Background: an optimization exercise with open tools, aiming at small area. Do not read the settings as production practice.
RTL that was checked went through simulation tests only; none was proved equivalent to the original.
The series may have gaps, and a smaller design here may also do less where the tests do not look.
For runs 1 to 5, only the layout was checked, not whether the RTL still works.

## flow/design.v in outline (module list and top-level ports)
// module mac_arith: 1617 lines
// module fa_cell: 4 lines
// module ha_cell: 4 lines
// module bwd_arith: 1589 lines
// module top_level: 423 lines
// module rs_cell: 9 lines
module top_level (
    clk, rst, seed,
    action, state, next_state, step_o, phase, episode_o, q_cur, q_next
);
  // ...
==> flow/flow/run.sh <==
#!/bin/bash
set -euo pipefail
export BUFFER_PORTS_ARGS="-buffer_cell sky130_fd_sc_hd__buf_1"
export CTS_ARGS="-sink_clustering_enable -repair_clock_nets -dont_use_dummy_load -buf_list sky130_fd_sc_hd__clkbuf_8 -sink_clustering_size 15 -sink_clustering_max_diameter 80"
bash standard.sh > standard.log 2>&1
==> flow/standard.sh <==
#!/bin/bash
# synth_recipe.tcl (not shown) runs the flow's synth.tcl, then flattens the netlist and writes it again
# the make line also repeats each setting of config.mk as NAME=value (left out here)
make -C /OpenROAD-flow-scripts/flow DESIGN_CONFIG=/design/flow/config.mk WORK_HOME=/design/flow/orfs CLKGATE_MAP_FILE= SYNTH_SCRIPT=/design/flow/synth_recipe.tcl "${@:-finish}"
==> flow/config.mk <==
export PLATFORM = sky130hd
export DESIGN_NAME = top_level
export DESIGN_NICKNAME = top_level
export VERILOG_FILES = /design/flow/design.v
export SDC_FILE = /design/flow/constraint.sdc
export NUM_CORES = 8
export LEC_CHECK = 0
export CAP_MARGIN = 20
export CORE_MARGIN = 2
export CORE_UTILIZATION = 30
export CTS_BUF_LIST = sky130_fd_sc_hd__clkbuf_8
export CTS_CLUSTER_DIAMETER = 80
export CTS_CLUSTER_SIZE = 15
export PLACE_DENSITY = 0.45
export SLEW_MARGIN = 20
export SYNTH_HIERARCHICAL = 1
export SYNTH_MINIMUM_KEEP_SIZE = 0
==> flow/constraint.sdc <==
create_clock -name core_clock -period 20.0 [get_ports {clk}]
set_input_delay 4.0000 -clock core_clock [delete_from_list [all_inputs] [get_ports {clk}]]
set_output_delay 4.0000 -clock core_clock [all_outputs]
set_load 0.01 [all_outputs]
==> run_1/layer_met3.png <==
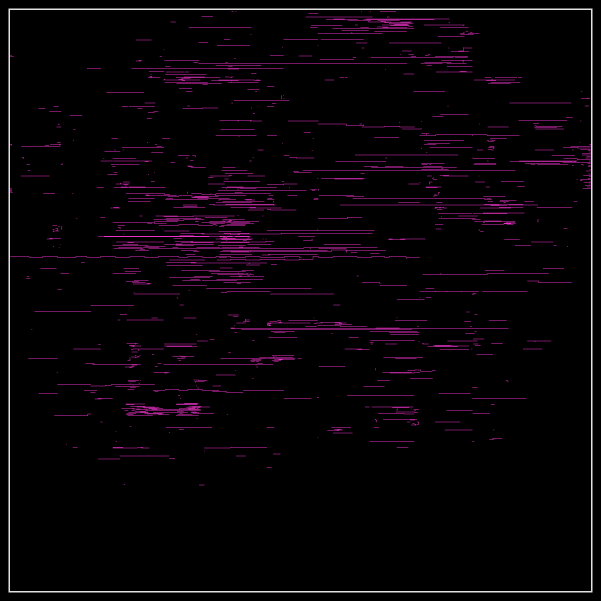
wire length on this layer = 16,200 um
nets with wire on the layer = 592
longest straight run = 261 um
met3 GRT Util: 2.70%
via count: 65,100

==> run_1/congestion.png <==
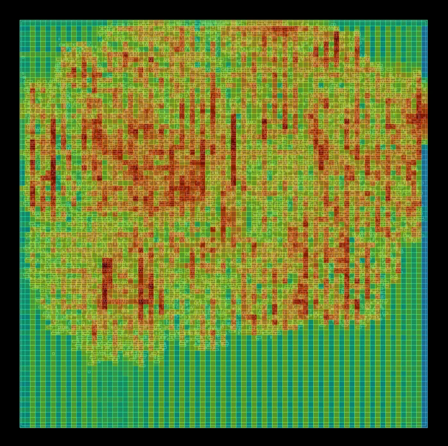
Wirelength per Cell: 22.3 um
Final Core Density: 32.3%
gr busiest metal: met2

==> run_1/flops_by_reg.png <==
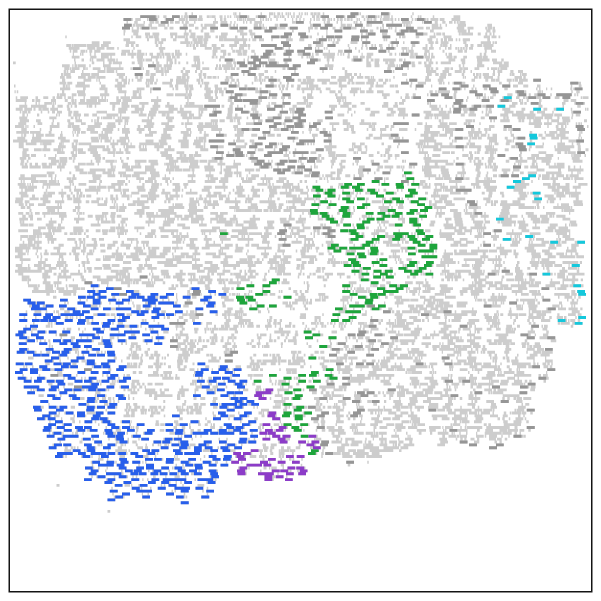
cyan -> acc1  # flops 26
purple -> b2r  # flops 55, where south
blue -> w2r  # flops 495
green -> w3r  # flops 220
flip-flop and latch area: 0.0245 sq mm
sequential share of cell area: 25.9%

==> run_1/detail.png <==
Region (263, 154) to (283, 174) um. Cells in gray, sequential cells in the stronger gray; small squares are vias.
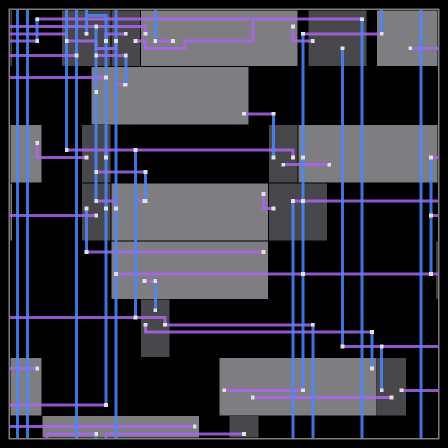
purple -> metal 1
blue -> metal 2
cells with their middle in the window = 15
sequential cells in the window = 6
most frequent = dfxtp_1 (6), nor2_1 (4)

==> flow_metrics.tcl, run 1 <==
set metrics [dict create \
    grt_util_all_layers_pct 19.6 \
    grt_pass1_wl_um 447000 \
    postCtsHoldBufs 0 \
    hold_ws_ns 0.282 \
    viasPerCell 4.95 \
    final_common_cell "nand2_1" \
    setup_viol 0 \
    cap_violations 0 \
    yosys-top-cells-count "2,052 x nand2_1, 1,347 x fa_1, 1,224 x dfxtp_1" \
    instances_no_fill 13100 \
    fin_skew_ns 0.151 \
    cp_num_cells 63 \
    drtPass1Iterations 8 \
    htree_levels 3 \
    first_global_vias 68300 \
    hold_depth 1 \
    worst_slew_pin_slew_ns 1.19 \
    synthTopCellsByArea "fa_1 31%, dfxtp_1 28%, nand2_1 8.7%" \
    rsz0062_at_grt "no" \
    yosys.area.top_type "fa_1" \
    grt_max_degree 110 \
    place_hpwl_um 214000 \
    syn_area_per_cell_sq_um 9.51 \
    critPathCaptureType "register" \
    cts_tree "done" \
    async_flop_share_pct 0 \
    io_buffers 171 \
    syn_area_sq_mm 0.0882 \
    startpoint_type "register" \
    cts.sinks 1224 \
    layout-area-overhead-vs-synth_pct 7.24 \
    nets 11000 \
    hold_class "reg -> reg" \
    hold_viol 0 \
    cp.arrival_ns 17.99 \
    drive_gt1_share_pct 4.99 \
    cts_resized 0 \
    first_iter_violations 4741 \
    fp-row-count 199 \
    drcViolationCount 0 \
    ant_nets 0 \
    crit_slowest_cell "nor3_1" \
    largest_reg_flops 495 \
    clk_path_buf_depth 3 \
    yosysSeqAreaShare_pct 27.8 \
    synth_edf_count 0 \
    clkLatencyLatePin_ns 0.92 \
    netlist.area_leader.share_pct 30.6 \
    cp.required_ns 20.74 \
    gp_congestion 0.877 \
    antenna_found_initial 6 \
    gr-total-overflow 0 \
    fmax_mhz 58.0 \
    fp.coreArea_sq_mm 0.293 \
    path_clk_slew_ns 0.10 \
    crit_path_frequent_cell "a21oi_1" \
    period_minus_slack_ns 17.24 \
    ys_ff_latch 1224 \
    cp_top_family "compound AO/OA/AOI/OAI gates" \
    yosysUniqueCellTypes 120 \
    ys_warn_count 7 \
    worstPathMaxFanout 23 \
    initial_core_util_pct 30.1 \
    layout_common_cells "2,052 x nand2_1, 1,347 x fa_1, 1,209 x dfxtp_1" \
    slowest_delay_ns 0.90 \
    root_buffer "clkbuf_8" \
    cts_buffers 111 \
    drv_slew 0 \
    synth_ff_type "dfxtp_1" \
    finalCritPeriodShare_pct 86.2 \
    outcome "timing/DRC/antenna clean" \
    fin_ws_ns 2.76 \
    reg2reg_slack_ns 2.76 \
    synth_cells 9267 \
    ff2ff_path_depth 63 \
    fin_tns_setup_ns 0 \
    place_area_sq_mm 0.0930 \
    crit_type "reg -> reg" \
    place_ws_ns 2.53 \
    die-area_sq_mm 0.298 \
    synth_fp_nets 11000 \
    yosysMostFrequentCell "nand2_1" \
]
-- run 1: cell type report --
type                            count  area (sq um)
Inverter                          622          2340
Fill cell                       30500        199000
Tap cell                         3919          4900
Multi-Input combinational cell   6930         59300
Antenna cell                        6          15.0
Sequential cell                  1224         24500
Clock buffer                      111          1530
Timing Repair Buffer              337          1910
-- run 1: cell families after synthesis --
kind of cell	count (synthesis)	share of synthesized area [%]
simple gates	3744	18.8
fa+ha+maj	1757	36.4
flops	1224	27.8
buf+inv	1113	5.09
compound gates	1061	7.95
xor+xnor	215	2.15
mux	153	1.82
-- run 1: layer usage --
| layer | vias up | GRT usage [%] | share of wire (%) |
|---|---|---|---|
| met5 | - | 0 | 0 |
| met4 | 0 | 4.81 | 2.5 |
| met3 | 345 | 2.70 | 5.5 |
| met2 | 1785 | 30.0 | 44 |
| met1 | 33500 | 28.9 | 48 |
| li1 | 29400 | - | - |
--- run 2 (diff from run 1) ---
--- a/flow/config.mk
+++ b/flow/config.mk
@@ -7,3 +7,3 @@
 export LEC_CHECK = 0
-export CAP_MARGIN = 20
+export CAP_MARGIN = 5
 export CORE_MARGIN = 2
@@ -14,3 +14,3 @@
 export PLACE_DENSITY = 0.45
-export SLEW_MARGIN = 20
+export SLEW_MARGIN = 5
 export SYNTH_HIERARCHICAL = 1
==> run_2/wires.png <==
Only two layers are drawn.
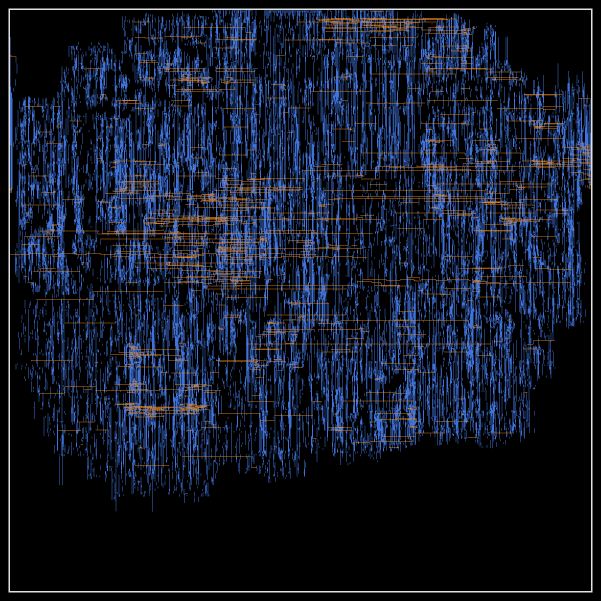
blue -> metal 2  # wire length 129 mm
orange -> metal 3  # wire length 16,600 um
GRT Total Usage: 19.6%
Wirelength per Cell: 22.3 um

==> run_2/congestion.png <==
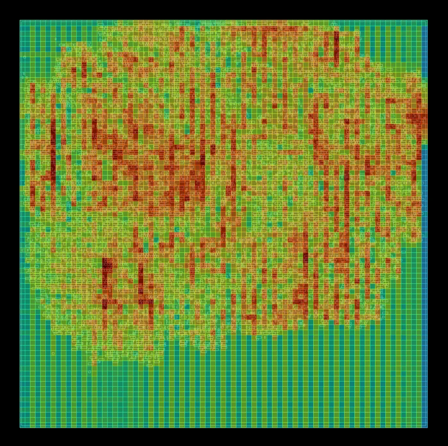
met2 usage: 30.1%
GR met1 Demand/Resource: 28.6%
Final Core Density: 32.2%
met3 GRT Util: 3.01%

==> run 2 against run 1 <==
Highest routed layer is now met5; largest cell class unchanged; via count is essentially flat.
==> flow_metrics.tcl, run 2 <==
set metrics [dict create \
    cts_buffers 110 \
    yosysSeqAreaShare_pct 27.8 \
    synth_adder_area_share_pct 36.4 \
    path_clk_slew_ns 0.10 \
    yosysUniqueCellTypes 120 \
    fin_skew_ns 0.111 \
    initial_core_util_pct 30.1 \
    reg2reg_slack_ns 2.33 \
    rsz0062_at_grt "no" \
    ys_warn_count 7 \
    clk_path_buf_depth 3 \
    die_y_um 546 \
    fp.coreArea_sq_mm 0.293 \
    hold_depth 1 \
    cp.required_ns 20.74 \
    met2_length_um 129000 \
    finalCritPeriodShare_pct 88.3 \
    ant_nets 0 \
    worst_slew_pin_slew_ns 1.22 \
    synth_compound_area_share_pct 7.95 \
    yosys-top-cells-count "2,052 x nand2_1, 1,347 x fa_1, 1,224 x dfxtp_1" \
    syn_area_per_cell_sq_um 9.51 \
    critPathCaptureType "register" \
    synth_cells 9267 \
    drv_slew 0 \
    place_hpwl_um 214000 \
    worstPathMaxFanout 23 \
    nets 11000 \
    grt_pass1_wl_um 446000 \
    hold_viol 0 \
    cts.sinks 1224 \
    cp_num_cells 61 \
    grt_max_degree 110 \
    crit_slowest_cell "a21oi_2" \
    slowest_delay_ns 0.82 \
    async_flop_share_pct 0 \
    period_minus_slack_ns 17.67 \
    outcome "timing/DRC/antenna clean" \
    cap_violations 0 \
    yosys.area.top_type "fa_1" \
    crit_type "reg -> reg" \
    drive_gt1_share_pct 4.97 \
    synthTopCellsByArea "fa_1 31%, dfxtp_1 28%, nand2_1 8.7%" \
    htree_levels 3 \
    synth_ff_type "dfxtp_1" \
    die-area_sq_mm 0.298 \
    startpoint_type "register" \
    largest_reg_flops 495 \
    routed-wl-met3_um 16600 \
    cts_tree "done" \
    yosysMostFrequentCell "nand2_1" \
    synth-simple-area-share_pct 18.8 \
    synth_fp_nets 11000 \
    ff2ff_path_depth 61 \
    final_common_cell "nand2_1" \
    max_slew_margin_pct 18.0 \
    syn_area_sq_mm 0.0882 \
    netlist.area_leader.share_pct 30.6 \
    layout_common_cells "2,052 x nand2_1, 1,347 x fa_1, 1,209 x dfxtp_1" \
    drtPass1Iterations 7 \
    hold_class "reg -> reg" \
    layout-area-overhead-vs-synth_pct 7.20 \
    fillers 30400 \
    gr-total-overflow 0 \
    critPathBufInv 4 \
    io_pins 172 \
    crit_path_frequent_cell "a21oi_1" \
    setup_viol 0 \
    cp.arrival_ns 18.41 \
    cp_top_family "compound AO/OA/AOI/OAI gates" \
    io_buffers 171 \
    met1_length_um 140000 \
    root_buffer "clkbuf_8" \
    die_x_um 546 \
    fp-row-count 199 \
    fmax_mhz 56.6 \
    ys_ff_latch 1224 \
    viasPerCell 4.95 \
    post-cts-setup-buffers 0 \
    synthMuxAreaShare_pct 1.82 \
    antenna_found_initial 7 \
    synthXorXnorAreaFrac_pct 2.15 \
    drcViolationCount 0 \
    postCtsHoldBufs 0 \
    first_global_vias 68200 \
    hold_ws_ns 0.335 \
    synth_top_family_by_area "adder cells" \
    cts_resized 0 \
    highest_layer "met5" \
    fin_tns_setup_ns 0 \
    gp_congestion 0.877 \
    clkLatencyLatePin_ns 0.88 \
    synth_edf_count 0 \
    busiest_layer "met2" \
    first_iter_violations 4783 \
]
==> run_2/layer_met3.png <==
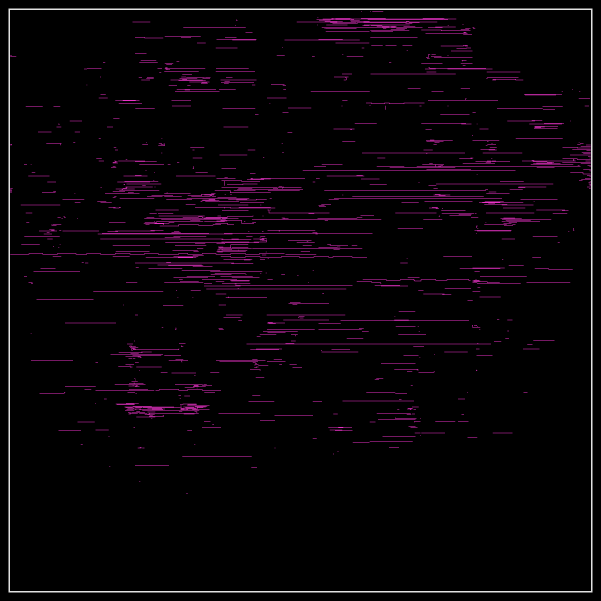
via count: 65,100
overall routed net length: 293,000 um

run 2: cell counts after synthesis:
Identical to the previous run, type by type.
run 2: metrics by stage:
stage,cell area (sq um),utilization (%),worst slack [ns],cells
after floorplan,88200,-,5.75,9267
after global placement,93000,31.7,2.67,13000
after detailed placement,93000,31.7,2.32,13000
after CTS,94500,32.2,2.24,13100
after global routing,94500,32.2,1.06,13100
final,94500,32.2,2.33,13100
run 2: cell type report:
class / instances / area [sq um] / area share [%]
tap: 3919 / 4900 / 5.19
inverter: 622 / 2340 / 2.48
antenna: 6 / 15.0 / 0.0159
sequential: 1224 / 24500 / 25.9
multi-input combinational: 6930 / 59300 / 62.8
clock buffer: 110 / 1510 / 1.60
timing repair buffer: 336 / 1900 / 2.01
--- run 3 (diff from run 2) ---
--- a/flow/config.mk
+++ b/flow/config.mk
@@ -7,5 +7,5 @@
 export LEC_CHECK = 0
-export CAP_MARGIN = 5
+export CAP_MARGIN = 20
 export CORE_MARGIN = 2
-export CORE_UTILIZATION = 30
+export CORE_UTILIZATION = 50
 export CTS_BUF_LIST = sky130_fd_sc_hd__clkbuf_8
@@ -13,4 +13,4 @@
 export CTS_CLUSTER_SIZE = 15
-export PLACE_DENSITY = 0.45
-export SLEW_MARGIN = 5
+export PLACE_DENSITY = 0.6
+export SLEW_MARGIN = 20
 export SYNTH_HIERARCHICAL = 1
==> run_3/layer_met3.png <==
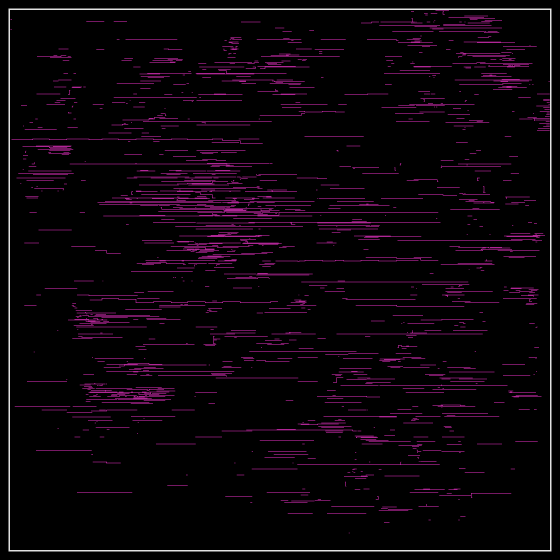
share of all routed wire = 6.8%
nets with wire on the layer = 692
main direction = horizontal
wire length on this layer = 17,800 um
via count: 65,300
met3 GRT Util: 4.80%

==> run_3/flops_by_reg.png <==
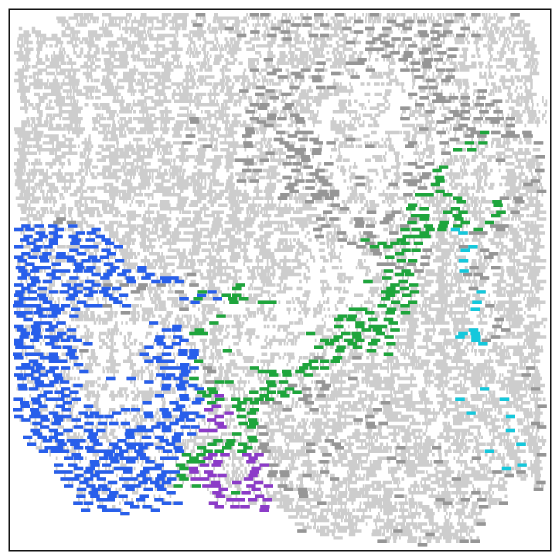
Final Core Density: 52.6%
sequential share of cell area: 26.5%

==> run 3 against run 2 <==
Via count rose by 0.34%; routed wire length fell by 10%; flip-flop and latch count did not move; critical path type unchanged; critical endpoint is now dl0[3]$_SDFFE_PP0P_; largest cell class unchanged.
==> flow_metrics.tcl, run 3 <==
set metrics [dict create \
    ant_nets 0 \
    post-cts-setup-buffers 0 \
    syn_area_per_cell_sq_um 9.51 \
    rsz0062_at_grt "no" \
    crit_path_frequent_cell "o21a_1" \
    crit_slowest_cell "xnor2_1" \
    synth_edf_count 0 \
    worstPathMaxFanout 23 \
    gr-total-overflow 0 \
    layout-area-overhead-vs-synth_pct 4.80 \
    regArea_sq_mm 0.0245 \
    wirelength_um 263000 \
    fin_area_sq_mm 0.0924 \
    io_pins 172 \
    reg2reg_slack_ns 3.06 \
    setup_viol 0 \
    drcViolationCount 0 \
    synthTopCellsByArea "fa_1 31%, dfxtp_1 28%, nand2_1 8.7%" \
    grt_max_degree 120 \
    nets 11000 \
    place_area_sq_mm 0.0909 \
    initial_core_util_pct 50.2 \
    hold_depth 1 \
    drv_slew 0 \
    outcome "timing/DRC/antenna clean" \
    crit_type "reg -> reg" \
    ff2ff_path_depth 60 \
    critPathCaptureType "register" \
    fp-row-count 154 \
    drt-wirelength-per-cell_um 22.7 \
    use_met2_pct 47.6 \
    cts.sinks 1224 \
    path_clk_slew_ns 0.10 \
    hold_class "reg -> reg" \
    synth_cells 9267 \
    cap_violations 0 \
    die-area_sq_mm 0.180 \
    grtUsageMet1_pct 41.1 \
    htree_levels 3 \
    antenna_found_initial 6 \
    ys_ff_latch 1224 \
    viasPerCell 5.65 \
    hold_ws_ns 0.326 \
    cp.arrival_ns 17.69 \
    root_buffer "clkbuf_8" \
    fp.coreArea_sq_mm 0.176 \
    fin_skew_ns 0.184 \
    fin_tns_setup_ns 0 \
    cts_buffers 106 \
    fin_ws_ns 3.06 \
    ys_warn_count 7 \
    yosysMostFrequentCell "nand2_1" \
    place_hpwl_um 191000 \
    startpoint_type "register" \
    finalCritPeriodShare_pct 84.7 \
    cts_resized 0 \
    place_ws_ns 3.12 \
    routed-wl-met3_um 17800 \
    multi_input_area_sq_mm 0.0593 \
    io_buffers 171 \
    async_flop_share_pct 0 \
    syn_area_sq_mm 0.0882 \
    synth_fp_nets 11000 \
    clkLatencyLatePin_ns 0.92 \
    first_iter_violations 5081 \
    busiest_layer "met2" \
    grt_util_all_layers_pct 29.6 \
    postCtsHoldBufs 0 \
    highest_layer "met5" \
    fmax_mhz 59.0 \
    met2_length_um 122000 \
    clk_path_buf_depth 3 \
    grt_pass1_wl_um 411000 \
    netlist.area_leader.share_pct 30.6 \
    worst_slew_pin_slew_ns 1.31 \
    yosys.area.top_type "fa_1" \
    instances_no_fill 11600 \
    dp.cells 11400 \
    die_y_um 424 \
    layout_common_cells "2,052 x nand2_1, 1,347 x fa_1, 1,217 x dfxtp_1" \
    met1_length_um 114000 \
    cp.required_ns 20.75 \
    max_slew_margin_pct 12.3 \
    largest_reg_flops 495 \
    hold_viol 0 \
    gp_congestion 0.945 \
    final_common_cell "nand2_1" \
    period_minus_slack_ns 16.94 \
    first_global_vias 67900 \
    cts_tree "done" \
    yosysUniqueCellTypes 120 \
]
==> run_3/detail.png <==
Region (202, 117) to (222, 137) um. Cells in gray, sequential cells in the stronger gray; small squares are vias.
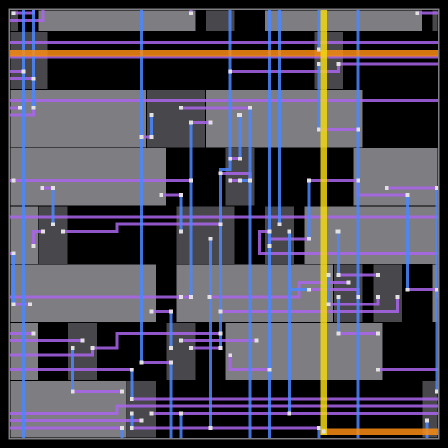
yellow -> metal 4
purple -> metal 1
orange -> metal 3
blue -> metal 2
sequential cells in the window = 9
most frequent = dfxtp_1 (9), nor2_1 (6), nand2_1 (3)
cells with their middle in the window = 20

run 3: cell count changes in the layout (fill, tap and decap cells not counted), sizes merged:
cell and change:
diode +1, clkbuf -4, buf -7
run 3: critical path, delay by kind of cell (launching register included):
| family | cells | cell delay (ns) |
|---|---|---|
| compound gates | 28 | 6.27 |
| buf+inv | 4 | 0.41 |
| fa+ha+maj | 9 | 3.29 |
| xor+xnor | 3 | 1.31 |
| flops | 1 | 0.65 |
| simple gates | 13 | 3.80 |
| mux | 3 | 1.00 |
run 3: final cells by class:
class                   instances  area share [%]
clock buffers                 106            1.58
repair buffers                329            1.98
multi-input cells            6930            64.2
flip-flops and latches       1224            26.5
inverters                     622            2.53
diodes                          7          0.0190
well taps                    2340            3.17
run 3: kinds of logic (layout without fill, tap and decap cells):
group	Yosys count	after routing	share of synthesized area, %
simple gates	3744	3744	18.8
fa+ha+maj	1757	1757	36.4
flops	1224	1224	27.8
buf+inv	1113	1057	5.09
compound gates	1061	1061	7.95
xor+xnor	215	215	2.15
mux	153	153	1.82
other cells	0	7	0
--- run 4 (diff from run 3) ---
==> flow/flow/run.sh (replaced) <==
#!/bin/bash
set -euo pipefail
export BUFFER_PORTS_ARGS="-buffer_cell sky130_fd_sc_hd__buf_1"
export CTS_ARGS="-sink_clustering_enable -repair_clock_nets -dont_use_dummy_load -buf_list sky130_fd_sc_hd__clkbuf_16 -sink_clustering_size 24 -sink_clustering_max_diameter 120"
bash standard.sh > standard.log 2>&1
--- a/flow/config.mk
+++ b/flow/config.mk
@@ -9,7 +9,7 @@
 export CORE_MARGIN = 2
-export CORE_UTILIZATION = 50
-export CTS_BUF_LIST = sky130_fd_sc_hd__clkbuf_8
-export CTS_CLUSTER_DIAMETER = 80
-export CTS_CLUSTER_SIZE = 15
-export PLACE_DENSITY = 0.6
+export CORE_UTILIZATION = 30
+export CTS_BUF_LIST = sky130_fd_sc_hd__clkbuf_16
+export CTS_CLUSTER_DIAMETER = 120
+export CTS_CLUSTER_SIZE = 24
+export PLACE_DENSITY = 0.45
 export SLEW_MARGIN = 20
==> run_4/congestion.png <==
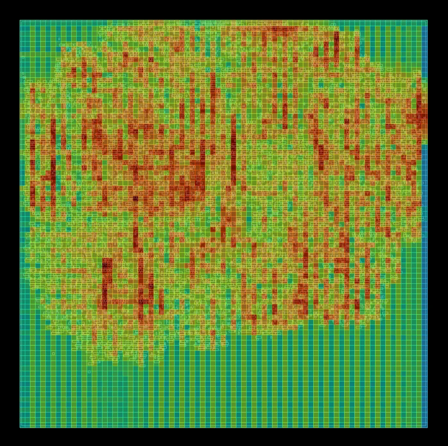
met3 GRT Util: 2.60%
GR met1 Demand/Resource: 28.9%

==> run_4/detail.png <==
Region (263, 154) to (283, 174) um. Cells in gray, sequential cells in the stronger gray; small squares are vias.
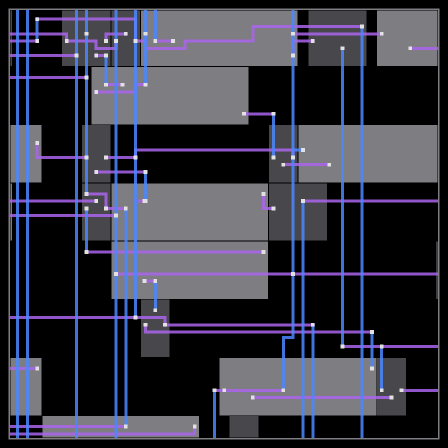

==> run 4 against run 3 <==
Worst setup slack got worse by 0.37 ns; critical path type unchanged; global-route usage fell by 10 points; die area rose by 66%; synthesized cell count did not move; first-iteration DRC count fell by 8.8%; count of clock-buffer cells in the layout fell by 40; sequential share of layout area fell by 0.62 points; final cell count rose by 13%.
==> flow_metrics.tcl, run 4 <==
set metrics [dict create \
    place_hpwl_um 214000 \
    first_iter_violations 4636 \
    place_area_sq_mm 0.0930 \
    root_buffer "clkbuf_16" \
    fp.coreArea_sq_mm 0.293 \
    first_global_vias 68000 \
    gr-total-overflow 0 \
    syn_area_per_cell_sq_um 9.51 \
    htree_levels 3 \
    fin_tns_setup_ns 0 \
    die_y_um 546 \
    rsz0062_at_grt "no" \
    fp-row-count 199 \
    layout_common_cells "2,052 x nand2_1, 1,347 x fa_1, 1,209 x dfxtp_1" \
    clkLatencyLatePin_ns 0.72 \
    startpoint_type "register" \
    crit_type "reg -> reg" \
    reg2reg_slack_ns 2.69 \
    ys_warn_count 7 \
    drtPass1Iterations 6 \
    grt_max_degree 110 \
    hold_class "reg -> reg" \
    viasPerCell 4.97 \
    cts_tree "done" \
    yosys.area.top_type "fa_1" \
    path_clk_slew_ns 0.11 \
    crit_slowest_cell "nor3_1" \
    postCtsHoldBufs 0 \
    largest_reg_flops 495 \
    antenna_found_initial 4 \
    max_slew_margin_pct 16.2 \
    syn_area_sq_mm 0.0882 \
    synth_ff_type "dfxtp_1" \
    worst_slew_pin_slew_ns 1.25 \
    yosysSeqAreaShare_pct 27.8 \
    synth_fp_nets 11000 \
    yosys-top-cells-count "2,052 x nand2_1, 1,347 x fa_1, 1,224 x dfxtp_1" \
    fmax_mhz 57.8 \
    cp_top_family "compound AO/OA/AOI/OAI gates" \
    ff2ff_path_depth 60 \
    final_common_cell "nand2_1" \
    cp.required_ns 20.57 \
    grt_util_all_layers_pct 19.5 \
    nets 10900 \
    clk_path_buf_depth 3 \
    place_ws_ns 2.53 \
    setup_viol 0 \
    cap_violations 0 \
    io_buffers 171 \
    layout-area-overhead-vs-synth_pct 7.37 \
    netlist.area_leader.share_pct 30.6 \
    vias 65100 \
    yosysUniqueCellTypes 120 \
    ant_nets 0 \
    critPathCaptureType "register" \
    io_pins 172 \
    crit_path_frequent_cell "a21oi_1" \
    drv_slew 0 \
    gp_congestion 0.877 \
    drt-wirelength-per-cell_um 22.3 \
    instances_no_fill 13100 \
    dp.cells 13000 \
    die-area_sq_mm 0.298 \
    hold_ws_ns 0.342 \
    critPathBufInv 4 \
    cts.sinks 1224 \
    post-cts-setup-buffers 0 \
    initial_core_util_pct 30.1 \
    slowest_delay_ns 0.86 \
    cp.arrival_ns 17.87 \
    wirelength_um 292000 \
    cp_num_cells 60 \
    async_flop_share_pct 0 \
    fin_skew_ns 0.0795 \
    synth_cells 9267 \
    n_antenna_cell 0 \
    hold_viol 0 \
    fin_area_sq_mm 0.0947 \
    ys_ff_latch 1224 \
    synth_edf_count 0 \
    synthTopCellsByArea "fa_1 31%, dfxtp_1 28%, nand2_1 8.7%" \
    cts_resized 0 \
    yosysMostFrequentCell "nand2_1" \
    fin_ws_ns 2.69 \
    outcome "timing/DRC/antenna clean" \
    grt_pass1_wl_um 445000 \
    worstPathMaxFanout 23 \
    finalCritPeriodShare_pct 86.5 \
    hold_depth 1 \
    drcViolationCount 0 \
    period_minus_slack_ns 17.31 \
    die_x_um 546 \
    cts_buffers 66 \
]
==> run_4/flops_by_reg.png <==
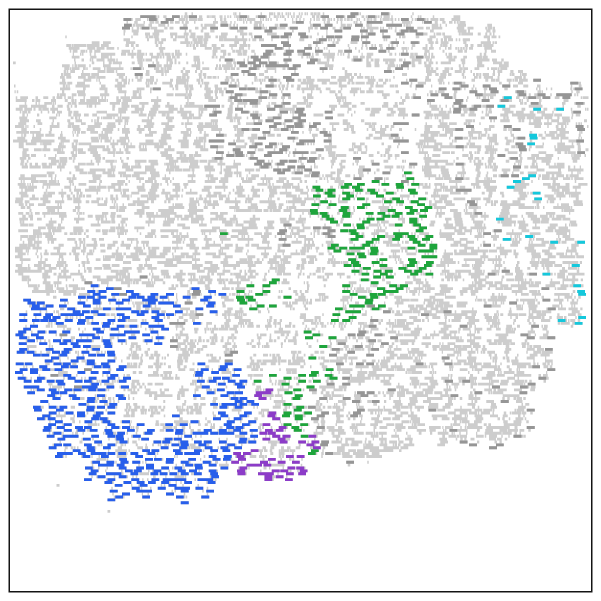
green -> w3r  # flops 220, where center
cyan -> acc1  # flops 26
blue -> w2r  # flops 495
purple -> b2r  # flops 55, where south
not colored = 428
Final Core Density: 32.3%
sequential share of cell area: 25.9%

## run 4: cell counts after synthesis
No cell type changed its count.
## run 4: kinds of logic after synthesis
family | count (synthesis) | synth area share (%)
XOR/XNOR | 215 | 2.15
flip-flops | 1224 | 27.8
AND/OR/NAND/NOR | 3744 | 18.8
AO/OA/AOI/OAI | 1061 | 7.95
adder cells (fa/ha/maj) | 1757 | 36.4
multiplexers | 153 | 1.82
buffers and inverters | 1113 | 5.09
## run 4: cell type report
cell class                      count  area (sq um)
Clock buffer                       66          1650
Inverter                          622          2340
Sequential cell                  1224         24500
Tap cell                         3919          4900
Multi-Input combinational cell   6930         59300
Timing Repair Buffer              337          1910
Fill cell                       30500        198000
## run 4: layer usage
metal,track usage (%),share of wire (%),up-vias
met5,0,0,-
met4,4.44,2.3,0
met3,2.60,5.3,323
met2,30.0,44,1839
met1,28.9,48,33600
li1,-,-,29300
## run 4: worst register-to-register path: cells and delay by family (launching register included)
family | cells | cell delay, ns
simple gates | 16 | 4.47
xor+xnor | 2 | 1.14
flops | 1 | 0.62
buf+inv | 4 | 0.50
mux | 4 | 1.40
fa+ha+maj | 7 | 2.99
compound gates | 27 | 6.10
--- run 5 (diff from run 4) ---
--- a/flow/design.v
+++ b/flow/design.v
@@ -3461,13 +3461,8 @@
     localparam [4:0] POL_B = 5'b01010;    
-    localparam [4:0] POL_C = 5'b10101;    
     wire [10:0] acr0 = ~acr[10:0];        
     reg [10:0] b3h0, b3h1, b3h2, b3h3;
-    wire [10:0] w3h0 = ~w3r[0*55 +: 11];      
-    wire [10:0] w3h1 = ~w3r[1*55 +: 11];
-    wire [10:0] w3h2 = ~w3r[2*55 +: 11];
-    wire [10:0] w3h3 = ~w3r[3*55 +: 11];
-    wire signed [15:0] w3s0 = {w3h0, w3lo(0, col0)};
-    wire signed [15:0] w3s1 = {w3h1, w3lo(1, col0)};
-    wire signed [15:0] w3s2 = {w3h2, w3lo(2, col0)};
-    wire signed [15:0] w3s3 = {w3h3, w3lo(3, col0)};
+    wire signed [15:0] w3s0 = {w3r[0*55 +: 11], w3lo(0, col0)};
+    wire signed [15:0] w3s1 = {w3r[1*55 +: 11], w3lo(1, col0)};
+    wire signed [15:0] w3s2 = {w3r[2*55 +: 11], w3lo(2, col0)};
+    wire signed [15:0] w3s3 = {w3r[3*55 +: 11], w3lo(3, col0)};
     wire [10:0] aprev = apr[10:0];
@@ -3479,3 +3474,3 @@
         .aprev(aprev), .delta2(delta2),
-        .w3h0(w3h0), .w3h1(w3h1), .w3h2(w3h2), .w3h3(w3h3),
+        .w3h0(w3r[0*55 +: 11]), .w3h1(w3r[1*55 +: 11]), .w3h2(w3r[2*55 +: 11]), .w3h3(w3r[3*55 +: 11]),
         .w3n0(w3n0), .w3n1(w3n1), .w3n2(w3n2), .w3n3(w3n3)
@@ -3501,6 +3496,6 @@
     wire [10:0] anext = aA[10:0];
-    wire signed [15:0] w3t0 = {w3r[0*55+33 +: 11], w3lo(0, col3)};
-    wire signed [15:0] w3t1 = {w3r[1*55+33 +: 11], w3lo(1, col3)};
-    wire signed [15:0] w3t2 = {w3r[2*55+33 +: 11], w3lo(2, col3)};
-    wire signed [15:0] w3t3 = {w3r[3*55+33 +: 11], w3lo(3, col3)};
+    wire signed [15:0] w3t0 = {~w3r[0*55+33 +: 11], w3lo(0, col3)};    
+    wire signed [15:0] w3t1 = {~w3r[1*55+33 +: 11], w3lo(1, col3)};
+    wire signed [15:0] w3t2 = {~w3r[2*55+33 +: 11], w3lo(2, col3)};
+    wire signed [15:0] w3t3 = {~w3r[3*55+33 +: 11], w3lo(3, col3)};
     reg [25:0] acc0, acc1, acc2, acc3;
@@ -3560,6 +3555,6 @@
                 if (gp == 4) begin : g_wr
-                    localparam [10:0] C = ~(w3init(gr, gp) >> 5);
-                    assign w3d[gr*55+44 +: 11] = (rst || s1) ? (rst ? C : ~w3n[gr]) : w3r[gr*55 +: 11];
+                    localparam [10:0] C = w3init(gr, gp) >> 5;
+                    assign w3d[gr*55+44 +: 11] = (rst || s1) ? (rst ? C : w3n[gr]) : w3r[gr*55 +: 11];
                 end else begin : g_sh
-                    localparam [10:0] C = (w3init(gr, gp) >> 5) ^ {11{POL_C[gp]}};
+                    localparam [10:0] C = (w3init(gr, gp) >> 5) ^ {11{POL_B[gp]}};
                     for (gb = 0; gb < 11; gb = gb + 1) begin : g_b
==> flow/flow/run.sh (replaced) <==
#!/bin/bash
set -euo pipefail
export BUFFER_PORTS_ARGS="-buffer_cell sky130_fd_sc_hd__buf_1"
export CTS_ARGS="-sink_clustering_enable -repair_clock_nets -dont_use_dummy_load -buf_list sky130_fd_sc_hd__clkbuf_8 -sink_clustering_size 15 -sink_clustering_max_diameter 80"
bash standard.sh > standard.log 2>&1
--- a/flow/config.mk
+++ b/flow/config.mk
@@ -10,5 +10,5 @@
 export CORE_UTILIZATION = 30
-export CTS_BUF_LIST = sky130_fd_sc_hd__clkbuf_16
-export CTS_CLUSTER_DIAMETER = 120
-export CTS_CLUSTER_SIZE = 24
+export CTS_BUF_LIST = sky130_fd_sc_hd__clkbuf_8
+export CTS_CLUSTER_DIAMETER = 80
+export CTS_CLUSTER_SIZE = 15
 export PLACE_DENSITY = 0.45
==> run_5/detail.png <==
Region (264, 154) to (284, 174) um. Cells in gray, sequential cells in the stronger gray; small squares are vias.
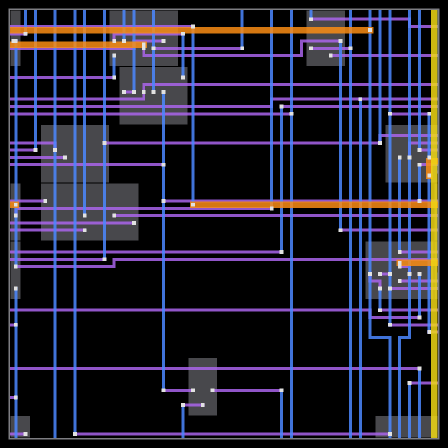

==> run_5/flops_by_reg.png <==
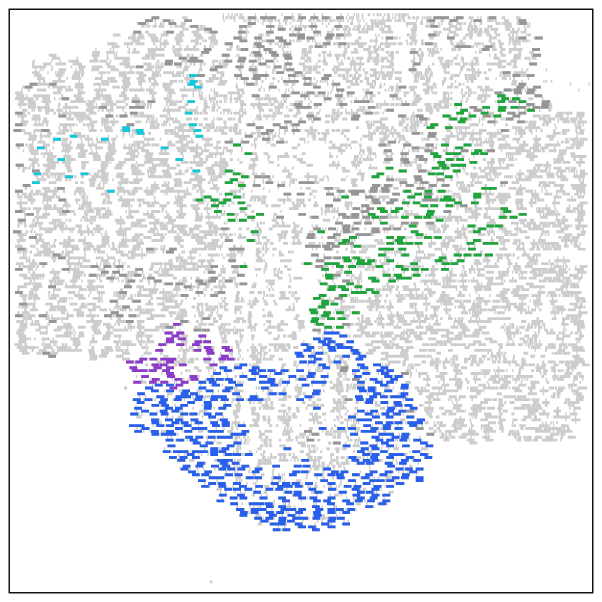
blue -> w2r  # flops 495, where south
cyan -> acc1  # flops 26, where north-west
purple -> b2r  # flops 55, where west
green -> w3r  # flops 220
not colored = 428
flip-flop and latch area: 0.0245 sq mm
Final Core Density: 32.2%
sequential share of cell area: 25.9%

==> run 5 against run 4 <==
Highest routed layer unchanged; sequential share of layout area hardly changed; via count is 1.0% lower; routed wire length is 2.1% lower; final cell count is 0.62% higher; still clean; critical endpoint is now dl3[2]$_SDFFE_PP0P_.
==> flow_metrics.tcl, run 5 <==
set metrics [dict create \
    outcome "timing/DRC/antenna clean" \
    startpoint_type "register" \
    largest_reg_flops 495 \
    place_hpwl_um 210000 \
    drt-wirelength-per-cell_um 21.7 \
    drtPass1Iterations 21 \
    io_pins 172 \
    final_common_cell "nand2_1" \
    worstPathMaxFanout 22 \
    post-cts-setup-buffers 0 \
    ant_nets 0 \
    gp_congestion 0.873 \
    postCtsHoldBufs 0 \
    grt_pass1_wl_um 436000 \
    setup_viol 0 \
    yosys.area.top_type "fa_1" \
    cts_resized 0 \
    synth_cells 9335 \
    place_ws_ns 3.20 \
    fp-row-count 199 \
    crit_path_frequent_cell "ha_1" \
    syn_area_per_cell_sq_um 9.48 \
    worst_slew_pin_slew_ns 1.16 \
    cp_top_family "compound AO/OA/AOI/OAI gates" \
    synth_fp_nets 11100 \
    cp.required_ns 20.80 \
    max_slew_margin_pct 22.5 \
    finalCritPeriodShare_pct 85.2 \
    drive_gt1_share_pct 4.24 \
    async_flop_share_pct 0 \
    cp_num_cells 64 \
    hold_viol 0 \
    first_iter_violations 4522 \
    initial_core_util_pct 30.1 \
    grt_max_degree 165 \
    clk_path_buf_depth 3 \
    fin_tns_setup_ns 0 \
    yosys-top-cells-count "2,155 x nand2_1, 1,347 x fa_1, 1,224 x dfxtp_1" \
    yosysMostFrequentCell "nand2_1" \
    period_minus_slack_ns 17.04 \
    ys_ff_latch 1224 \
    syn_area_sq_mm 0.0885 \
    antenna_found_initial 10 \
    drv_slew 0 \
    slowest_delay_ns 0.76 \
    first_global_vias 67400 \
    path_clk_slew_ns 0.10 \
    htree_levels 3 \
    fin_area_sq_mm 0.0946 \
    nets 11000 \
    clkLatencyLatePin_ns 0.95 \
    io_buffers 171 \
    cp.arrival_ns 17.84 \
    cts_buffers 111 \
    yosysSeqAreaShare_pct 27.7 \
    cap_violations 0 \
    die_y_um 547 \
    fp.coreArea_sq_mm 0.294 \
    ff2ff_path_depth 64 \
    wirelength_um 286000 \
    crit_type "reg -> reg" \
    viasPerCell 4.89 \
    hold_depth 1 \
    critPathBufInv 4 \
    hold_class "reg -> reg" \
    synth_edf_count 0 \
    cts.sinks 1224 \
    die-area_sq_mm 0.299 \
    root_buffer "clkbuf_8" \
    critPathCaptureType "register" \
    layout-area-overhead-vs-synth_pct 6.92 \
    drcViolationCount 0 \
    reg2reg_slack_ns 2.96 \
    fin_skew_ns 0.155 \
    synth_ff_type "dfxtp_1" \
    busiest_layer "met2" \
    hold_ws_ns 0.262 \
    layout_common_cells "2,154 x nand2_1, 1,347 x fa_1, 1,208 x dfxtp_1" \
    crit_slowest_cell "xor2_1" \
    gr-total-overflow 0 \
    rsz0062_at_grt "no" \
    synthTopCellsByArea "fa_1 30%, dfxtp_1 28%, nand2_1 9.1%" \
    ys_warn_count 7 \
    yosysUniqueCellTypes 112 \
    place_area_sq_mm 0.0931 \
    die_x_um 547 \
    netlist.area_leader.share_pct 30.5 \
    cts_tree "done" \
    vias 64400 \
    fmax_mhz 58.7 \
    fin_ws_ns 2.96 \
]
==> run_5/congestion.png <==
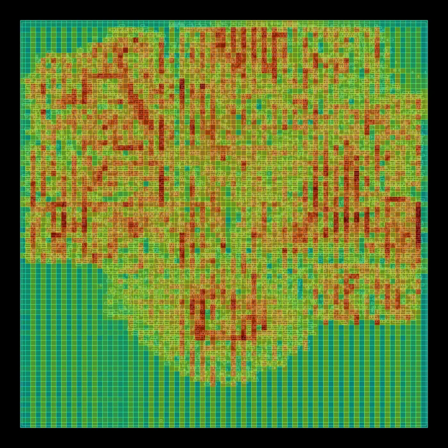
GR met1 Demand/Resource: 27.7%
met3 GRT Util: 2.58%
GRT Total Usage: 19.0%
met2 usage: 29.9%

[run 5: routing by layer]
| layer | share of wire (%) | vias to the layer above |
|---|---|---|
| met5 | 0 | - |
| met2 | 45 | 1632 |
| li1 | - | 29400 |
| met4 | 2.2 | 0 |
| met1 | 47 | 33000 |
| met3 | 5.1 | 340 |
[run 5: per-stage QoR]
step	instances	util, %
2_1_floorplan	9335	-
3_3_place_gp	13100	31.7
3_5_place_dp	13100	31.7
4_1_cts	13200	32.2
5_1_grt	13200	32.2
6_report	13200	32.2
[run 5: logic make-up after synthesis]
kind of cell / synth area share [%]
flip-flops: 27.7
AO/OA/AOI/OAI: 7.69
multiplexers: 2.43
AND/OR/NAND/NOR: 18.7
buffers and inverters: 5.09
XOR/XNOR: 2.16
adder cells (fa/ha/maj): 36.3
[run 5: area by class of cell]
type / instances / area [sq um]
fillers: 30700 / 199000
multi-input cells: 6990 / 59600
flip-flops and latches: 1224 / 24500
well taps: 3919 / 4900
inverters: 624 / 2350
repair buffers: 303 / 1690
clock buffers: 111 / 1530
diodes: 8 / 20.0
--- run 6 (diff from run 5) ---
--- a/flow/design.v
+++ b/flow/design.v
@@ -3365,7 +3365,4 @@
     reg [11:0] qc0, qc1, qc2, qc3, qn0, qn1, qn2, qn3;
-    wire signed [11:0] sc0 = qc0, sc1 = qc1, sc2 = qc2, sc3 = qc3;
-    wire signed [11:0] cm1 = (sc0 > sc1) ? sc0 : sc1;
-    wire signed [11:0] cm2 = (sc2 > sc3) ? sc2 : sc3;
-    wire signed [11:0] qt = (cm1 > cm2) ? cm1 : cm2;
-    wire [1:0] qact = (qt == sc0) ? 2'd0 : (qt == sc1) ? 2'd1 : (qt == sc2) ? 2'd2 : 2'd3;
+    reg signed [11:0] mxr, qt;
+    reg [1:0] ixr, qact;
     wire [1:0] act = (ep < lf) ? qact : lf[1:0];
@@ -3387,5 +3384,8 @@
     wire signed [11:0] sn0 = pq0, sn1 = pq1, sn2 = aA, sn3 = aB;
-    wire signed [11:0] nm1 = (sn0 > sn1) ? sn0 : sn1;
-    wire signed [11:0] nm2 = (sn2 > sn3) ? sn2 : sn3;
-    wire signed [11:0] qmx = (nm1 > nm2) ? nm1 : nm2;
+    wire nge01 = (sn0 >= sn1), nge23 = (sn2 >= sn3);
+    wire signed [11:0] nm1 = nge01 ? sn0 : sn1;
+    wire signed [11:0] nm2 = nge23 ? sn2 : sn3;
+    wire ngew = (nm1 >= nm2);
+    wire signed [11:0] qmx = ngew ? nm1 : nm2;
+    wire [1:0] qmi = ngew ? {1'b0, ~nge01} : {1'b1, ~nge23};
     reg signed [4:0] dl0, dl1, dl2, dl3;
@@ -3394,8 +3394,8 @@
     wire [3:0] st1_7 = ij2st(gmove(gi, gj, act7, step));
-    wire signed [15:0] rw_a = ((st1_7 == 4'd5) || (st1_7 == 4'd7) || (st1_7 == 4'd8)) ? -16'sd5120 :
-                              ((st1_7 == 4'd9) ? 16'sd10240 : 16'sd0);
-    wire signed [15:0] rw_b = ((st1_7 == st) || (step == 4'd15)) ? -16'sd5120 : 16'sd0;
-    wire signed [15:0] rwd = rw_a + rw_b;
-    wire signed [15:0] tdu = (qmx >>> 1) + (qmx >>> 2) + (qmx >>> 3) + rwd - qt;
-    wire signed [4:0] tdd = tdu[14:10];
+    wire rneg = (st1_7 == 4'd5) || (st1_7 == 4'd7) || (st1_7 == 4'd8);
+    wire rpos = (st1_7 == 4'd9);
+    wire pen = (st1_7 == st) || (step == 4'd15);
+    wire signed [4:0] r5 = rpos ? (pen ? 5'sd5 : 5'sd10) : ((rneg ^ pen) ? -5'sd5 : ((rneg & pen) ? -5'sd10 : 5'sd0));
+    wire signed [12:0] tdx = (qmx >>> 1) + (qmx >>> 2) + (qmx >>> 3) - qt;
+    wire signed [4:0] tdd = {{2{tdx[12]}}, tdx[12:10]} + r5;
     always @(posedge clk) begin
@@ -3420,8 +3420,5 @@
     wire [3:0] stnew = ij2st(gmove(gi, gj, act1, step1));
-    reg [3:0] st_old, st_new;
+    reg [3:0] st_old, st_new;       
     always @(posedge clk) begin
-        if (rst) begin
-            st_old <= 4'd1;
-            st_new <= 4'd1;
-        end else if (ctrl == 4'd6) begin
+        if (ctrl == 4'd6) begin
             st_old <= st;
@@ -3459,13 +3456,16 @@
     reg [54:0] acr;             
-    localparam [4:0] POL_A = 5'b00101;    
-    localparam [4:0] POL_B = 5'b01010;    
-    wire [10:0] acr0 = ~acr[10:0];        
+    wire rload = (step == 4'd0) && (ctrl <= 4'd4);
+    wire [10:0] acr0 = acr[10:0];         
     reg [10:0] b3h0, b3h1, b3h2, b3h3;
-    wire signed [15:0] w3s0 = {w3r[0*55 +: 11], w3lo(0, col0)};
-    wire signed [15:0] w3s1 = {w3r[1*55 +: 11], w3lo(1, col0)};
-    wire signed [15:0] w3s2 = {w3r[2*55 +: 11], w3lo(2, col0)};
-    wire signed [15:0] w3s3 = {w3r[3*55 +: 11], w3lo(3, col0)};
+    wire [10:0] w3h0 = w3r[0*55 +: 11];
+    wire [10:0] w3h1 = w3r[1*55 +: 11];
+    wire [10:0] w3h2 = w3r[2*55 +: 11];
+    wire [10:0] w3h3 = w3r[3*55 +: 11];
+    wire signed [15:0] w3s0 = {w3h0, w3lo(0, col0)};
+    wire signed [15:0] w3s1 = {w3h1, w3lo(1, col0)};
+    wire signed [15:0] w3s2 = {w3h2, w3lo(2, col0)};
+    wire signed [15:0] w3s3 = {w3h3, w3lo(3, col0)};
     wire [10:0] aprev = apr[10:0];
     wire [7:0] delta2;
-    wire [10:0] w3n0, w3n1, w3n2, w3n3;
+    wire [10:0] w3n0, w3n1, w3n2, w3n3;    
     bwd_arith u_bwd (
@@ -3474,3 +3474,3 @@
         .aprev(aprev), .delta2(delta2),
-        .w3h0(w3r[0*55 +: 11]), .w3h1(w3r[1*55 +: 11]), .w3h2(w3r[2*55 +: 11]), .w3h3(w3r[3*55 +: 11]),
+        .w3h0(w3h0), .w3h1(w3h1), .w3h2(w3h2), .w3h3(w3h3),
         .w3n0(w3n0), .w3n1(w3n1), .w3n2(w3n2), .w3n3(w3n3)
@@ -3496,6 +3496,6 @@
     wire [10:0] anext = aA[10:0];
-    wire signed [15:0] w3t0 = {~w3r[0*55+33 +: 11], w3lo(0, col3)};    
-    wire signed [15:0] w3t1 = {~w3r[1*55+33 +: 11], w3lo(1, col3)};
-    wire signed [15:0] w3t2 = {~w3r[2*55+33 +: 11], w3lo(2, col3)};
-    wire signed [15:0] w3t3 = {~w3r[3*55+33 +: 11], w3lo(3, col3)};
+    wire signed [15:0] w3t0 = {w3r[0*55+33 +: 11], w3lo(0, col3)};
+    wire signed [15:0] w3t1 = {w3r[1*55+33 +: 11], w3lo(1, col3)};
+    wire signed [15:0] w3t2 = {w3r[2*55+33 +: 11], w3lo(2, col3)};
+    wire signed [15:0] w3t3 = {w3r[3*55+33 +: 11], w3lo(3, col3)};
     reg [25:0] acc0, acc1, acc2, acc3;
@@ -3510,12 +3510,7 @@
     always @(posedge clk) begin
-        if (rst) begin
-            acc0 <= 26'd0; acc1 <= 26'd0; acc2 <= 26'd0; acc3 <= 26'd0;
-        end else begin              
-            acc0 <= macc0;
-            acc1 <= macc1;
-            acc2 <= macc2;
-            acc3 <= macc3;
-        end
+        acc0 <= macc0;
+        acc1 <= macc1;
+        acc2 <= macc2;
+        acc3 <= macc3;
     end
-    wire rstn = ~rst;
     wire [10:0] w3n [0:3];
@@ -3528,14 +3523,10 @@
     wire [4*55-1:0] w3d;
-    genvar gr, gp, gb;
+    genvar gr, gp;
     generate
         for (gr = 0; gr < 9; gr = gr + 1) begin : g_w2
+            wire [15:0] c16 = w2init(gr, col4);
+            assign w2d[gr*55+33 +: 11] = (rload || (s2 && (orow == gr))) ? (rload ? c16[15:5] : w2u) : w2r[gr*55+44 +: 11];
             for (gp = 0; gp < 5; gp = gp + 1) begin : g_p
-                if (gp == 3) begin : g_wr
-                    localparam [10:0] C = w2init(gr, gp) >> 5;
-                    assign w2d[gr*55+33 +: 11] = (rst || (s2 && (orow == gr))) ? (rst ? C : w2u) : w2r[gr*55+44 +: 11];
-                end else begin : g_sh
-                    localparam [10:0] C = (w2init(gr, gp) >> 5) ^ {11{POL_A[gp]}};
-                    for (gb = 0; gb < 11; gb = gb + 1) begin : g_b
-                        rs_cell #(.V(C[gb])) u (.q(w2r[gr*55+((gp+1)%5)*11+gb]), .rst(rst), .rstn(rstn), .d(w2d[gr*55+gp*11+gb]));
-                    end
+                if (gp != 3) begin : g_sh
+                    assign w2d[gr*55+gp*11 +: 11] = w2r[gr*55+((gp+1)%5)*11 +: 11];
                 end
@@ -3545,7 +3536,5 @@
             if (gp == 3) begin : g_wr
-                assign b2d[33 +: 11] = (rst || s2) ? (rst ? 11'h7FF : b2n) : b2r[44 +: 11];
+                assign b2d[33 +: 11] = (rload || s2) ? (rload ? 11'h7FF : b2n) : b2r[44 +: 11];
             end else begin : g_sh
-                for (gb = 0; gb < 11; gb = gb + 1) begin : g_b
-                    rs_cell #(.V(~POL_A[gp])) u (.q(b2r[((gp+1)%5)*11+gb]), .rst(rst), .rstn(rstn), .d(b2d[gp*11+gb]));
-                end
+                assign b2d[gp*11 +: 11] = b2r[((gp+1)%5)*11 +: 11];
             end
@@ -3553,12 +3542,6 @@
         for (gr = 0; gr < 4; gr = gr + 1) begin : g_w3
-            for (gp = 0; gp < 5; gp = gp + 1) begin : g_p
-                if (gp == 4) begin : g_wr
-                    localparam [10:0] C = w3init(gr, gp) >> 5;
-                    assign w3d[gr*55+44 +: 11] = (rst || s1) ? (rst ? C : w3n[gr]) : w3r[gr*55 +: 11];
-                end else begin : g_sh
-                    localparam [10:0] C = (w3init(gr, gp) >> 5) ^ {11{POL_B[gp]}};
-                    for (gb = 0; gb < 11; gb = gb + 1) begin : g_b
-                        rs_cell #(.V(C[gb])) u (.q(w3r[gr*55+(gp+1)*11+gb]), .rst(rst), .rstn(rstn), .d(w3d[gr*55+gp*11+gb]));
-                    end
-                end
+            wire [15:0] c16 = w3init(gr, col0);
+            assign w3d[gr*55+44 +: 11] = (rload || s1) ? (rload ? c16[15:5] : w3n[gr]) : w3r[gr*55 +: 11];
+            for (gp = 0; gp < 4; gp = gp + 1) begin : g_p
+                assign w3d[gr*55+gp*11 +: 11] = w3r[gr*55+(gp+1)*11 +: 11];
             end
@@ -3567,7 +3550,5 @@
             if (gp == 4) begin : g_wr
-                assign apd[44 +: 11] = (rst || s1) ? (rst ? 11'd0 : acr0) : apr[0 +: 11];
+                assign apd[44 +: 11] = (rload || s1) ? (rload ? 11'd0 : acr0) : apr[0 +: 11];
             end else begin : g_sh
-                for (gb = 0; gb < 11; gb = gb + 1) begin : g_b
-                    rs_cell #(.V(POL_B[gp])) u (.q(apr[(gp+1)*11+gb]), .rst(rst), .rstn(rstn), .d(apd[gp*11+gb]));
-                end
+                assign apd[gp*11 +: 11] = apr[(gp+1)*11 +: 11];
             end
@@ -3576,8 +3557,5 @@
             if (gp == 3) begin : g_wr
-                assign acd[33 +: 11] = (rst || s2) ? (rst ? 11'd512 : anext) : acr[44 +: 11];
+                assign acd[33 +: 11] = (rload || s2) ? (rload ? 11'd512 : anext) : acr[44 +: 11];
             end else begin : g_sh
-                localparam [10:0] C = 11'd512 ^ {11{POL_A[gp]}};
-                for (gb = 0; gb < 11; gb = gb + 1) begin : g_b
-                    rs_cell #(.V(C[gb])) u (.q(acr[((gp+1)%5)*11+gb]), .rst(rst), .rstn(rstn), .d(acd[gp*11+gb]));
-                end
+                assign acd[gp*11 +: 11] = acr[((gp+1)%5)*11 +: 11];
             end
@@ -3598,2 +3576,3 @@
     wire b3upd = (ctrl == 4'd6);
+    wire q0 = (step == 4'd0);
     always @(posedge clk) begin     
@@ -3607,2 +3586,3 @@
             qc0 <= 12'd0; qc1 <= 12'd0; qc2 <= 12'd0; qc3 <= 12'd0;
+            qact <= 2'd0;
         end else begin
@@ -3612,7 +3592,9 @@
             b3h3 <= b3h3 - {10'd0, dl3[4] & b3upd};
-            if (ctrl == 4'd5) begin
-                qn0 <= pq0;
-                qn1 <= pq1;
-                qn2 <= aA;
-                qn3 <= aB;
+            if (ctrl == 4'd5) begin    
+                qn0 <= q0 ? 12'd512 : pq0;
+                qn1 <= q0 ? 12'd512 : pq1;
+                qn2 <= q0 ? 12'd512 : aA;
+                qn3 <= q0 ? 12'd512 : aB;
+                mxr <= q0 ? 12'sd512 : qmx;
+                ixr <= q0 ? 2'd0 : qmi;
             end
@@ -3620,2 +3602,4 @@
                 qc0 <= qn0; qc1 <= qn1; qc2 <= qn2; qc3 <= qn3;
+                qt <= mxr;
+                qact <= ixr;
             end
@@ -3632,10 +3616 @@
 endmodule
-module rs_cell #(parameter V = 1'b0) (input q, input rst, input rstn, output d);
-    generate
-        if (V) begin : g_one
-            assign d = ~(q & rstn);
-        end else begin : g_zero
-            assign d = ~(q | rst);
-        end
-    endgenerate
-endmodule
--- a/flow/config.mk
+++ b/flow/config.mk
@@ -7,5 +7,5 @@
 export LEC_CHECK = 0
-export CAP_MARGIN = 20
+export CAP_MARGIN = 5
 export CORE_MARGIN = 2
-export CORE_UTILIZATION = 30
+export CORE_UTILIZATION = 50
 export CTS_BUF_LIST = sky130_fd_sc_hd__clkbuf_8
@@ -13,4 +13,4 @@
 export CTS_CLUSTER_SIZE = 15
-export PLACE_DENSITY = 0.45
-export SLEW_MARGIN = 20
+export PLACE_DENSITY = 0.6
+export SLEW_MARGIN = 5
 export SYNTH_HIERARCHICAL = 1
==> run_6/layer_met3.png <==
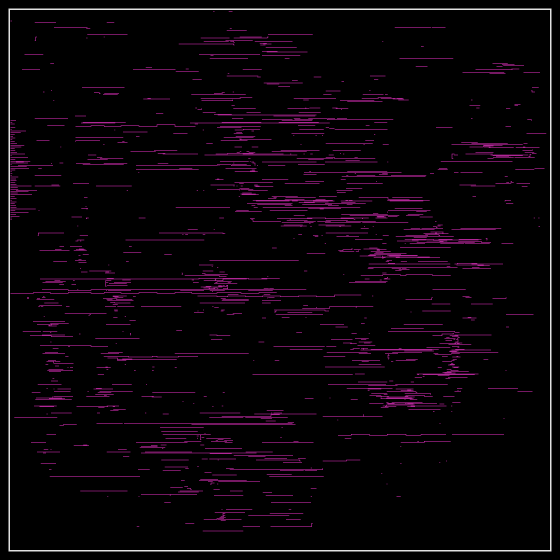
longest straight run = 165 um
main direction = horizontal
share of all routed wire = 6.3%
met3 GRT Util: 4.22%
via count: 58,500
overall routed net length: 238,000 um

==> run_6/wires.png <==
Only two layers are drawn.
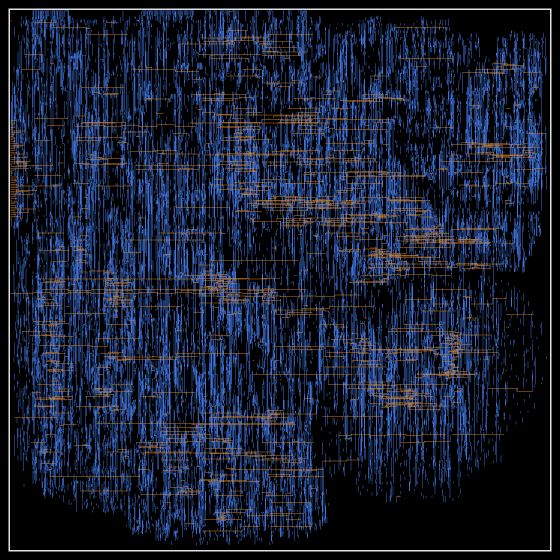
blue -> metal 2  # wire length 110 mm
orange -> metal 3  # wire length 15,000 um
GRT Total Usage: 28.0%
Wirelength per Cell: 22.9 um

==> run 6 against run 5 <==
Still clean; first-iteration DRC count rose by 3.3%; critical path depth rose by 16; flip-flop and latch count rose by 28; area after synthesis fell by 5.0%; global-route usage rose by 9.0 points; count of clock-buffer cells in the layout fell by 4; clock skew fell by 0.030 ns; largest cell class unchanged.
==> flow_metrics.tcl, run 6 <==
set metrics [dict create \
    die-area_sq_mm 0.171 \
    synth_cells 8177 \
    tap_cells 2204 \
    hold_class "reg -> reg" \
    max_slew_margin_pct 14.5 \
    ff2ff_path_depth 80 \
    ys_warn_count 7 \
    finalCritPeriodShare_pct 92.7 \
    fin_ws_ns 1.47 \
    outcome "timing/DRC/antenna clean" \
    die_x_um 414 \
    cp.arrival_ns 19.32 \
    io_pins 172 \
    netlist.area_leader.share_pct 32.1 \
    cp.required_ns 20.79 \
    cts_tree "done" \
    met2_length_um 110000 \
    worst_slew_pin_slew_ns 1.27 \
    fillers 15100 \
    yosysMostFrequentCell "nand2_1" \
    crit_type "reg -> reg" \
    buffer_area_share_pct 2.36 \
    gr-total-overflow 0 \
    yosysSeqAreaShare_pct 30.2 \
    postCtsHoldBufs 0 \
    rsz0062_at_grt "no" \
    grt_pass1_wl_um 372000 \
    synth_fp_nets 9913 \
    fmax_mhz 54.0 \
    root_buffer "clkbuf_8" \
    dp.cells 10300 \
    cts_buffers 107 \
    hold_ws_ns 0.265 \
    reg2reg_slack_ns 1.47 \
    drtPass1Iterations 6 \
    fin_area_sq_mm 0.0885 \
    worstPathMaxFanout 21 \
    place_area_sq_mm 0.0869 \
    syn_area_per_cell_sq_um 10.3 \
    slowest_delay_ns 0.59 \
    first_iter_violations 4673 \
    nClkBuffers 107 \
    flops_and_latches 1252 \
    drive_gt1_share_pct 5.56 \
    busiest_layer "met2" \
    layout_common_cells "1,662 x nand2_1, 1,349 x fa_1, 1,217 x dfxtp_1" \
    cp_num_cells 80 \
    drv_slew 0 \
    die_y_um 414 \
    final_common_cell "nand2_1" \
    layout-area-overhead-vs-synth_pct 5.28 \
    synth_ff_type "dfxtp_1" \
    ant_nets 0 \
    grt_max_degree 77 \
    clkCellAreaFrac_pct 1.66 \
]
==> run_6/congestion.png <==
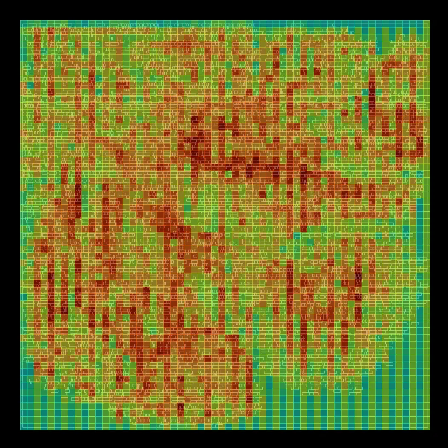
GR met1 Demand/Resource: 39.1%
met2 usage: 44.8%
Final Core Density: 53.0%

==> run 6: cell count changes in the layout (fill, tap and decap cells not counted), moves of 36 or more <==
cell,delta
nand2b_1,+46
inv_1,-62
a21oi_1,-43
buf_4,+64
a22oi_1,+66
xnor2_1,-36
o21a_1,-48
nor2_1,-336
nand2_1,-492
nor2b_1,-107
==> run 6: cells by family (layout without fill, tap and decap cells) <==
family | Yosys count | after routing | share of synthesized area, %
DFF | 1252 | 1252 | 30.2
adders and majority gates | 1723 | 1723 | 37.7
AOI/OAI and AO/OA | 1016 | 1016 | 8.03
buffers and inverters | 1029 | 1033 | 4.95
xor gates and xnor gates | 181 | 181 | 1.90
muxes | 177 | 177 | 2.21
and+or+nand+nor | 2799 | 2799 | 15.0
other | 0 | 2 | 0
## Run 7: large edit since run 6, in outline
flow/design.v: 3616 -> 3616 lines; modules unchanged: 3
  mac_arith: edited, 1617 -> 1617 lines
  bwd_arith: edited, 1589 -> 1589 lines
--- a/flow/config.mk
+++ b/flow/config.mk
@@ -6,5 +6,5 @@
 export NUM_CORES = 8
 export LEC_CHECK = 0
-export CAP_MARGIN = 5
+export CAP_MARGIN = 12
 export CORE_MARGIN = 2
 export CORE_UTILIZATION = 50
@@ -13,5 +13,5 @@
 export CTS_CLUSTER_SIZE = 15
 export PLACE_DENSITY = 0.6
-export SLEW_MARGIN = 5
+export SLEW_MARGIN = 12
 export SYNTH_HIERARCHICAL = 1
 export SYNTH_MINIMUM_KEEP_SIZE = 0
==> run_7/detail.png <==
Region (196, 114) to (216, 134) um. Cells in gray, sequential cells in the stronger gray; small squares are vias.
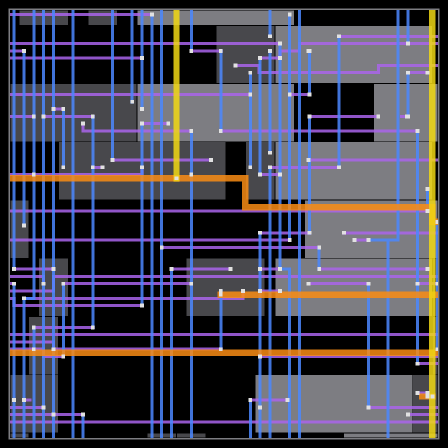
blue -> metal 2
orange -> metal 3
yellow -> metal 4
purple -> metal 1
cells with their middle in the window = 14
most frequent = dfxtp_1 (5), nor2_1 (2)
sequential cells in the window = 6

==> run_7/congestion.png <==
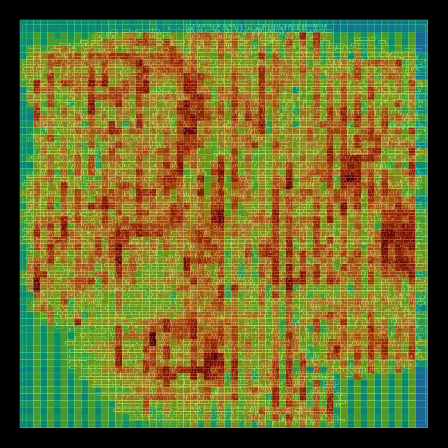
met3 GRT Util: 4.71%
GR met1 Demand/Resource: 38.3%
met2 usage: 44.7%

==> run 7 against run 6 <==
Synthesized cell count is 0.54% lower; routed wire length down 1.3%; clock skew is 0.033 ns lower; critical path depth is 7 higher; via count shrank 0.63%; count of clock-buffer cells in the layout fell by 6; utilization about the same; largest cell class unchanged.
==> flow_metrics.tcl, run 7 <==
set metrics [dict create \
    cp_top_family "compound AO/OA/AOI/OAI gates" \
    fp.coreArea_sq_mm 0.165 \
    cp_num_cells 87 \
    clk_path_buf_depth 3 \
    syn_area_sq_mm 0.0834 \
    synthTopCellsByArea "fa_1 32%, dfxtp_1 29%, nand2_1 7.7%" \
    drive_gt1_share_pct 5.13 \
    ant_nets 0 \
    largest_reg_flops 495 \
    finalCritPeriodShare_pct 92.6 \
    fin_area_sq_mm 0.0877 \
    final_common_cell "nand2_1" \
    dp.cells 10200 \
    netlist.area_leader.share_pct 32.5 \
    hold_viol 0 \
    fin_util_pct 53.0 \
    crit_type "reg -> reg" \
    initial_core_util_pct 50.4 \
    layout-area-overhead-vs-synth_pct 5.13 \
    drtPass1Iterations 7 \
    drv_slew 0 \
    hold_ws_ns 0.249 \
    synth_adder_area_share_pct 38.0 \
    hold_class "reg -> reg" \
    yosysSeqAreaShare_pct 30.5 \
    worst_slew_pin_slew_ns 1.17 \
    fin_tns_setup_ns 0 \
    fmax_mhz 54.0 \
    ys_ff_latch 1252 \
    rsz0062_at_grt "no" \
    synth_compound_area_share_pct 7.99 \
    reg2reg_slack_ns 1.49 \
    outcome "timing/DRC/antenna clean" \
    root_buffer "clkbuf_8" \
    die_x_um 412 \
    first_global_vias 60400 \
    grt_max_degree 100 \
    die-area_sq_mm 0.170 \
    cp.required_ns 20.79 \
    grt_util_all_layers_pct 28.0 \
    gp_congestion 0.931 \
    cp.arrival_ns 19.30 \
    io_pins 172 \
    synth-simple-area-share_pct 15.0 \
    startpoint_type "register" \
    yosys-top-cells-count "1,712 x nand2_1, 1,353 x fa_1, 1,218 x dfxtp_1" \
    layout_common_cells "1,709 x nand2_1, 1,353 x fa_1, 1,215 x dfxtp_1" \
    critPathBufInv 8 \
    worstPathMaxFanout 19 \
    synthXorXnorAreaFrac_pct 1.80 \
    htree_levels 3 \
    place_hpwl_um 174000 \
    first_iter_violations 4924 \
    viasPerCell 5.64 \
    drt-wirelength-per-cell_um 22.8 \
    slowest_delay_ns 0.64 \
    synth_cells 8133 \
    cap_violations 0 \
    cts_buffers 101 \
    setup_viol 0 \
    period_minus_slack_ns 18.51 \
    ys_warn_count 7 \
    synth_fp_nets 9867 \
    place_ws_ns 0.307 \
    synth_edf_count 34 \
    wirelength_um 235000 \
    fp-row-count 149 \
    fin_ws_ns 1.49 \
    crit_slowest_cell "or4b_2" \
    antenna_found_initial 16 \
    synthMuxAreaShare_pct 1.78 \
    clkLatencyLatePin_ns 0.88 \
    yosysUniqueCellTypes 115 \
    crit_path_frequent_cell "a21oi_1" \
    synth_top_family_by_area "adder cells" \
    synth_ff_type "dfxtp_1" \
    async_flop_share_pct 0 \
    hold_depth 0 \
    postCtsHoldBufs 0 \
    cts.sinks 1252 \
    place_area_sq_mm 0.0862 \
    cts_tree "done" \
    instances_no_fill 10300 \
    critPathCaptureType "register" \
    gr-total-overflow 0 \
    io_buffers 171 \
    path_clk_slew_ns 0.09 \
    max_slew_margin_pct 21.8 \
    syn_area_per_cell_sq_um 10.3 \
    die_y_um 412 \
    ff2ff_path_depth 87 \
    grt_pass1_wl_um 362000 \
    fin_skew_ns 0.0921 \
    nets 9860 \
    yosys.area.top_type "fa_1" \
    vias 58100 \
    yosysMostFrequentCell "nand2_1" \
    drcViolationCount 0 \
]
==> run_7/flops_by_reg.png <==
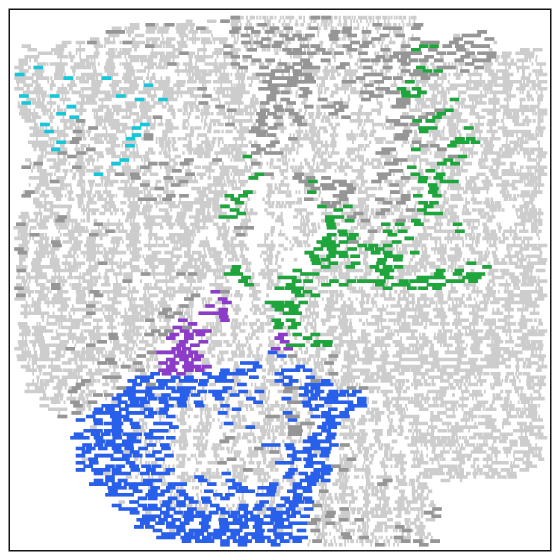
blue -> w2r  # flops 495
purple -> b2r  # flops 55
green -> w3r  # flops 220
cyan -> acc1  # flops 26, where north-west
flip-flop and latch area: 0.0254 sq mm

[run 7: cell count changes after synthesis, sizes merged, moves of 17 or more]
cell | before | now
a22oi | 86 | 103
a222oi | 2 | 21
a221oi | 34 | 6
nand2b | 104 | 69
and3 | 28 | 46
nand2 | 1663 | 1712
mux2 | 41 | 17
xor2 | 76 | 55
[run 7: cell type report]
cell class              instances  area, sq um
diodes                          2         5.00
clock buffers                 101         1390
fillers                     14800        77700
inverters                     553         2080
multi-input cells            5864        54000
flip-flops and latches       1252        25400
well taps                    2189         2740
repair buffers                354         2030
[run 7: metal layers]
metal	wire (um)	vias up	global-route usage (%)
met5	41	-	0
met4	8780	6	10.2
met3	16500	451	4.71
met2	109000	2140	44.7
met1	101000	29700	38.3
li1	-	25900	-
[run 7: what timing repair did]
item | in CTS | in global routing
gates resized for setup | 0 | 4
buffers inserted | 0 | 8
setup endpoints to repair | 0 | 16
--- run 8 (diff from run 7) ---
--- a/flow/config.mk
+++ b/flow/config.mk
@@ -7,5 +7,5 @@
 export LEC_CHECK = 0
-export CAP_MARGIN = 12
+export CAP_MARGIN = 20
 export CORE_MARGIN = 2
-export CORE_UTILIZATION = 50
+export CORE_UTILIZATION = 65
 export CTS_BUF_LIST = sky130_fd_sc_hd__clkbuf_8
@@ -13,4 +13,4 @@
 export CTS_CLUSTER_SIZE = 15
-export PLACE_DENSITY = 0.6
-export SLEW_MARGIN = 12
+export PLACE_DENSITY = 0.75
+export SLEW_MARGIN = 20
 export SYNTH_HIERARCHICAL = 1
==> run_8/wires.png <==
Only two layers are drawn.
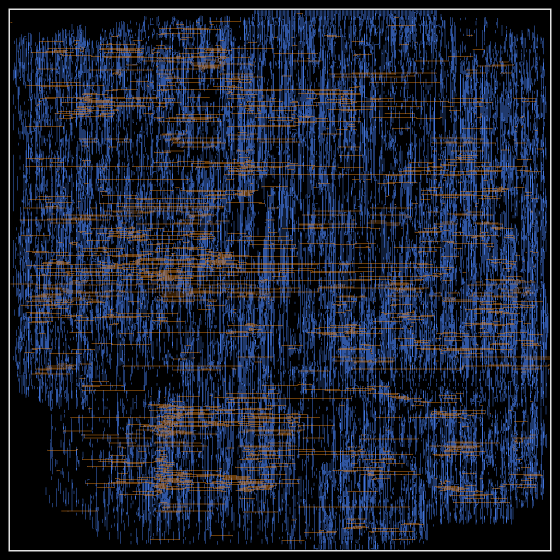
blue -> metal 2  # wire length 104 mm
orange -> metal 3  # wire length 19,700 um
via count: 58,700
overall routed net length: 223,000 um
GRT Total Usage: 34.6%

==> run_8/detail.png <==
Region (171, 99) to (191, 119) um. Cells in gray, sequential cells in the stronger gray; small squares are vias.
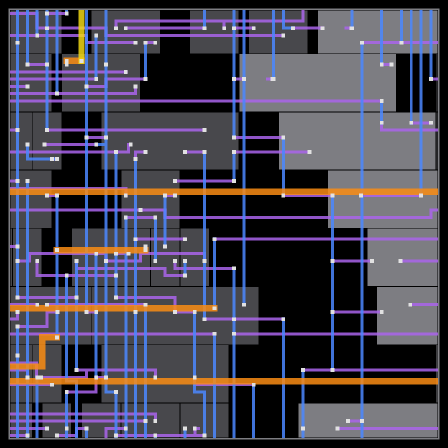
orange -> metal 3
yellow -> metal 4
purple -> metal 1
blue -> metal 2
cells with their middle in the window = 27
most frequent = dfxtp_1 (4), nand2_1 (3)
sequential cells in the window = 5

==> run 8 against run 7 <==
Still clean on timing, DRC and antenna; area after synthesis unchanged; flip-flop and latch count stayed put; worst setup slack better by 0.060 ns; critical path type unchanged.
==> flow_metrics.tcl, run 8 <==
set metrics [dict create \
    outcome "timing/DRC/antenna clean" \
    drt-wirelength-per-cell_um 22.9 \
    first_iter_violations 5709 \
    hold_ws_ns 0.278 \
    ys_ff_latch 1252 \
    viasPerCell 6.01 \
    synth_ff_type "dfxtp_1" \
    synth_adder_area_share_pct 38.0 \
    die_y_um 362 \
    synthXorXnorAreaFrac_pct 1.80 \
    synth_fp_nets 9867 \
    path_clk_slew_ns 0.10 \
    io_buffers 171 \
    drcViolationCount 0 \
    netlist.area_leader.share_pct 32.5 \
    fin_tns_setup_ns 0 \
    synth-simple-area-share_pct 15.0 \
    initial_core_util_pct 65.4 \
    layout-area-overhead-vs-synth_pct 4.13 \
    grt_max_degree 82 \
    startpoint_type "register" \
    clk_path_buf_depth 3 \
    cts_resized 0 \
    drv_slew 0 \
    cts_buffers 99 \
    crit_type "reg -> reg" \
    ff2ff_path_depth 87 \
    ant_nets 0 \
    crit_slowest_cell "or4b_2" \
    largest_reg_flops 495 \
    busiest_layer "met2" \
    grt_pass1_wl_um 350000 \
    yosysMostFrequentCell "nand2_1" \
    gp_congestion 0.941 \
    slowest_delay_ns 0.64 \
    fmax_mhz 54.2 \
    postCtsHoldBufs 0 \
    io_pins 172 \
    highest_layer "met5" \
    nets 9836 \
    hold_viol 0 \
    yosys-top-cells-count "1,712 x nand2_1, 1,353 x fa_1, 1,218 x dfxtp_1" \
    cts_tree "done" \
    synthMuxAreaShare_pct 1.78 \
    cp.required_ns 20.74 \
    antenna_found_initial 11 \
    max_slew_margin_pct 19.9 \
    cts.sinks 1252 \
    synth_top_family_by_area "adder cells" \
    htree_levels 3 \
    die_x_um 362 \
    worstPathMaxFanout 21 \
    ys_warn_count 7 \
    met1_length_um 90100 \
    syn_area_per_cell_sq_um 10.3 \
    synth_compound_area_share_pct 7.99 \
    period_minus_slack_ns 18.45 \
    post-cts-setup-buffers 0 \
    reg2reg_slack_ns 1.55 \
    fin_ws_ns 1.55 \
    fp-row-count 131 \
    finalCritPeriodShare_pct 92.3 \
    place_ws_ns 0.782 \
    met2_length_um 104000 \
    dp.cells 9658 \
    use_met2_pct 54.9 \
    die-area_sq_mm 0.131 \
    final_common_cell "nand2_1" \
    first_global_vias 61500 \
    syn_area_sq_mm 0.0834 \
    multi_input_area_sq_mm 0.0541 \
    synth_cells 8133 \
    drive_gt1_share_pct 4.89 \
    hold_class "reg -> reg" \
    worst_slew_pin_slew_ns 1.20 \
    yosys.area.top_type "fa_1" \
    clkLatencyLatePin_ns 0.88 \
]
==> run_8/flops_by_reg.png <==
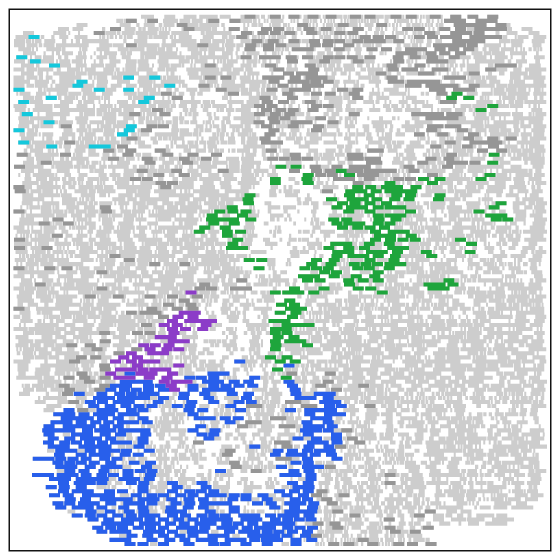
Final Core Density: 68.1%
sequential share of cell area: 29.2%
flip-flop and latch area: 0.0254 sq mm

## run 8: cell counts after synthesis
Identical to the previous run, type by type.
## run 8: cells by family after synthesis
group	count (synthesis)
AND/OR/NAND/NOR	2817
adder cells (fa/ha/maj)	1721
AO/OA/AOI/OAI	1010
multiplexers	145
flip-flops	1252
buffers and inverters	1017
XOR/XNOR	171
## run 8: worst max-delay path, delay by kind of cell (launching register included)
kind | cells | cell delay [ns]
compound gates | 39 | 6.73
xor+xnor | 6 | 1.43
fa+ha+maj | 11 | 3.64
buf+inv | 7 | 1.00
flops | 1 | 0.54
mux | 1 | 0.14
simple gates | 23 | 4.86
## run 8: area by class of cell
| type | count | area share [%] |
|---|---|---|
| Multi-Input combinational cell | 5864 | 62.2 |
| Sequential cell | 1252 | 29.2 |
| Tap cell | 1662 | 2.39 |
| Inverter | 553 | 2.39 |
| Timing Repair Buffer | 332 | 2.15 |
| Clock buffer | 99 | 1.57 |
| Antenna cell | 2 | 0.00576 |
--- run 9 (diff from run 8) ---
--- a/flow/flow/run.sh
+++ b/flow/flow/run.sh
@@ -3,2 +3,3 @@
 export BUFFER_PORTS_ARGS="-buffer_cell sky130_fd_sc_hd__buf_1"
+export RECOVER_POWER=100
 export CTS_ARGS="-sink_clustering_enable -repair_clock_nets -dont_use_dummy_load -buf_list sky130_fd_sc_hd__clkbuf_8 -sink_clustering_size 15 -sink_clustering_max_diameter 80"
==> run_9/layer_met3.png <==
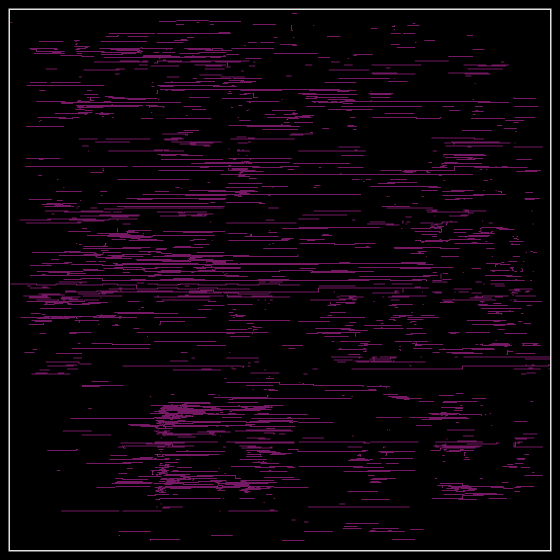
main direction = horizontal
nets with wire on the layer = 776
met3 GRT Util: 6.66%
via count: 58,800
overall routed net length: 223,000 um

==> run_9/detail.png <==
Region (171, 99) to (191, 119) um. Cells in gray, sequential cells in the stronger gray; small squares are vias.
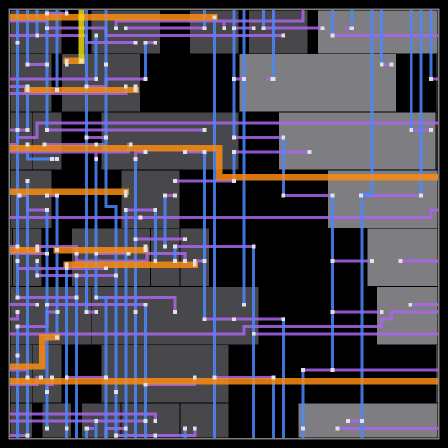
yellow -> metal 4
purple -> metal 1
blue -> metal 2
orange -> metal 3
most frequent = dfxtp_1 (4), nand2_1 (3)
sequential cells in the window = 5
cells with their middle in the window = 27

==> run 9 against run 8 <==
The layout now fails its checks (max-capacitance violations, max-slew violations); die area is the same; register-to-register slack lost 0.03 ns; first-iteration DRC count shrank 2.0%; via count grew 0.18%; clock skew grew 0.00083 ns; maximum frequency shrank 0.18%; routed wire length shrank 0.11%; highest routed layer unchanged.
==> flow_metrics.tcl, run 9 <==
set metrics [dict create \
    outcome "finished with violations" \
    violations "max-capacitance violations, max-slew violations" \
    dp.cells 9658 \
    cts.sinks 1252 \
    cp_top_family "compound AO/OA/AOI/OAI gates" \
    layout-area-overhead-vs-synth_pct 3.77 \
    initial_core_util_pct 65.4 \
    yosysMostFrequentCell "nand2_1" \
    met1_length_um 89500 \
    first_iter_violations 5597 \
    crit_type "reg -> reg" \
    multi_input_area_sq_mm 0.0540 \
    largest_reg_flops 495 \
    cap_violations 12 \
    synth_ff_type "dfxtp_1" \
    path_clk_slew_ns 0.10 \
    finalCritPeriodShare_pct 92.4 \
    worstPathMaxFanout 21 \
    die_x_um 362 \
    drcViolationCount 0 \
    yosys-top-cells-count "1,712 x nand2_1, 1,353 x fa_1, 1,218 x dfxtp_1" \
    hold_ws_ns 0.267 \
    critPathBufInv 7 \
    antenna_found_initial 11 \
    startpoint_type "register" \
    drt-wirelength-per-cell_um 22.9 \
    cts_buffers 99 \
    syn_area_sq_mm 0.0834 \
    nets 9836 \
    gp_congestion 0.941 \
    final_common_cell "nand2_1" \
    die_y_um 362 \
    viasPerCell 6.02 \
    syn_area_per_cell_sq_um 10.3 \
    max_slew_margin_pct -114 \
    cts_tree "done" \
    grt_max_degree 82 \
    busiest_layer "met2" \
    slowest_delay_ns 0.64 \
    htree_levels 3 \
    met2_length_um 104000 \
    fin_ws_ns 1.51 \
    period_minus_slack_ns 18.49 \
    io_pins 172 \
    netlist.area_leader.share_pct 32.5 \
    hold_class "reg -> reg" \
    synth_fp_nets 9867 \
    drv_slew 409 \
    ys_warn_count 7 \
    crit_slowest_cell "or4b_2" \
    fin_tns_setup_ns 0 \
    highest_layer "met5" \
    grt_util_all_layers_pct 34.6 \
    drive_gt1_share_pct 3.90 \
    cp_num_cells 84 \
    cp.required_ns 20.74 \
    synth_cells 8133 \
    regArea_sq_mm 0.0254 \
    io_buffers 171 \
    fp-row-count 131 \
]
==> run_9/flops_by_reg.png <==
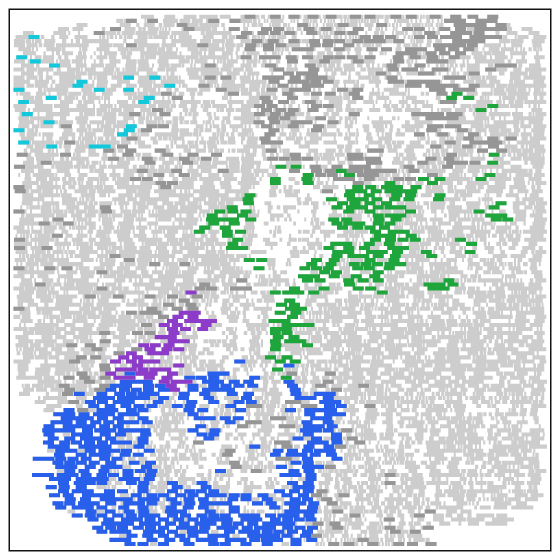
purple -> b2r  # flops 55
cyan -> acc1  # flops 26, where north-west
green -> w3r  # flops 220
blue -> w2r  # flops 495
not colored = 456
sequential share of cell area: 29.3%
Final Core Density: 67.9%

## run 9: metrics by stage
step                util, %  area, sq um
detailed placement     67.0        85400
global placement       67.0        85400
global route           67.9        86600
floorplan                 -        83400
CTS                    68.1        86800
finish                 67.9        86600
## run 9: what timing repair did
action | CTS | global route
resized for setup | 0 | 4
setup endpoints to repair | 0 | 12
setup buffers | 0 | 3
## run 9: final cells by class
type | count | area share [%]
antenna | 1 | 0.00289
clock buffer | 99 | 1.57
inverter | 553 | 2.40
multi-input combinational | 5864 | 62.4
sequential | 1252 | 29.3
tap | 1662 | 2.40
timing repair buffer | 332 | 1.91
## run 9: cells by family after synthesis
logic type,after synthesis,share of synthesized area [%]
fa+ha+maj,1721,38.0
compound gates,1010,7.99
xor+xnor,171,1.80
mux,145,1.78
simple gates,2817,15.0
buf+inv,1017,4.94
flops,1252,30.5
--- run 10 (diff from run 9) ---
==> flow/flow/run.sh (replaced) <==
#!/bin/bash
set -euo pipefail
export BUFFER_PORTS_ARGS="-buffer_cell sky130_fd_sc_hd__buf_1"
export CTS_ARGS="-sink_clustering_enable -repair_clock_nets -dont_use_dummy_load -buf_list sky130_fd_sc_hd__clkbuf_8 -sink_clustering_size 15 -sink_clustering_max_diameter 80"
bash standard.sh > standard.log 2>&1
--- a/flow/config.mk
+++ b/flow/config.mk
@@ -9,3 +9,3 @@
 export CORE_MARGIN = 2
-export CORE_UTILIZATION = 65
+export CORE_UTILIZATION = 75
 export CTS_BUF_LIST = sky130_fd_sc_hd__clkbuf_8
@@ -13,3 +13,3 @@
 export CTS_CLUSTER_SIZE = 15
-export PLACE_DENSITY = 0.75
+export PLACE_DENSITY = 0.85
 export SLEW_MARGIN = 20
==> run_10/wires.png <==
Only two layers are drawn.
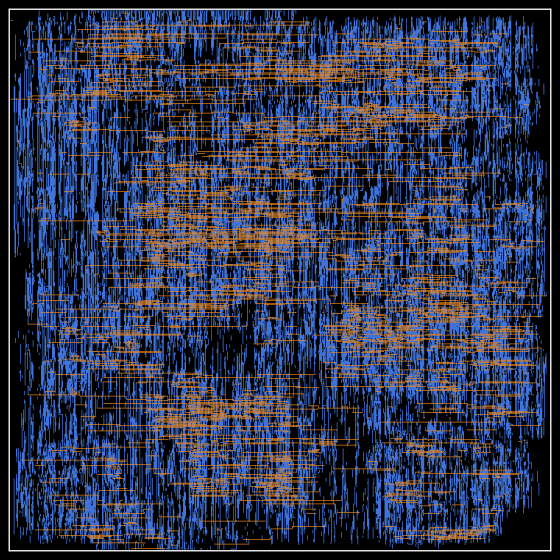
blue -> metal 2  # wire length 103 mm
orange -> metal 3  # wire length 27.8 mm
overall routed net length: 229,000 um
Wirelength per Cell: 24.0 um
via count: 60,700
GRT Total Usage: 41.1%

==> run_10/flops_by_reg.png <==
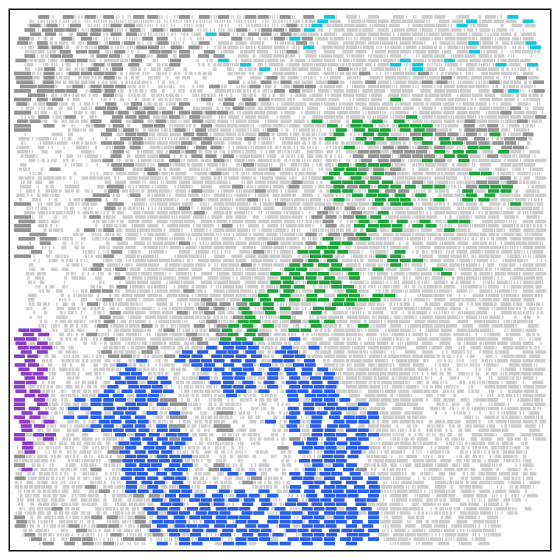
blue -> w2r  # flops 495
green -> w3r  # flops 220
purple -> b2r  # flops 55
cyan -> acc1  # flops 26
not colored = 456
flip-flop and latch area: 0.0254 sq mm
Final Core Density: 78.2%

==> run 10 against run 9 <==
First-iteration DRC count up 21%; the run now finishes clean; worst setup slack worse by 0.31 ns; hold slack better by 0.021 ns; maximum frequency down 1.6%; routed wire length up 2.8%; synthesized cell count unchanged; critical path type unchanged.
==> flow_metrics.tcl, run 10 <==
set metrics [dict create \
    syn_area_sq_mm 0.0834 \
    gp_congestion 0.971 \
    viasPerCell 6.35 \
    die_x_um 338 \
    hold_viol 0 \
    ys_warn_count 7 \
    synth_ff_type "dfxtp_1" \
    post-cts-setup-buffers 0 \
    fp-row-count 122 \
    netlist.area_leader.share_pct 32.5 \
    io_pins 172 \
    hold_class "reg -> reg" \
    antenna_found_initial 8 \
    place_ws_ns 0.824 \
    drcViolationCount 0 \
    crit_slowest_cell "a222oi_1" \
    cp.required_ns 20.70 \
    cp_top_family "compound AO/OA/AOI/OAI gates" \
    place_area_sq_mm 0.0850 \
    finalCritPeriodShare_pct 94.0 \
    io_buffers 171 \
    cp_num_cells 85 \
    async_flop_share_pct 0 \
    syn_area_per_cell_sq_um 10.3 \
    grt_max_degree 95 \
    first_iter_violations 6778 \
    yosysMostFrequentCell "nand2_1" \
    fin_ws_ns 1.20 \
    initial_core_util_pct 75.5 \
    synth_fp_nets 9867 \
    hold_ws_ns 0.288 \
    die_y_um 338 \
    cap_violations 0 \
    period_minus_slack_ns 18.80 \
    use_met2_pct 62.6 \
    worstPathMaxFanout 19 \
    max_slew_margin_pct 21.5 \
    busiest_layer "met2" \
    nets 9803 \
    fin_area_sq_mm 0.0864 \
    cts_tree "done" \
    yosys-top-cells-count "1,712 x nand2_1, 1,353 x fa_1, 1,218 x dfxtp_1" \
    synth_cells 8133 \
    met1_length_um 84800 \
    startpoint_type "register" \
    largest_reg_flops 495 \
    critPathBufInv 9 \
    layout-area-overhead-vs-synth_pct 3.58 \
    met2_length_um 103000 \
    path_clk_slew_ns 0.11 \
    drv_slew 0 \
    highest_layer "met5" \
    fin_tns_setup_ns 0 \
    cp.arrival_ns 19.49 \
    cts_buffers 96 \
    cts_resized 0 \
    drive_gt1_share_pct 4.55 \
    crit_type "reg -> reg" \
    crit_path_frequent_cell "a21oi_1" \
    final_common_cell "nand2_1" \
    outcome "timing/DRC/antenna clean" \
    cts.sinks 1252 \
    slowest_delay_ns 0.67 \
]
==> run_10/layer_met3.png <==
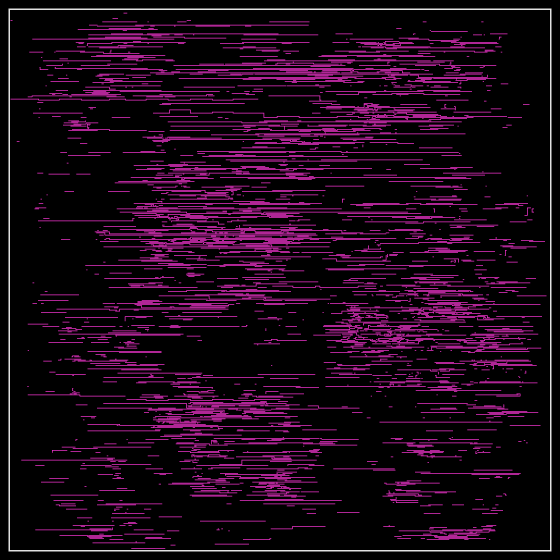
share of all routed wire = 12%
longest straight run = 154 um
nets with wire on the layer = 973
wire length on this layer = 27.8 mm
met3 GRT Util: 11.9%

==> run 10: cell count changes in the layout (fill, tap and decap cells not counted), moves of 9 or more <==
| cell | before | now |
|---|---|---|
| a21oi_2 | 2 | 11 |
| clkbuf_1 | 62 | 0 |
| and2_1 | 309 | 333 |
| a21oi_1 | 281 | 271 |
| buf_4 | 101 | 129 |
| and2_0 | 26 | 1 |
==> run 10: kinds of logic (layout without fill, tap and decap cells) <==
kind of cell	Yosys count	after routing	synth area share (%)
simple gates	2817	2817	15.0
fa+ha+maj	1721	1721	38.0
flops	1252	1252	30.5
buf+inv	1017	951	4.94
compound gates	1010	1010	7.99
xor+xnor	171	171	1.80
mux	145	145	1.78
other cells	0	4	0
==> run 10: area by class of cell <==
cell class | instances | area, sq um | share of cell area [%]
Timing Repair Buffer | 302 | 1660 | 1.92
Inverter | 553 | 2080 | 2.41
Tap cell | 1488 | 1860 | 2.15
Sequential cell | 1252 | 25400 | 29.4
Multi-Input combinational cell | 5864 | 54100 | 62.6
Clock buffer | 96 | 1320 | 1.53
Antenna cell | 4 | 10.0 | 0.0116
--- run 11 (diff from run 10) ---
--- a/flow/config.mk
+++ b/flow/config.mk
@@ -9,3 +9,3 @@
 export CORE_MARGIN = 2
-export CORE_UTILIZATION = 75
+export CORE_UTILIZATION = 50
 export CTS_BUF_LIST = sky130_fd_sc_hd__clkbuf_8
@@ -13,3 +13,3 @@
 export CTS_CLUSTER_SIZE = 15
-export PLACE_DENSITY = 0.85
+export PLACE_DENSITY = 0.6
 export SLEW_MARGIN = 20
==> run_11/detail.png <==
Region (196, 114) to (216, 134) um. Cells in gray, sequential cells in the stronger gray; small squares are vias.
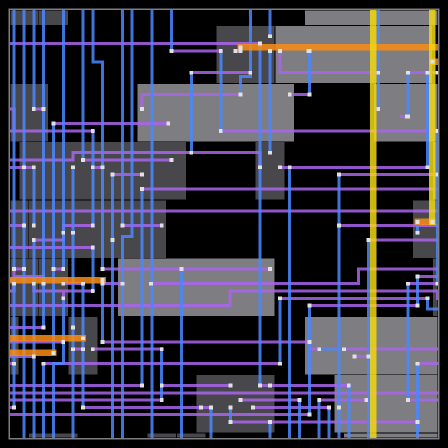
orange -> metal 3
blue -> metal 2
purple -> metal 1
yellow -> metal 4
sequential cells in the window = 5
cells with their middle in the window = 13
most frequent = dfxtp_1 (4), nor2_1 (3)

==> run_11/wires.png <==
Only two layers are drawn.
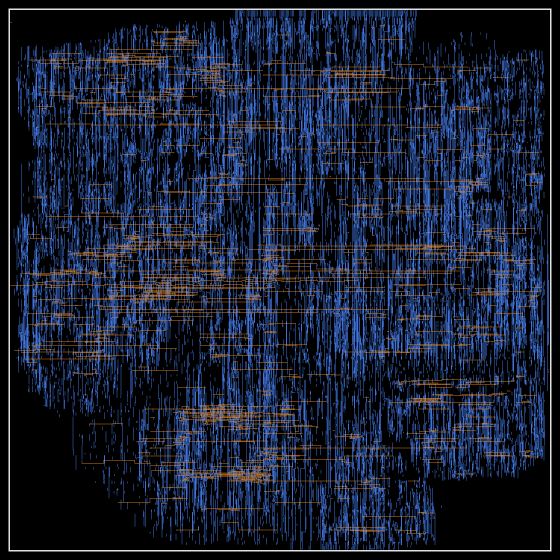
Wirelength per Cell: 22.8 um
overall routed net length: 235,000 um
GRT Total Usage: 27.9%
via count: 58,000

==> run 11 against run 10 <==
Largest cell class unchanged; synthesized cell count did not move; final cell count rose by 7.9%; global-route usage fell by 13 points; critical path depth rose by 2; die area rose by 49%.
==> flow_metrics.tcl, run 11 <==
set metrics [dict create \
    hold_viol 0 \
    cp.arrival_ns 19.16 \
    fin_area_sq_mm 0.0877 \
    cp_top_family "compound AO/OA/AOI/OAI gates" \
    place_ws_ns 0.396 \
    max_slew_margin_pct 17.7 \
    hold_class "reg -> reg" \
    drive_gt1_share_pct 5.16 \
    place_area_sq_mm 0.0862 \
    hold_depth 0 \
    fin_ws_ns 1.60 \
    cp_num_cells 87 \
    first_global_vias 60500 \
    worstPathMaxFanout 19 \
    setup_viol 0 \
    highest_layer "met5" \
    place_hpwl_um 174000 \
    fp.coreArea_sq_mm 0.165 \
    busiest_layer "met2" \
    yosysMostFrequentCell "nand2_1" \
    dp.cells 10200 \
    fp-row-count 149 \
    instances_no_fill 10300 \
    cts_resized 0 \
    initial_core_util_pct 50.4 \
    drv_slew 0 \
    yosys.area.top_type "fa_1" \
    cap_violations 0 \
    viasPerCell 5.63 \
    fmax_mhz 54.3 \
    met2_length_um 109000 \
    ys_ff_latch 1252 \
    crit_type "reg -> reg" \
    synth_edf_count 34 \
    layout-area-overhead-vs-synth_pct 5.19 \
    fin_skew_ns 0.119 \
    ant_nets 0 \
    clk_path_buf_depth 3 \
    antenna_found_initial 19 \
    synthTopCellsByArea "fa_1 32%, dfxtp_1 29%, nand2_1 7.7%" \
    final_common_cell "nand2_1" \
    period_minus_slack_ns 18.40 \
    yosysSeqAreaShare_pct 30.5 \
    yosys-top-cells-count "1,712 x nand2_1, 1,353 x fa_1, 1,218 x dfxtp_1" \
    die_y_um 412 \
    outcome "timing/DRC/antenna clean" \
    path_clk_slew_ns 0.10 \
    netlist.area_leader.share_pct 32.5 \
    syn_area_sq_mm 0.0834 \
    synth_fp_nets 9867 \
    ff2ff_path_depth 87 \
    grtUsageMet1_pct 38.1 \
    largest_reg_flops 495 \
    drcViolationCount 0 \
    io_pins 172 \
    cts_tree "done" \
    htree_levels 3 \
    cts_buffers 102 \
    routed-wl-met3_um 17200 \
    finalCritPeriodShare_pct 92.0 \
    nets 9859 \
    critPathCaptureType "register" \
    grt_max_degree 100 \
    layout_common_cells "1,709 x nand2_1, 1,353 x fa_1, 1,215 x dfxtp_1" \
    gr-total-overflow 0 \
    syn_area_per_cell_sq_um 10.3 \
    clkLatencyLatePin_ns 0.87 \
    first_iter_violations 4709 \
    hold_ws_ns 0.252 \
    critPathBufInv 8 \
    synth_ff_type "dfxtp_1" \
    postCtsHoldBufs 0 \
    drtPass1Iterations 7 \
    gp_congestion 0.931 \
    post-cts-setup-buffers 0 \
    slowest_delay_ns 0.65 \
    cts.sinks 1252 \
    grt_pass1_wl_um 362000 \
    io_buffers 171 \
    use_met2_pct 44.8 \
    cp.required_ns 20.76 \
    rsz0062_at_grt "no" \
    startpoint_type "register" \
    die_x_um 412 \
    reg2reg_slack_ns 1.60 \
    async_flop_share_pct 0 \
    yosysUniqueCellTypes 115 \
    worst_slew_pin_slew_ns 1.23 \
    synth_cells 8133 \
    fin_tns_setup_ns 0 \
    crit_slowest_cell "or4b_2" \
    die-area_sq_mm 0.170 \
    met1_length_um 99600 \
    grt_use_met3_pct 4.91 \
    ys_warn_count 7 \
    root_buffer "clkbuf_8" \
    crit_path_frequent_cell "a21oi_1" \
]
==> run_11/flops_by_reg.png <==
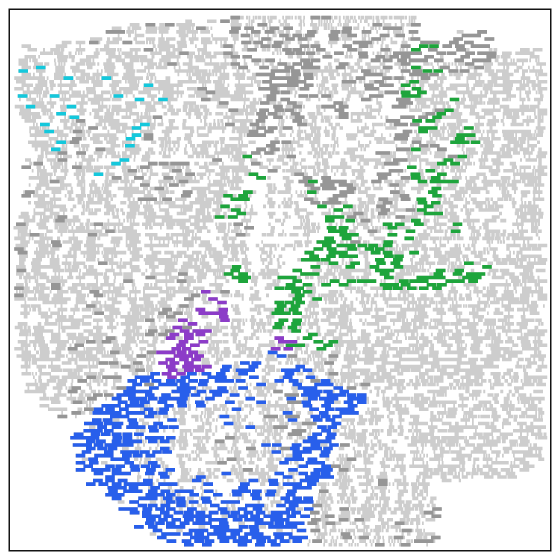
green -> w3r  # flops 220
cyan -> acc1  # flops 26, where north-west
blue -> w2r  # flops 495
purple -> b2r  # flops 55
Final Core Density: 53.1%

run 11: cell types whose count changed in the layout (fill, tap and decap cells not counted), moves of 2 or more:
cell	previous run	this run
a21oi_1	271	277
a21oi_2	11	5
buf_4	129	177
clkbuf_8	96	102
nor2_1	285	282
nor2_2	7	10
o21ai_0	193	195
o21ai_1	28	26
run 11: area by class of cell:
type | instances | area (sq um)
antenna | 3 | 7.51
clock buffer | 102 | 1400
fill | 14800 | 77600
inverter | 553 | 2080
multi-input combinational | 5864 | 54100
sequential | 1252 | 25400
tap | 2189 | 2740
timing repair buffer | 352 | 2050
run 11: logic make-up after synthesis:
family / after synthesis / share of synthesized area [%]
AO/OA/AOI/OAI: 1010 / 7.99
XOR/XNOR: 171 / 1.80
adder cells (fa/ha/maj): 1721 / 38.0
buffers and inverters: 1017 / 4.94
flip-flops: 1252 / 30.5
multiplexers: 145 / 1.78
AND/OR/NAND/NOR: 2817 / 15.0
--- run 12 (diff from run 11) ---
--- a/flow/config.mk
+++ b/flow/config.mk
@@ -9,3 +9,3 @@
 export CORE_MARGIN = 2
-export CORE_UTILIZATION = 50
+export CORE_UTILIZATION = 70
 export CTS_BUF_LIST = sky130_fd_sc_hd__clkbuf_8
@@ -13,3 +13,5 @@
 export CTS_CLUSTER_SIZE = 15
-export PLACE_DENSITY = 0.6
+export GPL_ROUTABILITY_DRIVEN = 0
+export GPL_TIMING_DRIVEN = 0
+export PLACE_DENSITY = 0.8
 export SLEW_MARGIN = 20
==> run_12/wires.png <==
Only two layers are drawn.
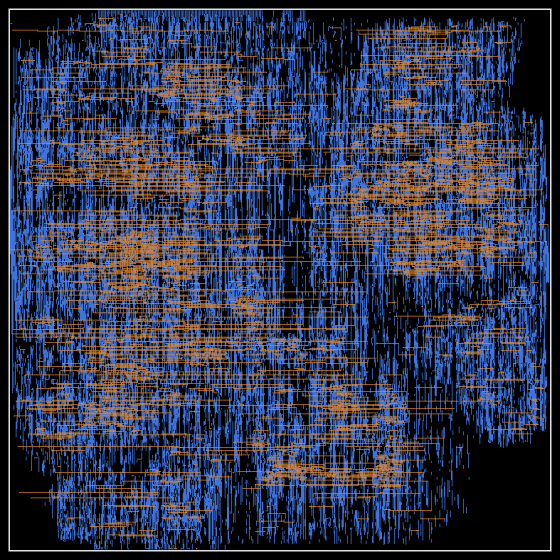
blue -> metal 2  # wire length 107 mm
orange -> metal 3  # wire length 31.7 mm
GRT Total Usage: 41.2%
Wirelength per Cell: 24.9 um

==> run_12/detail.png <==
Region (165, 95) to (185, 115) um. Cells in gray, sequential cells in the stronger gray; small squares are vias.
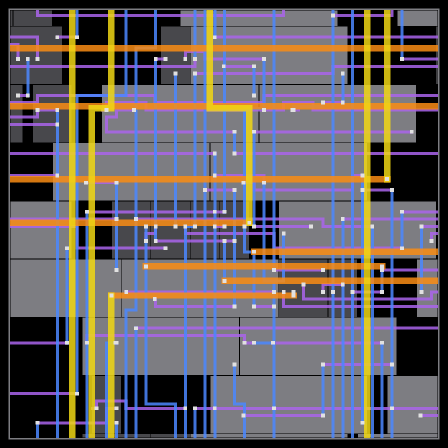
blue -> metal 2
orange -> metal 3
purple -> metal 1
yellow -> metal 4
sequential cells in the window = 11
cells with their middle in the window = 21
most frequent = dfxtp_1 (11), nand2_1 (3), nand3_1 (2)

==> run 12 against run 11 <==
Still clean; critical path depth up 5; sequential share of layout area barely moved; routed wire length increased by 5.5%; final area hardly changed; hold slack better by 0.034 ns; first-iteration DRC count up 55%; area after synthesis is the same; critical path type unchanged; critical endpoint is now dl2[4]$_SDFFE_PP0P_.
==> flow_metrics.tcl, run 12 <==
set metrics [dict create \
    worst_slew_pin_slew_ns 1.26 \
    netlist.area_leader.share_pct 32.5 \
    clkLatencyLatePin_ns 0.84 \
    ff2ff_path_depth 92 \
    drive_gt1_share_pct 4.79 \
    yosys-top-cells-count "1,712 x nand2_1, 1,353 x fa_1, 1,218 x dfxtp_1" \
    place_ws_ns -1.03 \
    first_global_vias 64000 \
    outcome "timing/DRC/antenna clean" \
    synth_compound_area_share_pct 7.99 \
    fin_ws_ns 0.950 \
    drv_slew 0 \
    synth_top_family_by_area "adder cells" \
    fmax_mhz 52.5 \
    antenna_found_initial 15 \
    hold_class "reg -> reg" \
    yosysUniqueCellTypes 115 \
    grt_max_degree 18 \
    cp.arrival_ns 19.75 \
    layout_common_cells "1,712 x nand2_1, 1,353 x fa_1, 1,218 x dfxtp_1" \
    synth_adder_area_share_pct 38.0 \
    place_hpwl_um 193000 \
    wirelength_um 248000 \
    setup_viol 0 \
    largest_reg_flops 495 \
    layout-area-overhead-vs-synth_pct 5.16 \
    slowest_delay_ns 0.64 \
    period_minus_slack_ns 19.05 \
    nets 10100 \
    synth_fp_nets 9867 \
    cp_num_cells 92 \
    initial_core_util_pct 70.6 \
    viasPerCell 6.27 \
    drcViolationCount 0 \
    vias 62500 \
    final_common_cell "nand2_1" \
    clk_path_buf_depth 3 \
    synth_cells 8133 \
    cts_tree "done" \
    syn_area_sq_mm 0.0834 \
    fp-row-count 126 \
    synthTopCellsByArea "fa_1 32%, dfxtp_1 29%, nand2_1 7.7%" \
    dp.cells 9843 \
    die_y_um 349 \
    syn_area_per_cell_sq_um 10.3 \
    fin_tns_setup_ns 0 \
    cts_buffers 96 \
    hold_viol 0 \
    yosys.area.top_type "fa_1" \
]
==> run_12/flops_by_reg.png <==
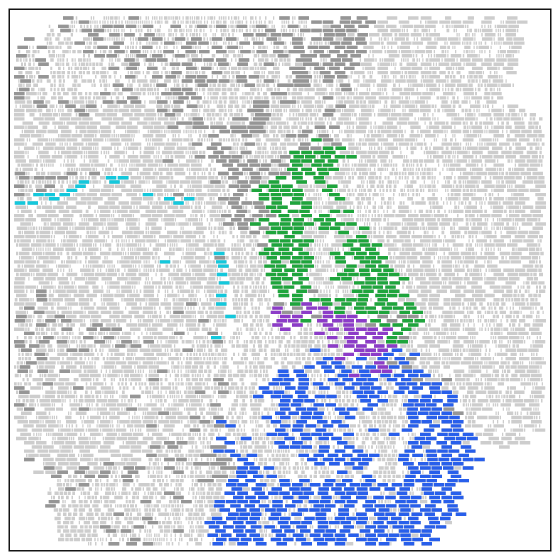
purple -> b2r  # flops 55
cyan -> acc1  # flops 26
green -> w3r  # flops 220, where center
blue -> w2r  # flops 495
not colored = 456
Final Core Density: 74.3%
sequential share of cell area: 29.0%

[run 12: cell counts after synthesis]
Identical to the previous run, type by type.
[run 12: cell type report]
cell class,count,area [sq um]
timing repair buffer,187,773
inverter,553,2080
sequential,1252,25400
clock buffer,96,1320
buffer,461,2060
multi-input combinational,5864,54100
antenna,10,25.0
fill,8147,30400
tap,1536,1920
[run 12: routing by layer]
| metal | track usage, % | wire length [um] | vias up |
|---|---|---|---|
| li1 | - | - | 26500 |
| met1 | 51.1 | 86800 | 30600 |
| met2 | 60.4 | 107000 | 4175 |
| met3 | 13.7 | 31700 | 1171 |
| met4 | 30.0 | 22400 | 8 |
| met5 | 0.560 | 116 | - |
[run 12: timing repair]
item | CTS | global route
setup buffers | 2 | 9
endpoints found under the setup margin | 18 | 20
hold buffers | 0 | 0
resized for setup | 20 | 41
pin swaps | 1 | 1
hold endpoints to repair | 0 | 0
--- run 13 (diff from run 12) ---
--- a/flow/config.mk
+++ b/flow/config.mk
@@ -13,3 +13,2 @@
 export CTS_CLUSTER_SIZE = 15
-export GPL_ROUTABILITY_DRIVEN = 0
 export GPL_TIMING_DRIVEN = 0
==> run_13/flops_by_reg.png <==
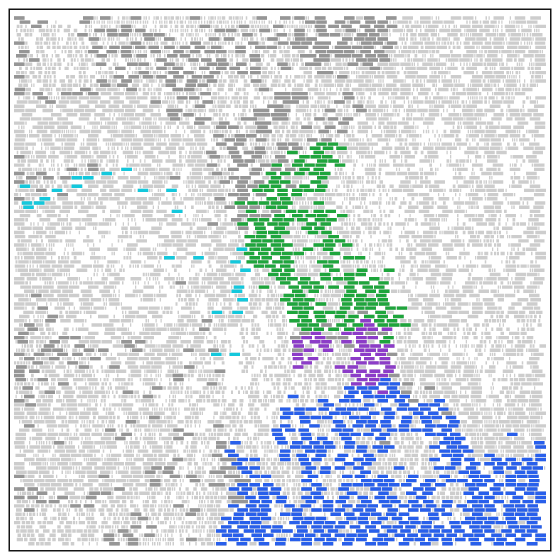
blue -> w2r  # flops 495
purple -> b2r  # flops 55
green -> w3r  # flops 220, where center
cyan -> acc1  # flops 26
flip-flop and latch area: 0.0254 sq mm
sequential share of cell area: 28.9%

==> run_13/detail.png <==
Region (165, 95) to (185, 115) um. Cells in gray, sequential cells in the stronger gray; small squares are vias.
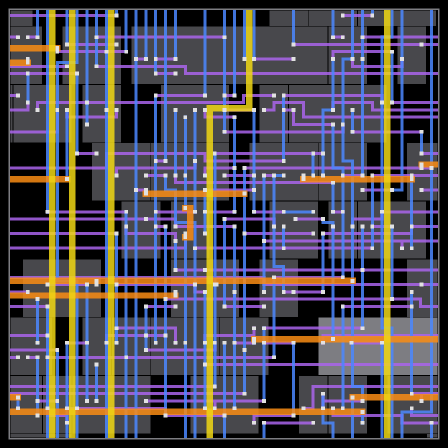

==> run 13 against run 12 <==
Routed wire length grew 5.2%; sequential share of layout area about the same; synthesized cell count unchanged; critical path depth down 2; critical endpoint is now dl0[4]$_SDFFE_PP0P_.
==> flow_metrics.tcl, run 13 <==
set metrics [dict create \
    syn_area_sq_mm 0.0834 \
    die_y_um 349 \
    highest_layer "met5" \
    worst_slew_pin_slew_ns 1.32 \
    worstPathMaxFanout 10 \
    hold_class "reg -> reg" \
    drive_gt1_share_pct 4.84 \
    synth_fp_nets 9867 \
    largest_reg_flops 495 \
    fp.coreArea_sq_mm 0.118 \
    max_slew_margin_pct 11.5 \
    yosys-top-cells-count "1,712 x nand2_1, 1,353 x fa_1, 1,218 x dfxtp_1" \
    drcViolationCount 0 \
    clk_path_buf_depth 3 \
    routed-wl-met3_um 30400 \
    cts_tree "done" \
    cap_violations 0 \
    crit_type "reg -> reg" \
    die-area_sq_mm 0.122 \
    yosysSeqAreaShare_pct 30.5 \
    async_flop_share_pct 0 \
    yosys.area.top_type "fa_1" \
    drt-wirelength-per-cell_um 26.2 \
    gr-total-overflow 0 \
    ys_warn_count 7 \
    fin_tns_setup_ns 0 \
    cp.arrival_ns 19.89 \
    ys_ff_latch 1252 \
    layout_common_cells "1,712 x nand2_1, 1,353 x fa_1, 1,218 x dfxtp_1" \
    grtUsageMet1_pct 54.9 \
    first_global_vias 64900 \
    synthTopCellsByArea "fa_1 32%, dfxtp_1 29%, nand2_1 7.7%" \
    drv_slew 0 \
    fp-row-count 126 \
    final_common_cell "nand2_1" \
    outcome "timing/DRC/antenna clean" \
    fmax_mhz 52.0 \
    postCtsHoldBufs 0 \
    layout-area-overhead-vs-synth_pct 5.25 \
    busiest_layer "met2" \
    htree_levels 3 \
    startpoint_type "register" \
    initial_core_util_pct 70.6 \
    yosysMostFrequentCell "nand2_1" \
    cts_buffers 97 \
    nets 10100 \
    place_ws_ns -1.52 \
    fin_ws_ns 0.782 \
    crit_slowest_cell "or4b_2" \
    fin_util_pct 74.4 \
    met1_length_um 93400 \
    cts.sinks 1252 \
    first_iter_violations 7269 \
    netlist.area_leader.share_pct 32.5 \
    setup_viol 0 \
    period_minus_slack_ns 19.22 \
    dp.cells 9843 \
    fin_area_sq_mm 0.0878 \
    fin_skew_ns 0.158 \
    crit_path_frequent_cell "a21oi_1" \
    met2_length_um 115000 \
    place_hpwl_um 204000 \
    yosysUniqueCellTypes 115 \
    use_met2_pct 64.4 \
    clkLatencyLatePin_ns 0.85 \
    wirelength_um 261000 \
    hold_viol 0 \
    syn_area_per_cell_sq_um 10.3 \
    grt_max_degree 19 \
    ff2ff_path_depth 90 \
    antenna_found_initial 12 \
    drtPass1Iterations 8 \
    synth_cells 8133 \
    viasPerCell 6.29 \
    grt_pass1_wl_um 390000 \
    slowest_delay_ns 0.64 \
    grt_use_met3_pct 11.5 \
    root_buffer "clkbuf_8" \
]
==> run_13/wires.png <==
Only two layers are drawn.
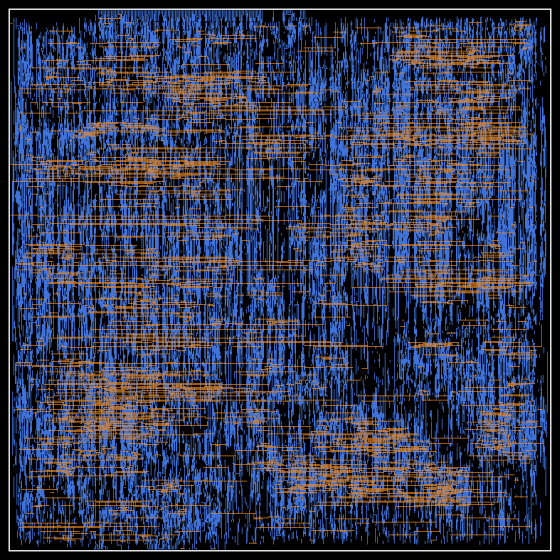
orange -> metal 3  # wire length 30.4 mm
blue -> metal 2  # wire length 115 mm
via count: 62,700
GRT Total Usage: 43.2%

==> run 13: final cells by class <==
class | count | area, sq um
clock buffers | 97 | 1340
well taps | 1536 | 1920
fillers | 8344 | 30300
diodes | 8 | 20.0
flip-flops and latches | 1252 | 25400
multi-input cells | 5864 | 54200
inverters | 553 | 2090
plain buffers | 461 | 2070
repair buffers | 185 | 758
==> run 13: cell families (layout without fill, tap and decap cells) <==
family,count (synthesis),after routing,share of synthesized area (%)
mux,145,145,1.78
flops,1252,1252,30.5
fa+ha+maj,1721,1721,38.0
compound gates,1010,1010,7.99
simple gates,2817,2817,15.0
xor+xnor,171,171,1.80
buf+inv,1017,1296,4.94
other cells,0,8,0
==> run 13: worst max-delay path, delay by kind of cell (launching register included) <==
family	cells	cell delay (ns)
fa+ha+maj	9	3.09
flops	1	0.59
xor+xnor	6	1.15
buf+inv	10	2.22
mux	1	0.25
compound gates	41	6.96
simple gates	23	4.78
==> run 13: what timing repair did <==
action,4_1_cts,5_1_grt
pin swaps,1,5
endpoints found under the setup margin,20,20
gates resized for setup,31,47
buffers inserted,3,8
--- run 14 (diff from run 13) ---
--- a/flow/config.mk
+++ b/flow/config.mk
@@ -13,3 +13,2 @@
 export CTS_CLUSTER_SIZE = 15
-export GPL_TIMING_DRIVEN = 0
 export PLACE_DENSITY = 0.8
==> run_14/flops_by_reg.png <==
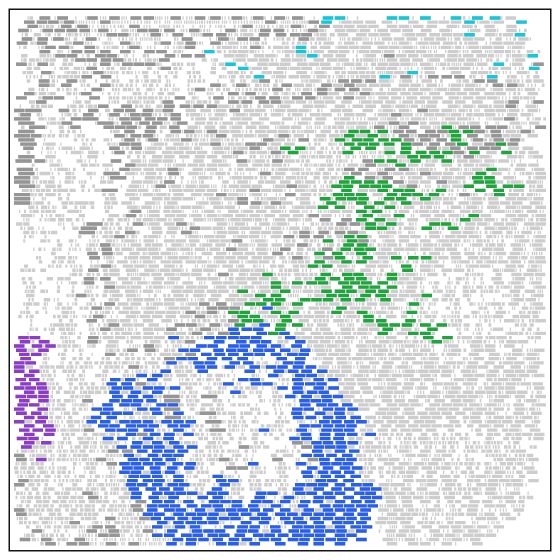
blue -> w2r  # flops 495
green -> w3r  # flops 220
purple -> b2r  # flops 55
cyan -> acc1  # flops 26
Final Core Density: 73.3%
sequential share of cell area: 29.3%

==> run_14/detail.png <==
Region (165, 95) to (185, 115) um. Cells in gray, sequential cells in the stronger gray; small squares are vias.
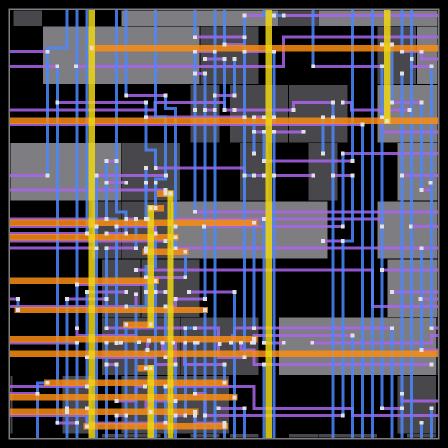
purple -> metal 1
orange -> metal 3
blue -> metal 2
yellow -> metal 4
sequential cells in the window = 4
most frequent = nand2_1 (5), dfxtp_1 (4)
cells with their middle in the window = 22

==> run 14 against run 13 <==
Still clean on timing, DRC and antenna; sequential share of layout area up 0.41 points; maximum frequency increased by 3.1%; area after synthesis unchanged; final cell count fell by 3.3%; critical path type unchanged; highest routed layer unchanged.
==> flow_metrics.tcl, run 14 <==
set metrics [dict create \
    fp-row-count 126 \
    cp.arrival_ns 19.35 \
    place_hpwl_um 169000 \
    ys_ff_latch 1252 \
    initial_core_util_pct 70.6 \
    startpoint_type "register" \
    crit_path_frequent_cell "a21oi_1" \
    first_iter_violations 6606 \
    hold_viol 0 \
    routed-wl-met3_um 24500 \
    final_common_cell "nand2_1" \
    crit_slowest_cell "or4b_2" \
    synthMuxAreaShare_pct 1.78 \
    fp.coreArea_sq_mm 0.118 \
    synth_top_family_by_area "adder cells" \
    crit_type "reg -> reg" \
    grt_max_degree 96 \
    first_global_vias 62300 \
    worst_slew_pin_slew_ns 1.15 \
    period_minus_slack_ns 18.63 \
    fin_area_sq_mm 0.0866 \
    worstPathMaxFanout 19 \
    grt_pass1_wl_um 353000 \
    netlist.area_leader.share_pct 32.5 \
    cp_top_family "compound AO/OA/AOI/OAI gates" \
    clkLatencyLatePin_ns 0.82 \
    synth_cells 8133 \
    outcome "timing/DRC/antenna clean" \
    critPathBufInv 7 \
    met1_length_um 89100 \
    fmax_mhz 53.7 \
    yosysMostFrequentCell "nand2_1" \
    synthXorXnorAreaFrac_pct 1.80 \
    cap_violations 0 \
    postCtsHoldBufs 0 \
    drive_gt1_share_pct 4.70 \
    layout-area-overhead-vs-synth_pct 3.78 \
    slowest_delay_ns 0.64 \
    grt_use_met3_pct 9.19 \
    hold_class "reg -> reg" \
    largest_reg_flops 495 \
    die-area_sq_mm 0.122 \
    ys_warn_count 7 \
    root_buffer "clkbuf_8" \
    drv_slew 0 \
    viasPerCell 6.21 \
    max_slew_margin_pct 22.7 \
    yosys-top-cells-count "1,712 x nand2_1, 1,353 x fa_1, 1,218 x dfxtp_1" \
    yosysSeqAreaShare_pct 30.5 \
    synthTopCellsByArea "fa_1 32%, dfxtp_1 29%, nand2_1 7.7%" \
    ff2ff_path_depth 86 \
    yosysUniqueCellTypes 115 \
    yosys.area.top_type "fa_1" \
    antenna_found_initial 8 \
    use_met2_pct 57.9 \
    drcViolationCount 0 \
    grtUsageMet1_pct 51.4 \
    htree_levels 3 \
    fin_skew_ns 0.0788 \
    clk_path_buf_depth 3 \
]
==> run_14/wires.png <==
Only two layers are drawn.
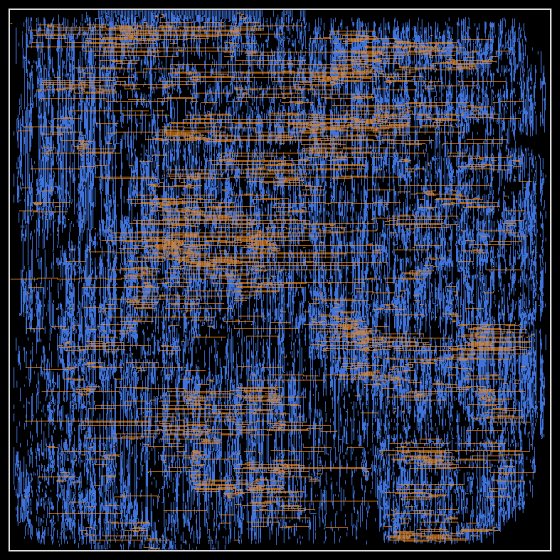
blue -> metal 2  # wire length 102 mm
orange -> metal 3  # wire length 24.5 mm
Wirelength per Cell: 23.6 um
GRT Total Usage: 37.9%
via count: 59,700
overall routed net length: 227,000 um

[run 14: final cells by class]
class	instances	area, sq um
Antenna cell	3	7.51
Clock buffer	97	1340
Fill cell	8376	31500
Inverter	553	2080
Multi-Input combinational cell	5864	54100
Sequential cell	1252	25400
Tap cell	1536	1920
Timing Repair Buffer	318	1750
[run 14: what timing repair did]
action                     4_1_cts  5_1_grt
gates resized for setup          0        7
setup endpoints to repair        0       16
buffers inserted                 0        5
[run 14: stage by stage]
step | instances | hold slack [ns] | worst slack, ns
finish | 9623 | 0.270 | 1.37
global route | 9623 | 0.278 | 0.0248
CTS | 9615 | 0.264 | 0.430
detailed placement | 9518 | 0.312 | 0.626
global placement | 9518 | 0.310 | 0.864
floorplan | 8133 | 0.310 | 2.96

## static timing again, ports no longer ideal
In the flow no input, the clock included, has a driving cell. The finished layouts below were timed again as built, in two steps. Step 1 assumes that a clkbuf_16 drives the clock port and a buf_2 every other input. Step 2 times the ports against the registers' clock, not the clock port: input delays grow and output delays shrink by t, the midpoint of the rising clock arrivals with the driver on. Slacks: ideal / step 1 / step 2; pairs: ideal / step 1.
run | t, ns | setup slack, ns | cell pins on the clock port's net
run 1 | 0.930 | 2.756 / 2.756 / 2.756 | 1
run 2 | 0.923 | 2.335 / 2.335 / 2.335 | 1
run 3 | 0.922 | 3.061 / 3.061 / 3.061 | 1
run 4 | 0.774 | 2.694 / 2.694 / 2.694 | 1
run 5 | 0.963 | 2.962 / 2.962 / 2.962 | 1
run 6 | 0.915 | 1.470 / 1.470 / 1.470 | 1
run 7 | 0.909 | 1.487 / 1.487 / 1.487 | 1
run 8 | 0.873 | 1.547 / 1.547 / 1.547 | 1
run 9 | 0.874 | 1.515 / 1.515 / 1.515 | 1
run 10 | 0.860 | 1.205 / 1.205 / 1.205 | 1
run 11 | 0.885 | 1.595 / 1.595 / 1.595 | 1
run 12 | 0.834 | 0.950 / 0.950 / 0.950 | 1
run 13 | 0.834 | 0.782 / 0.782 / 0.782 | 1
run 14 | 0.847 | 1.365 / 1.365 / 1.365 | 1
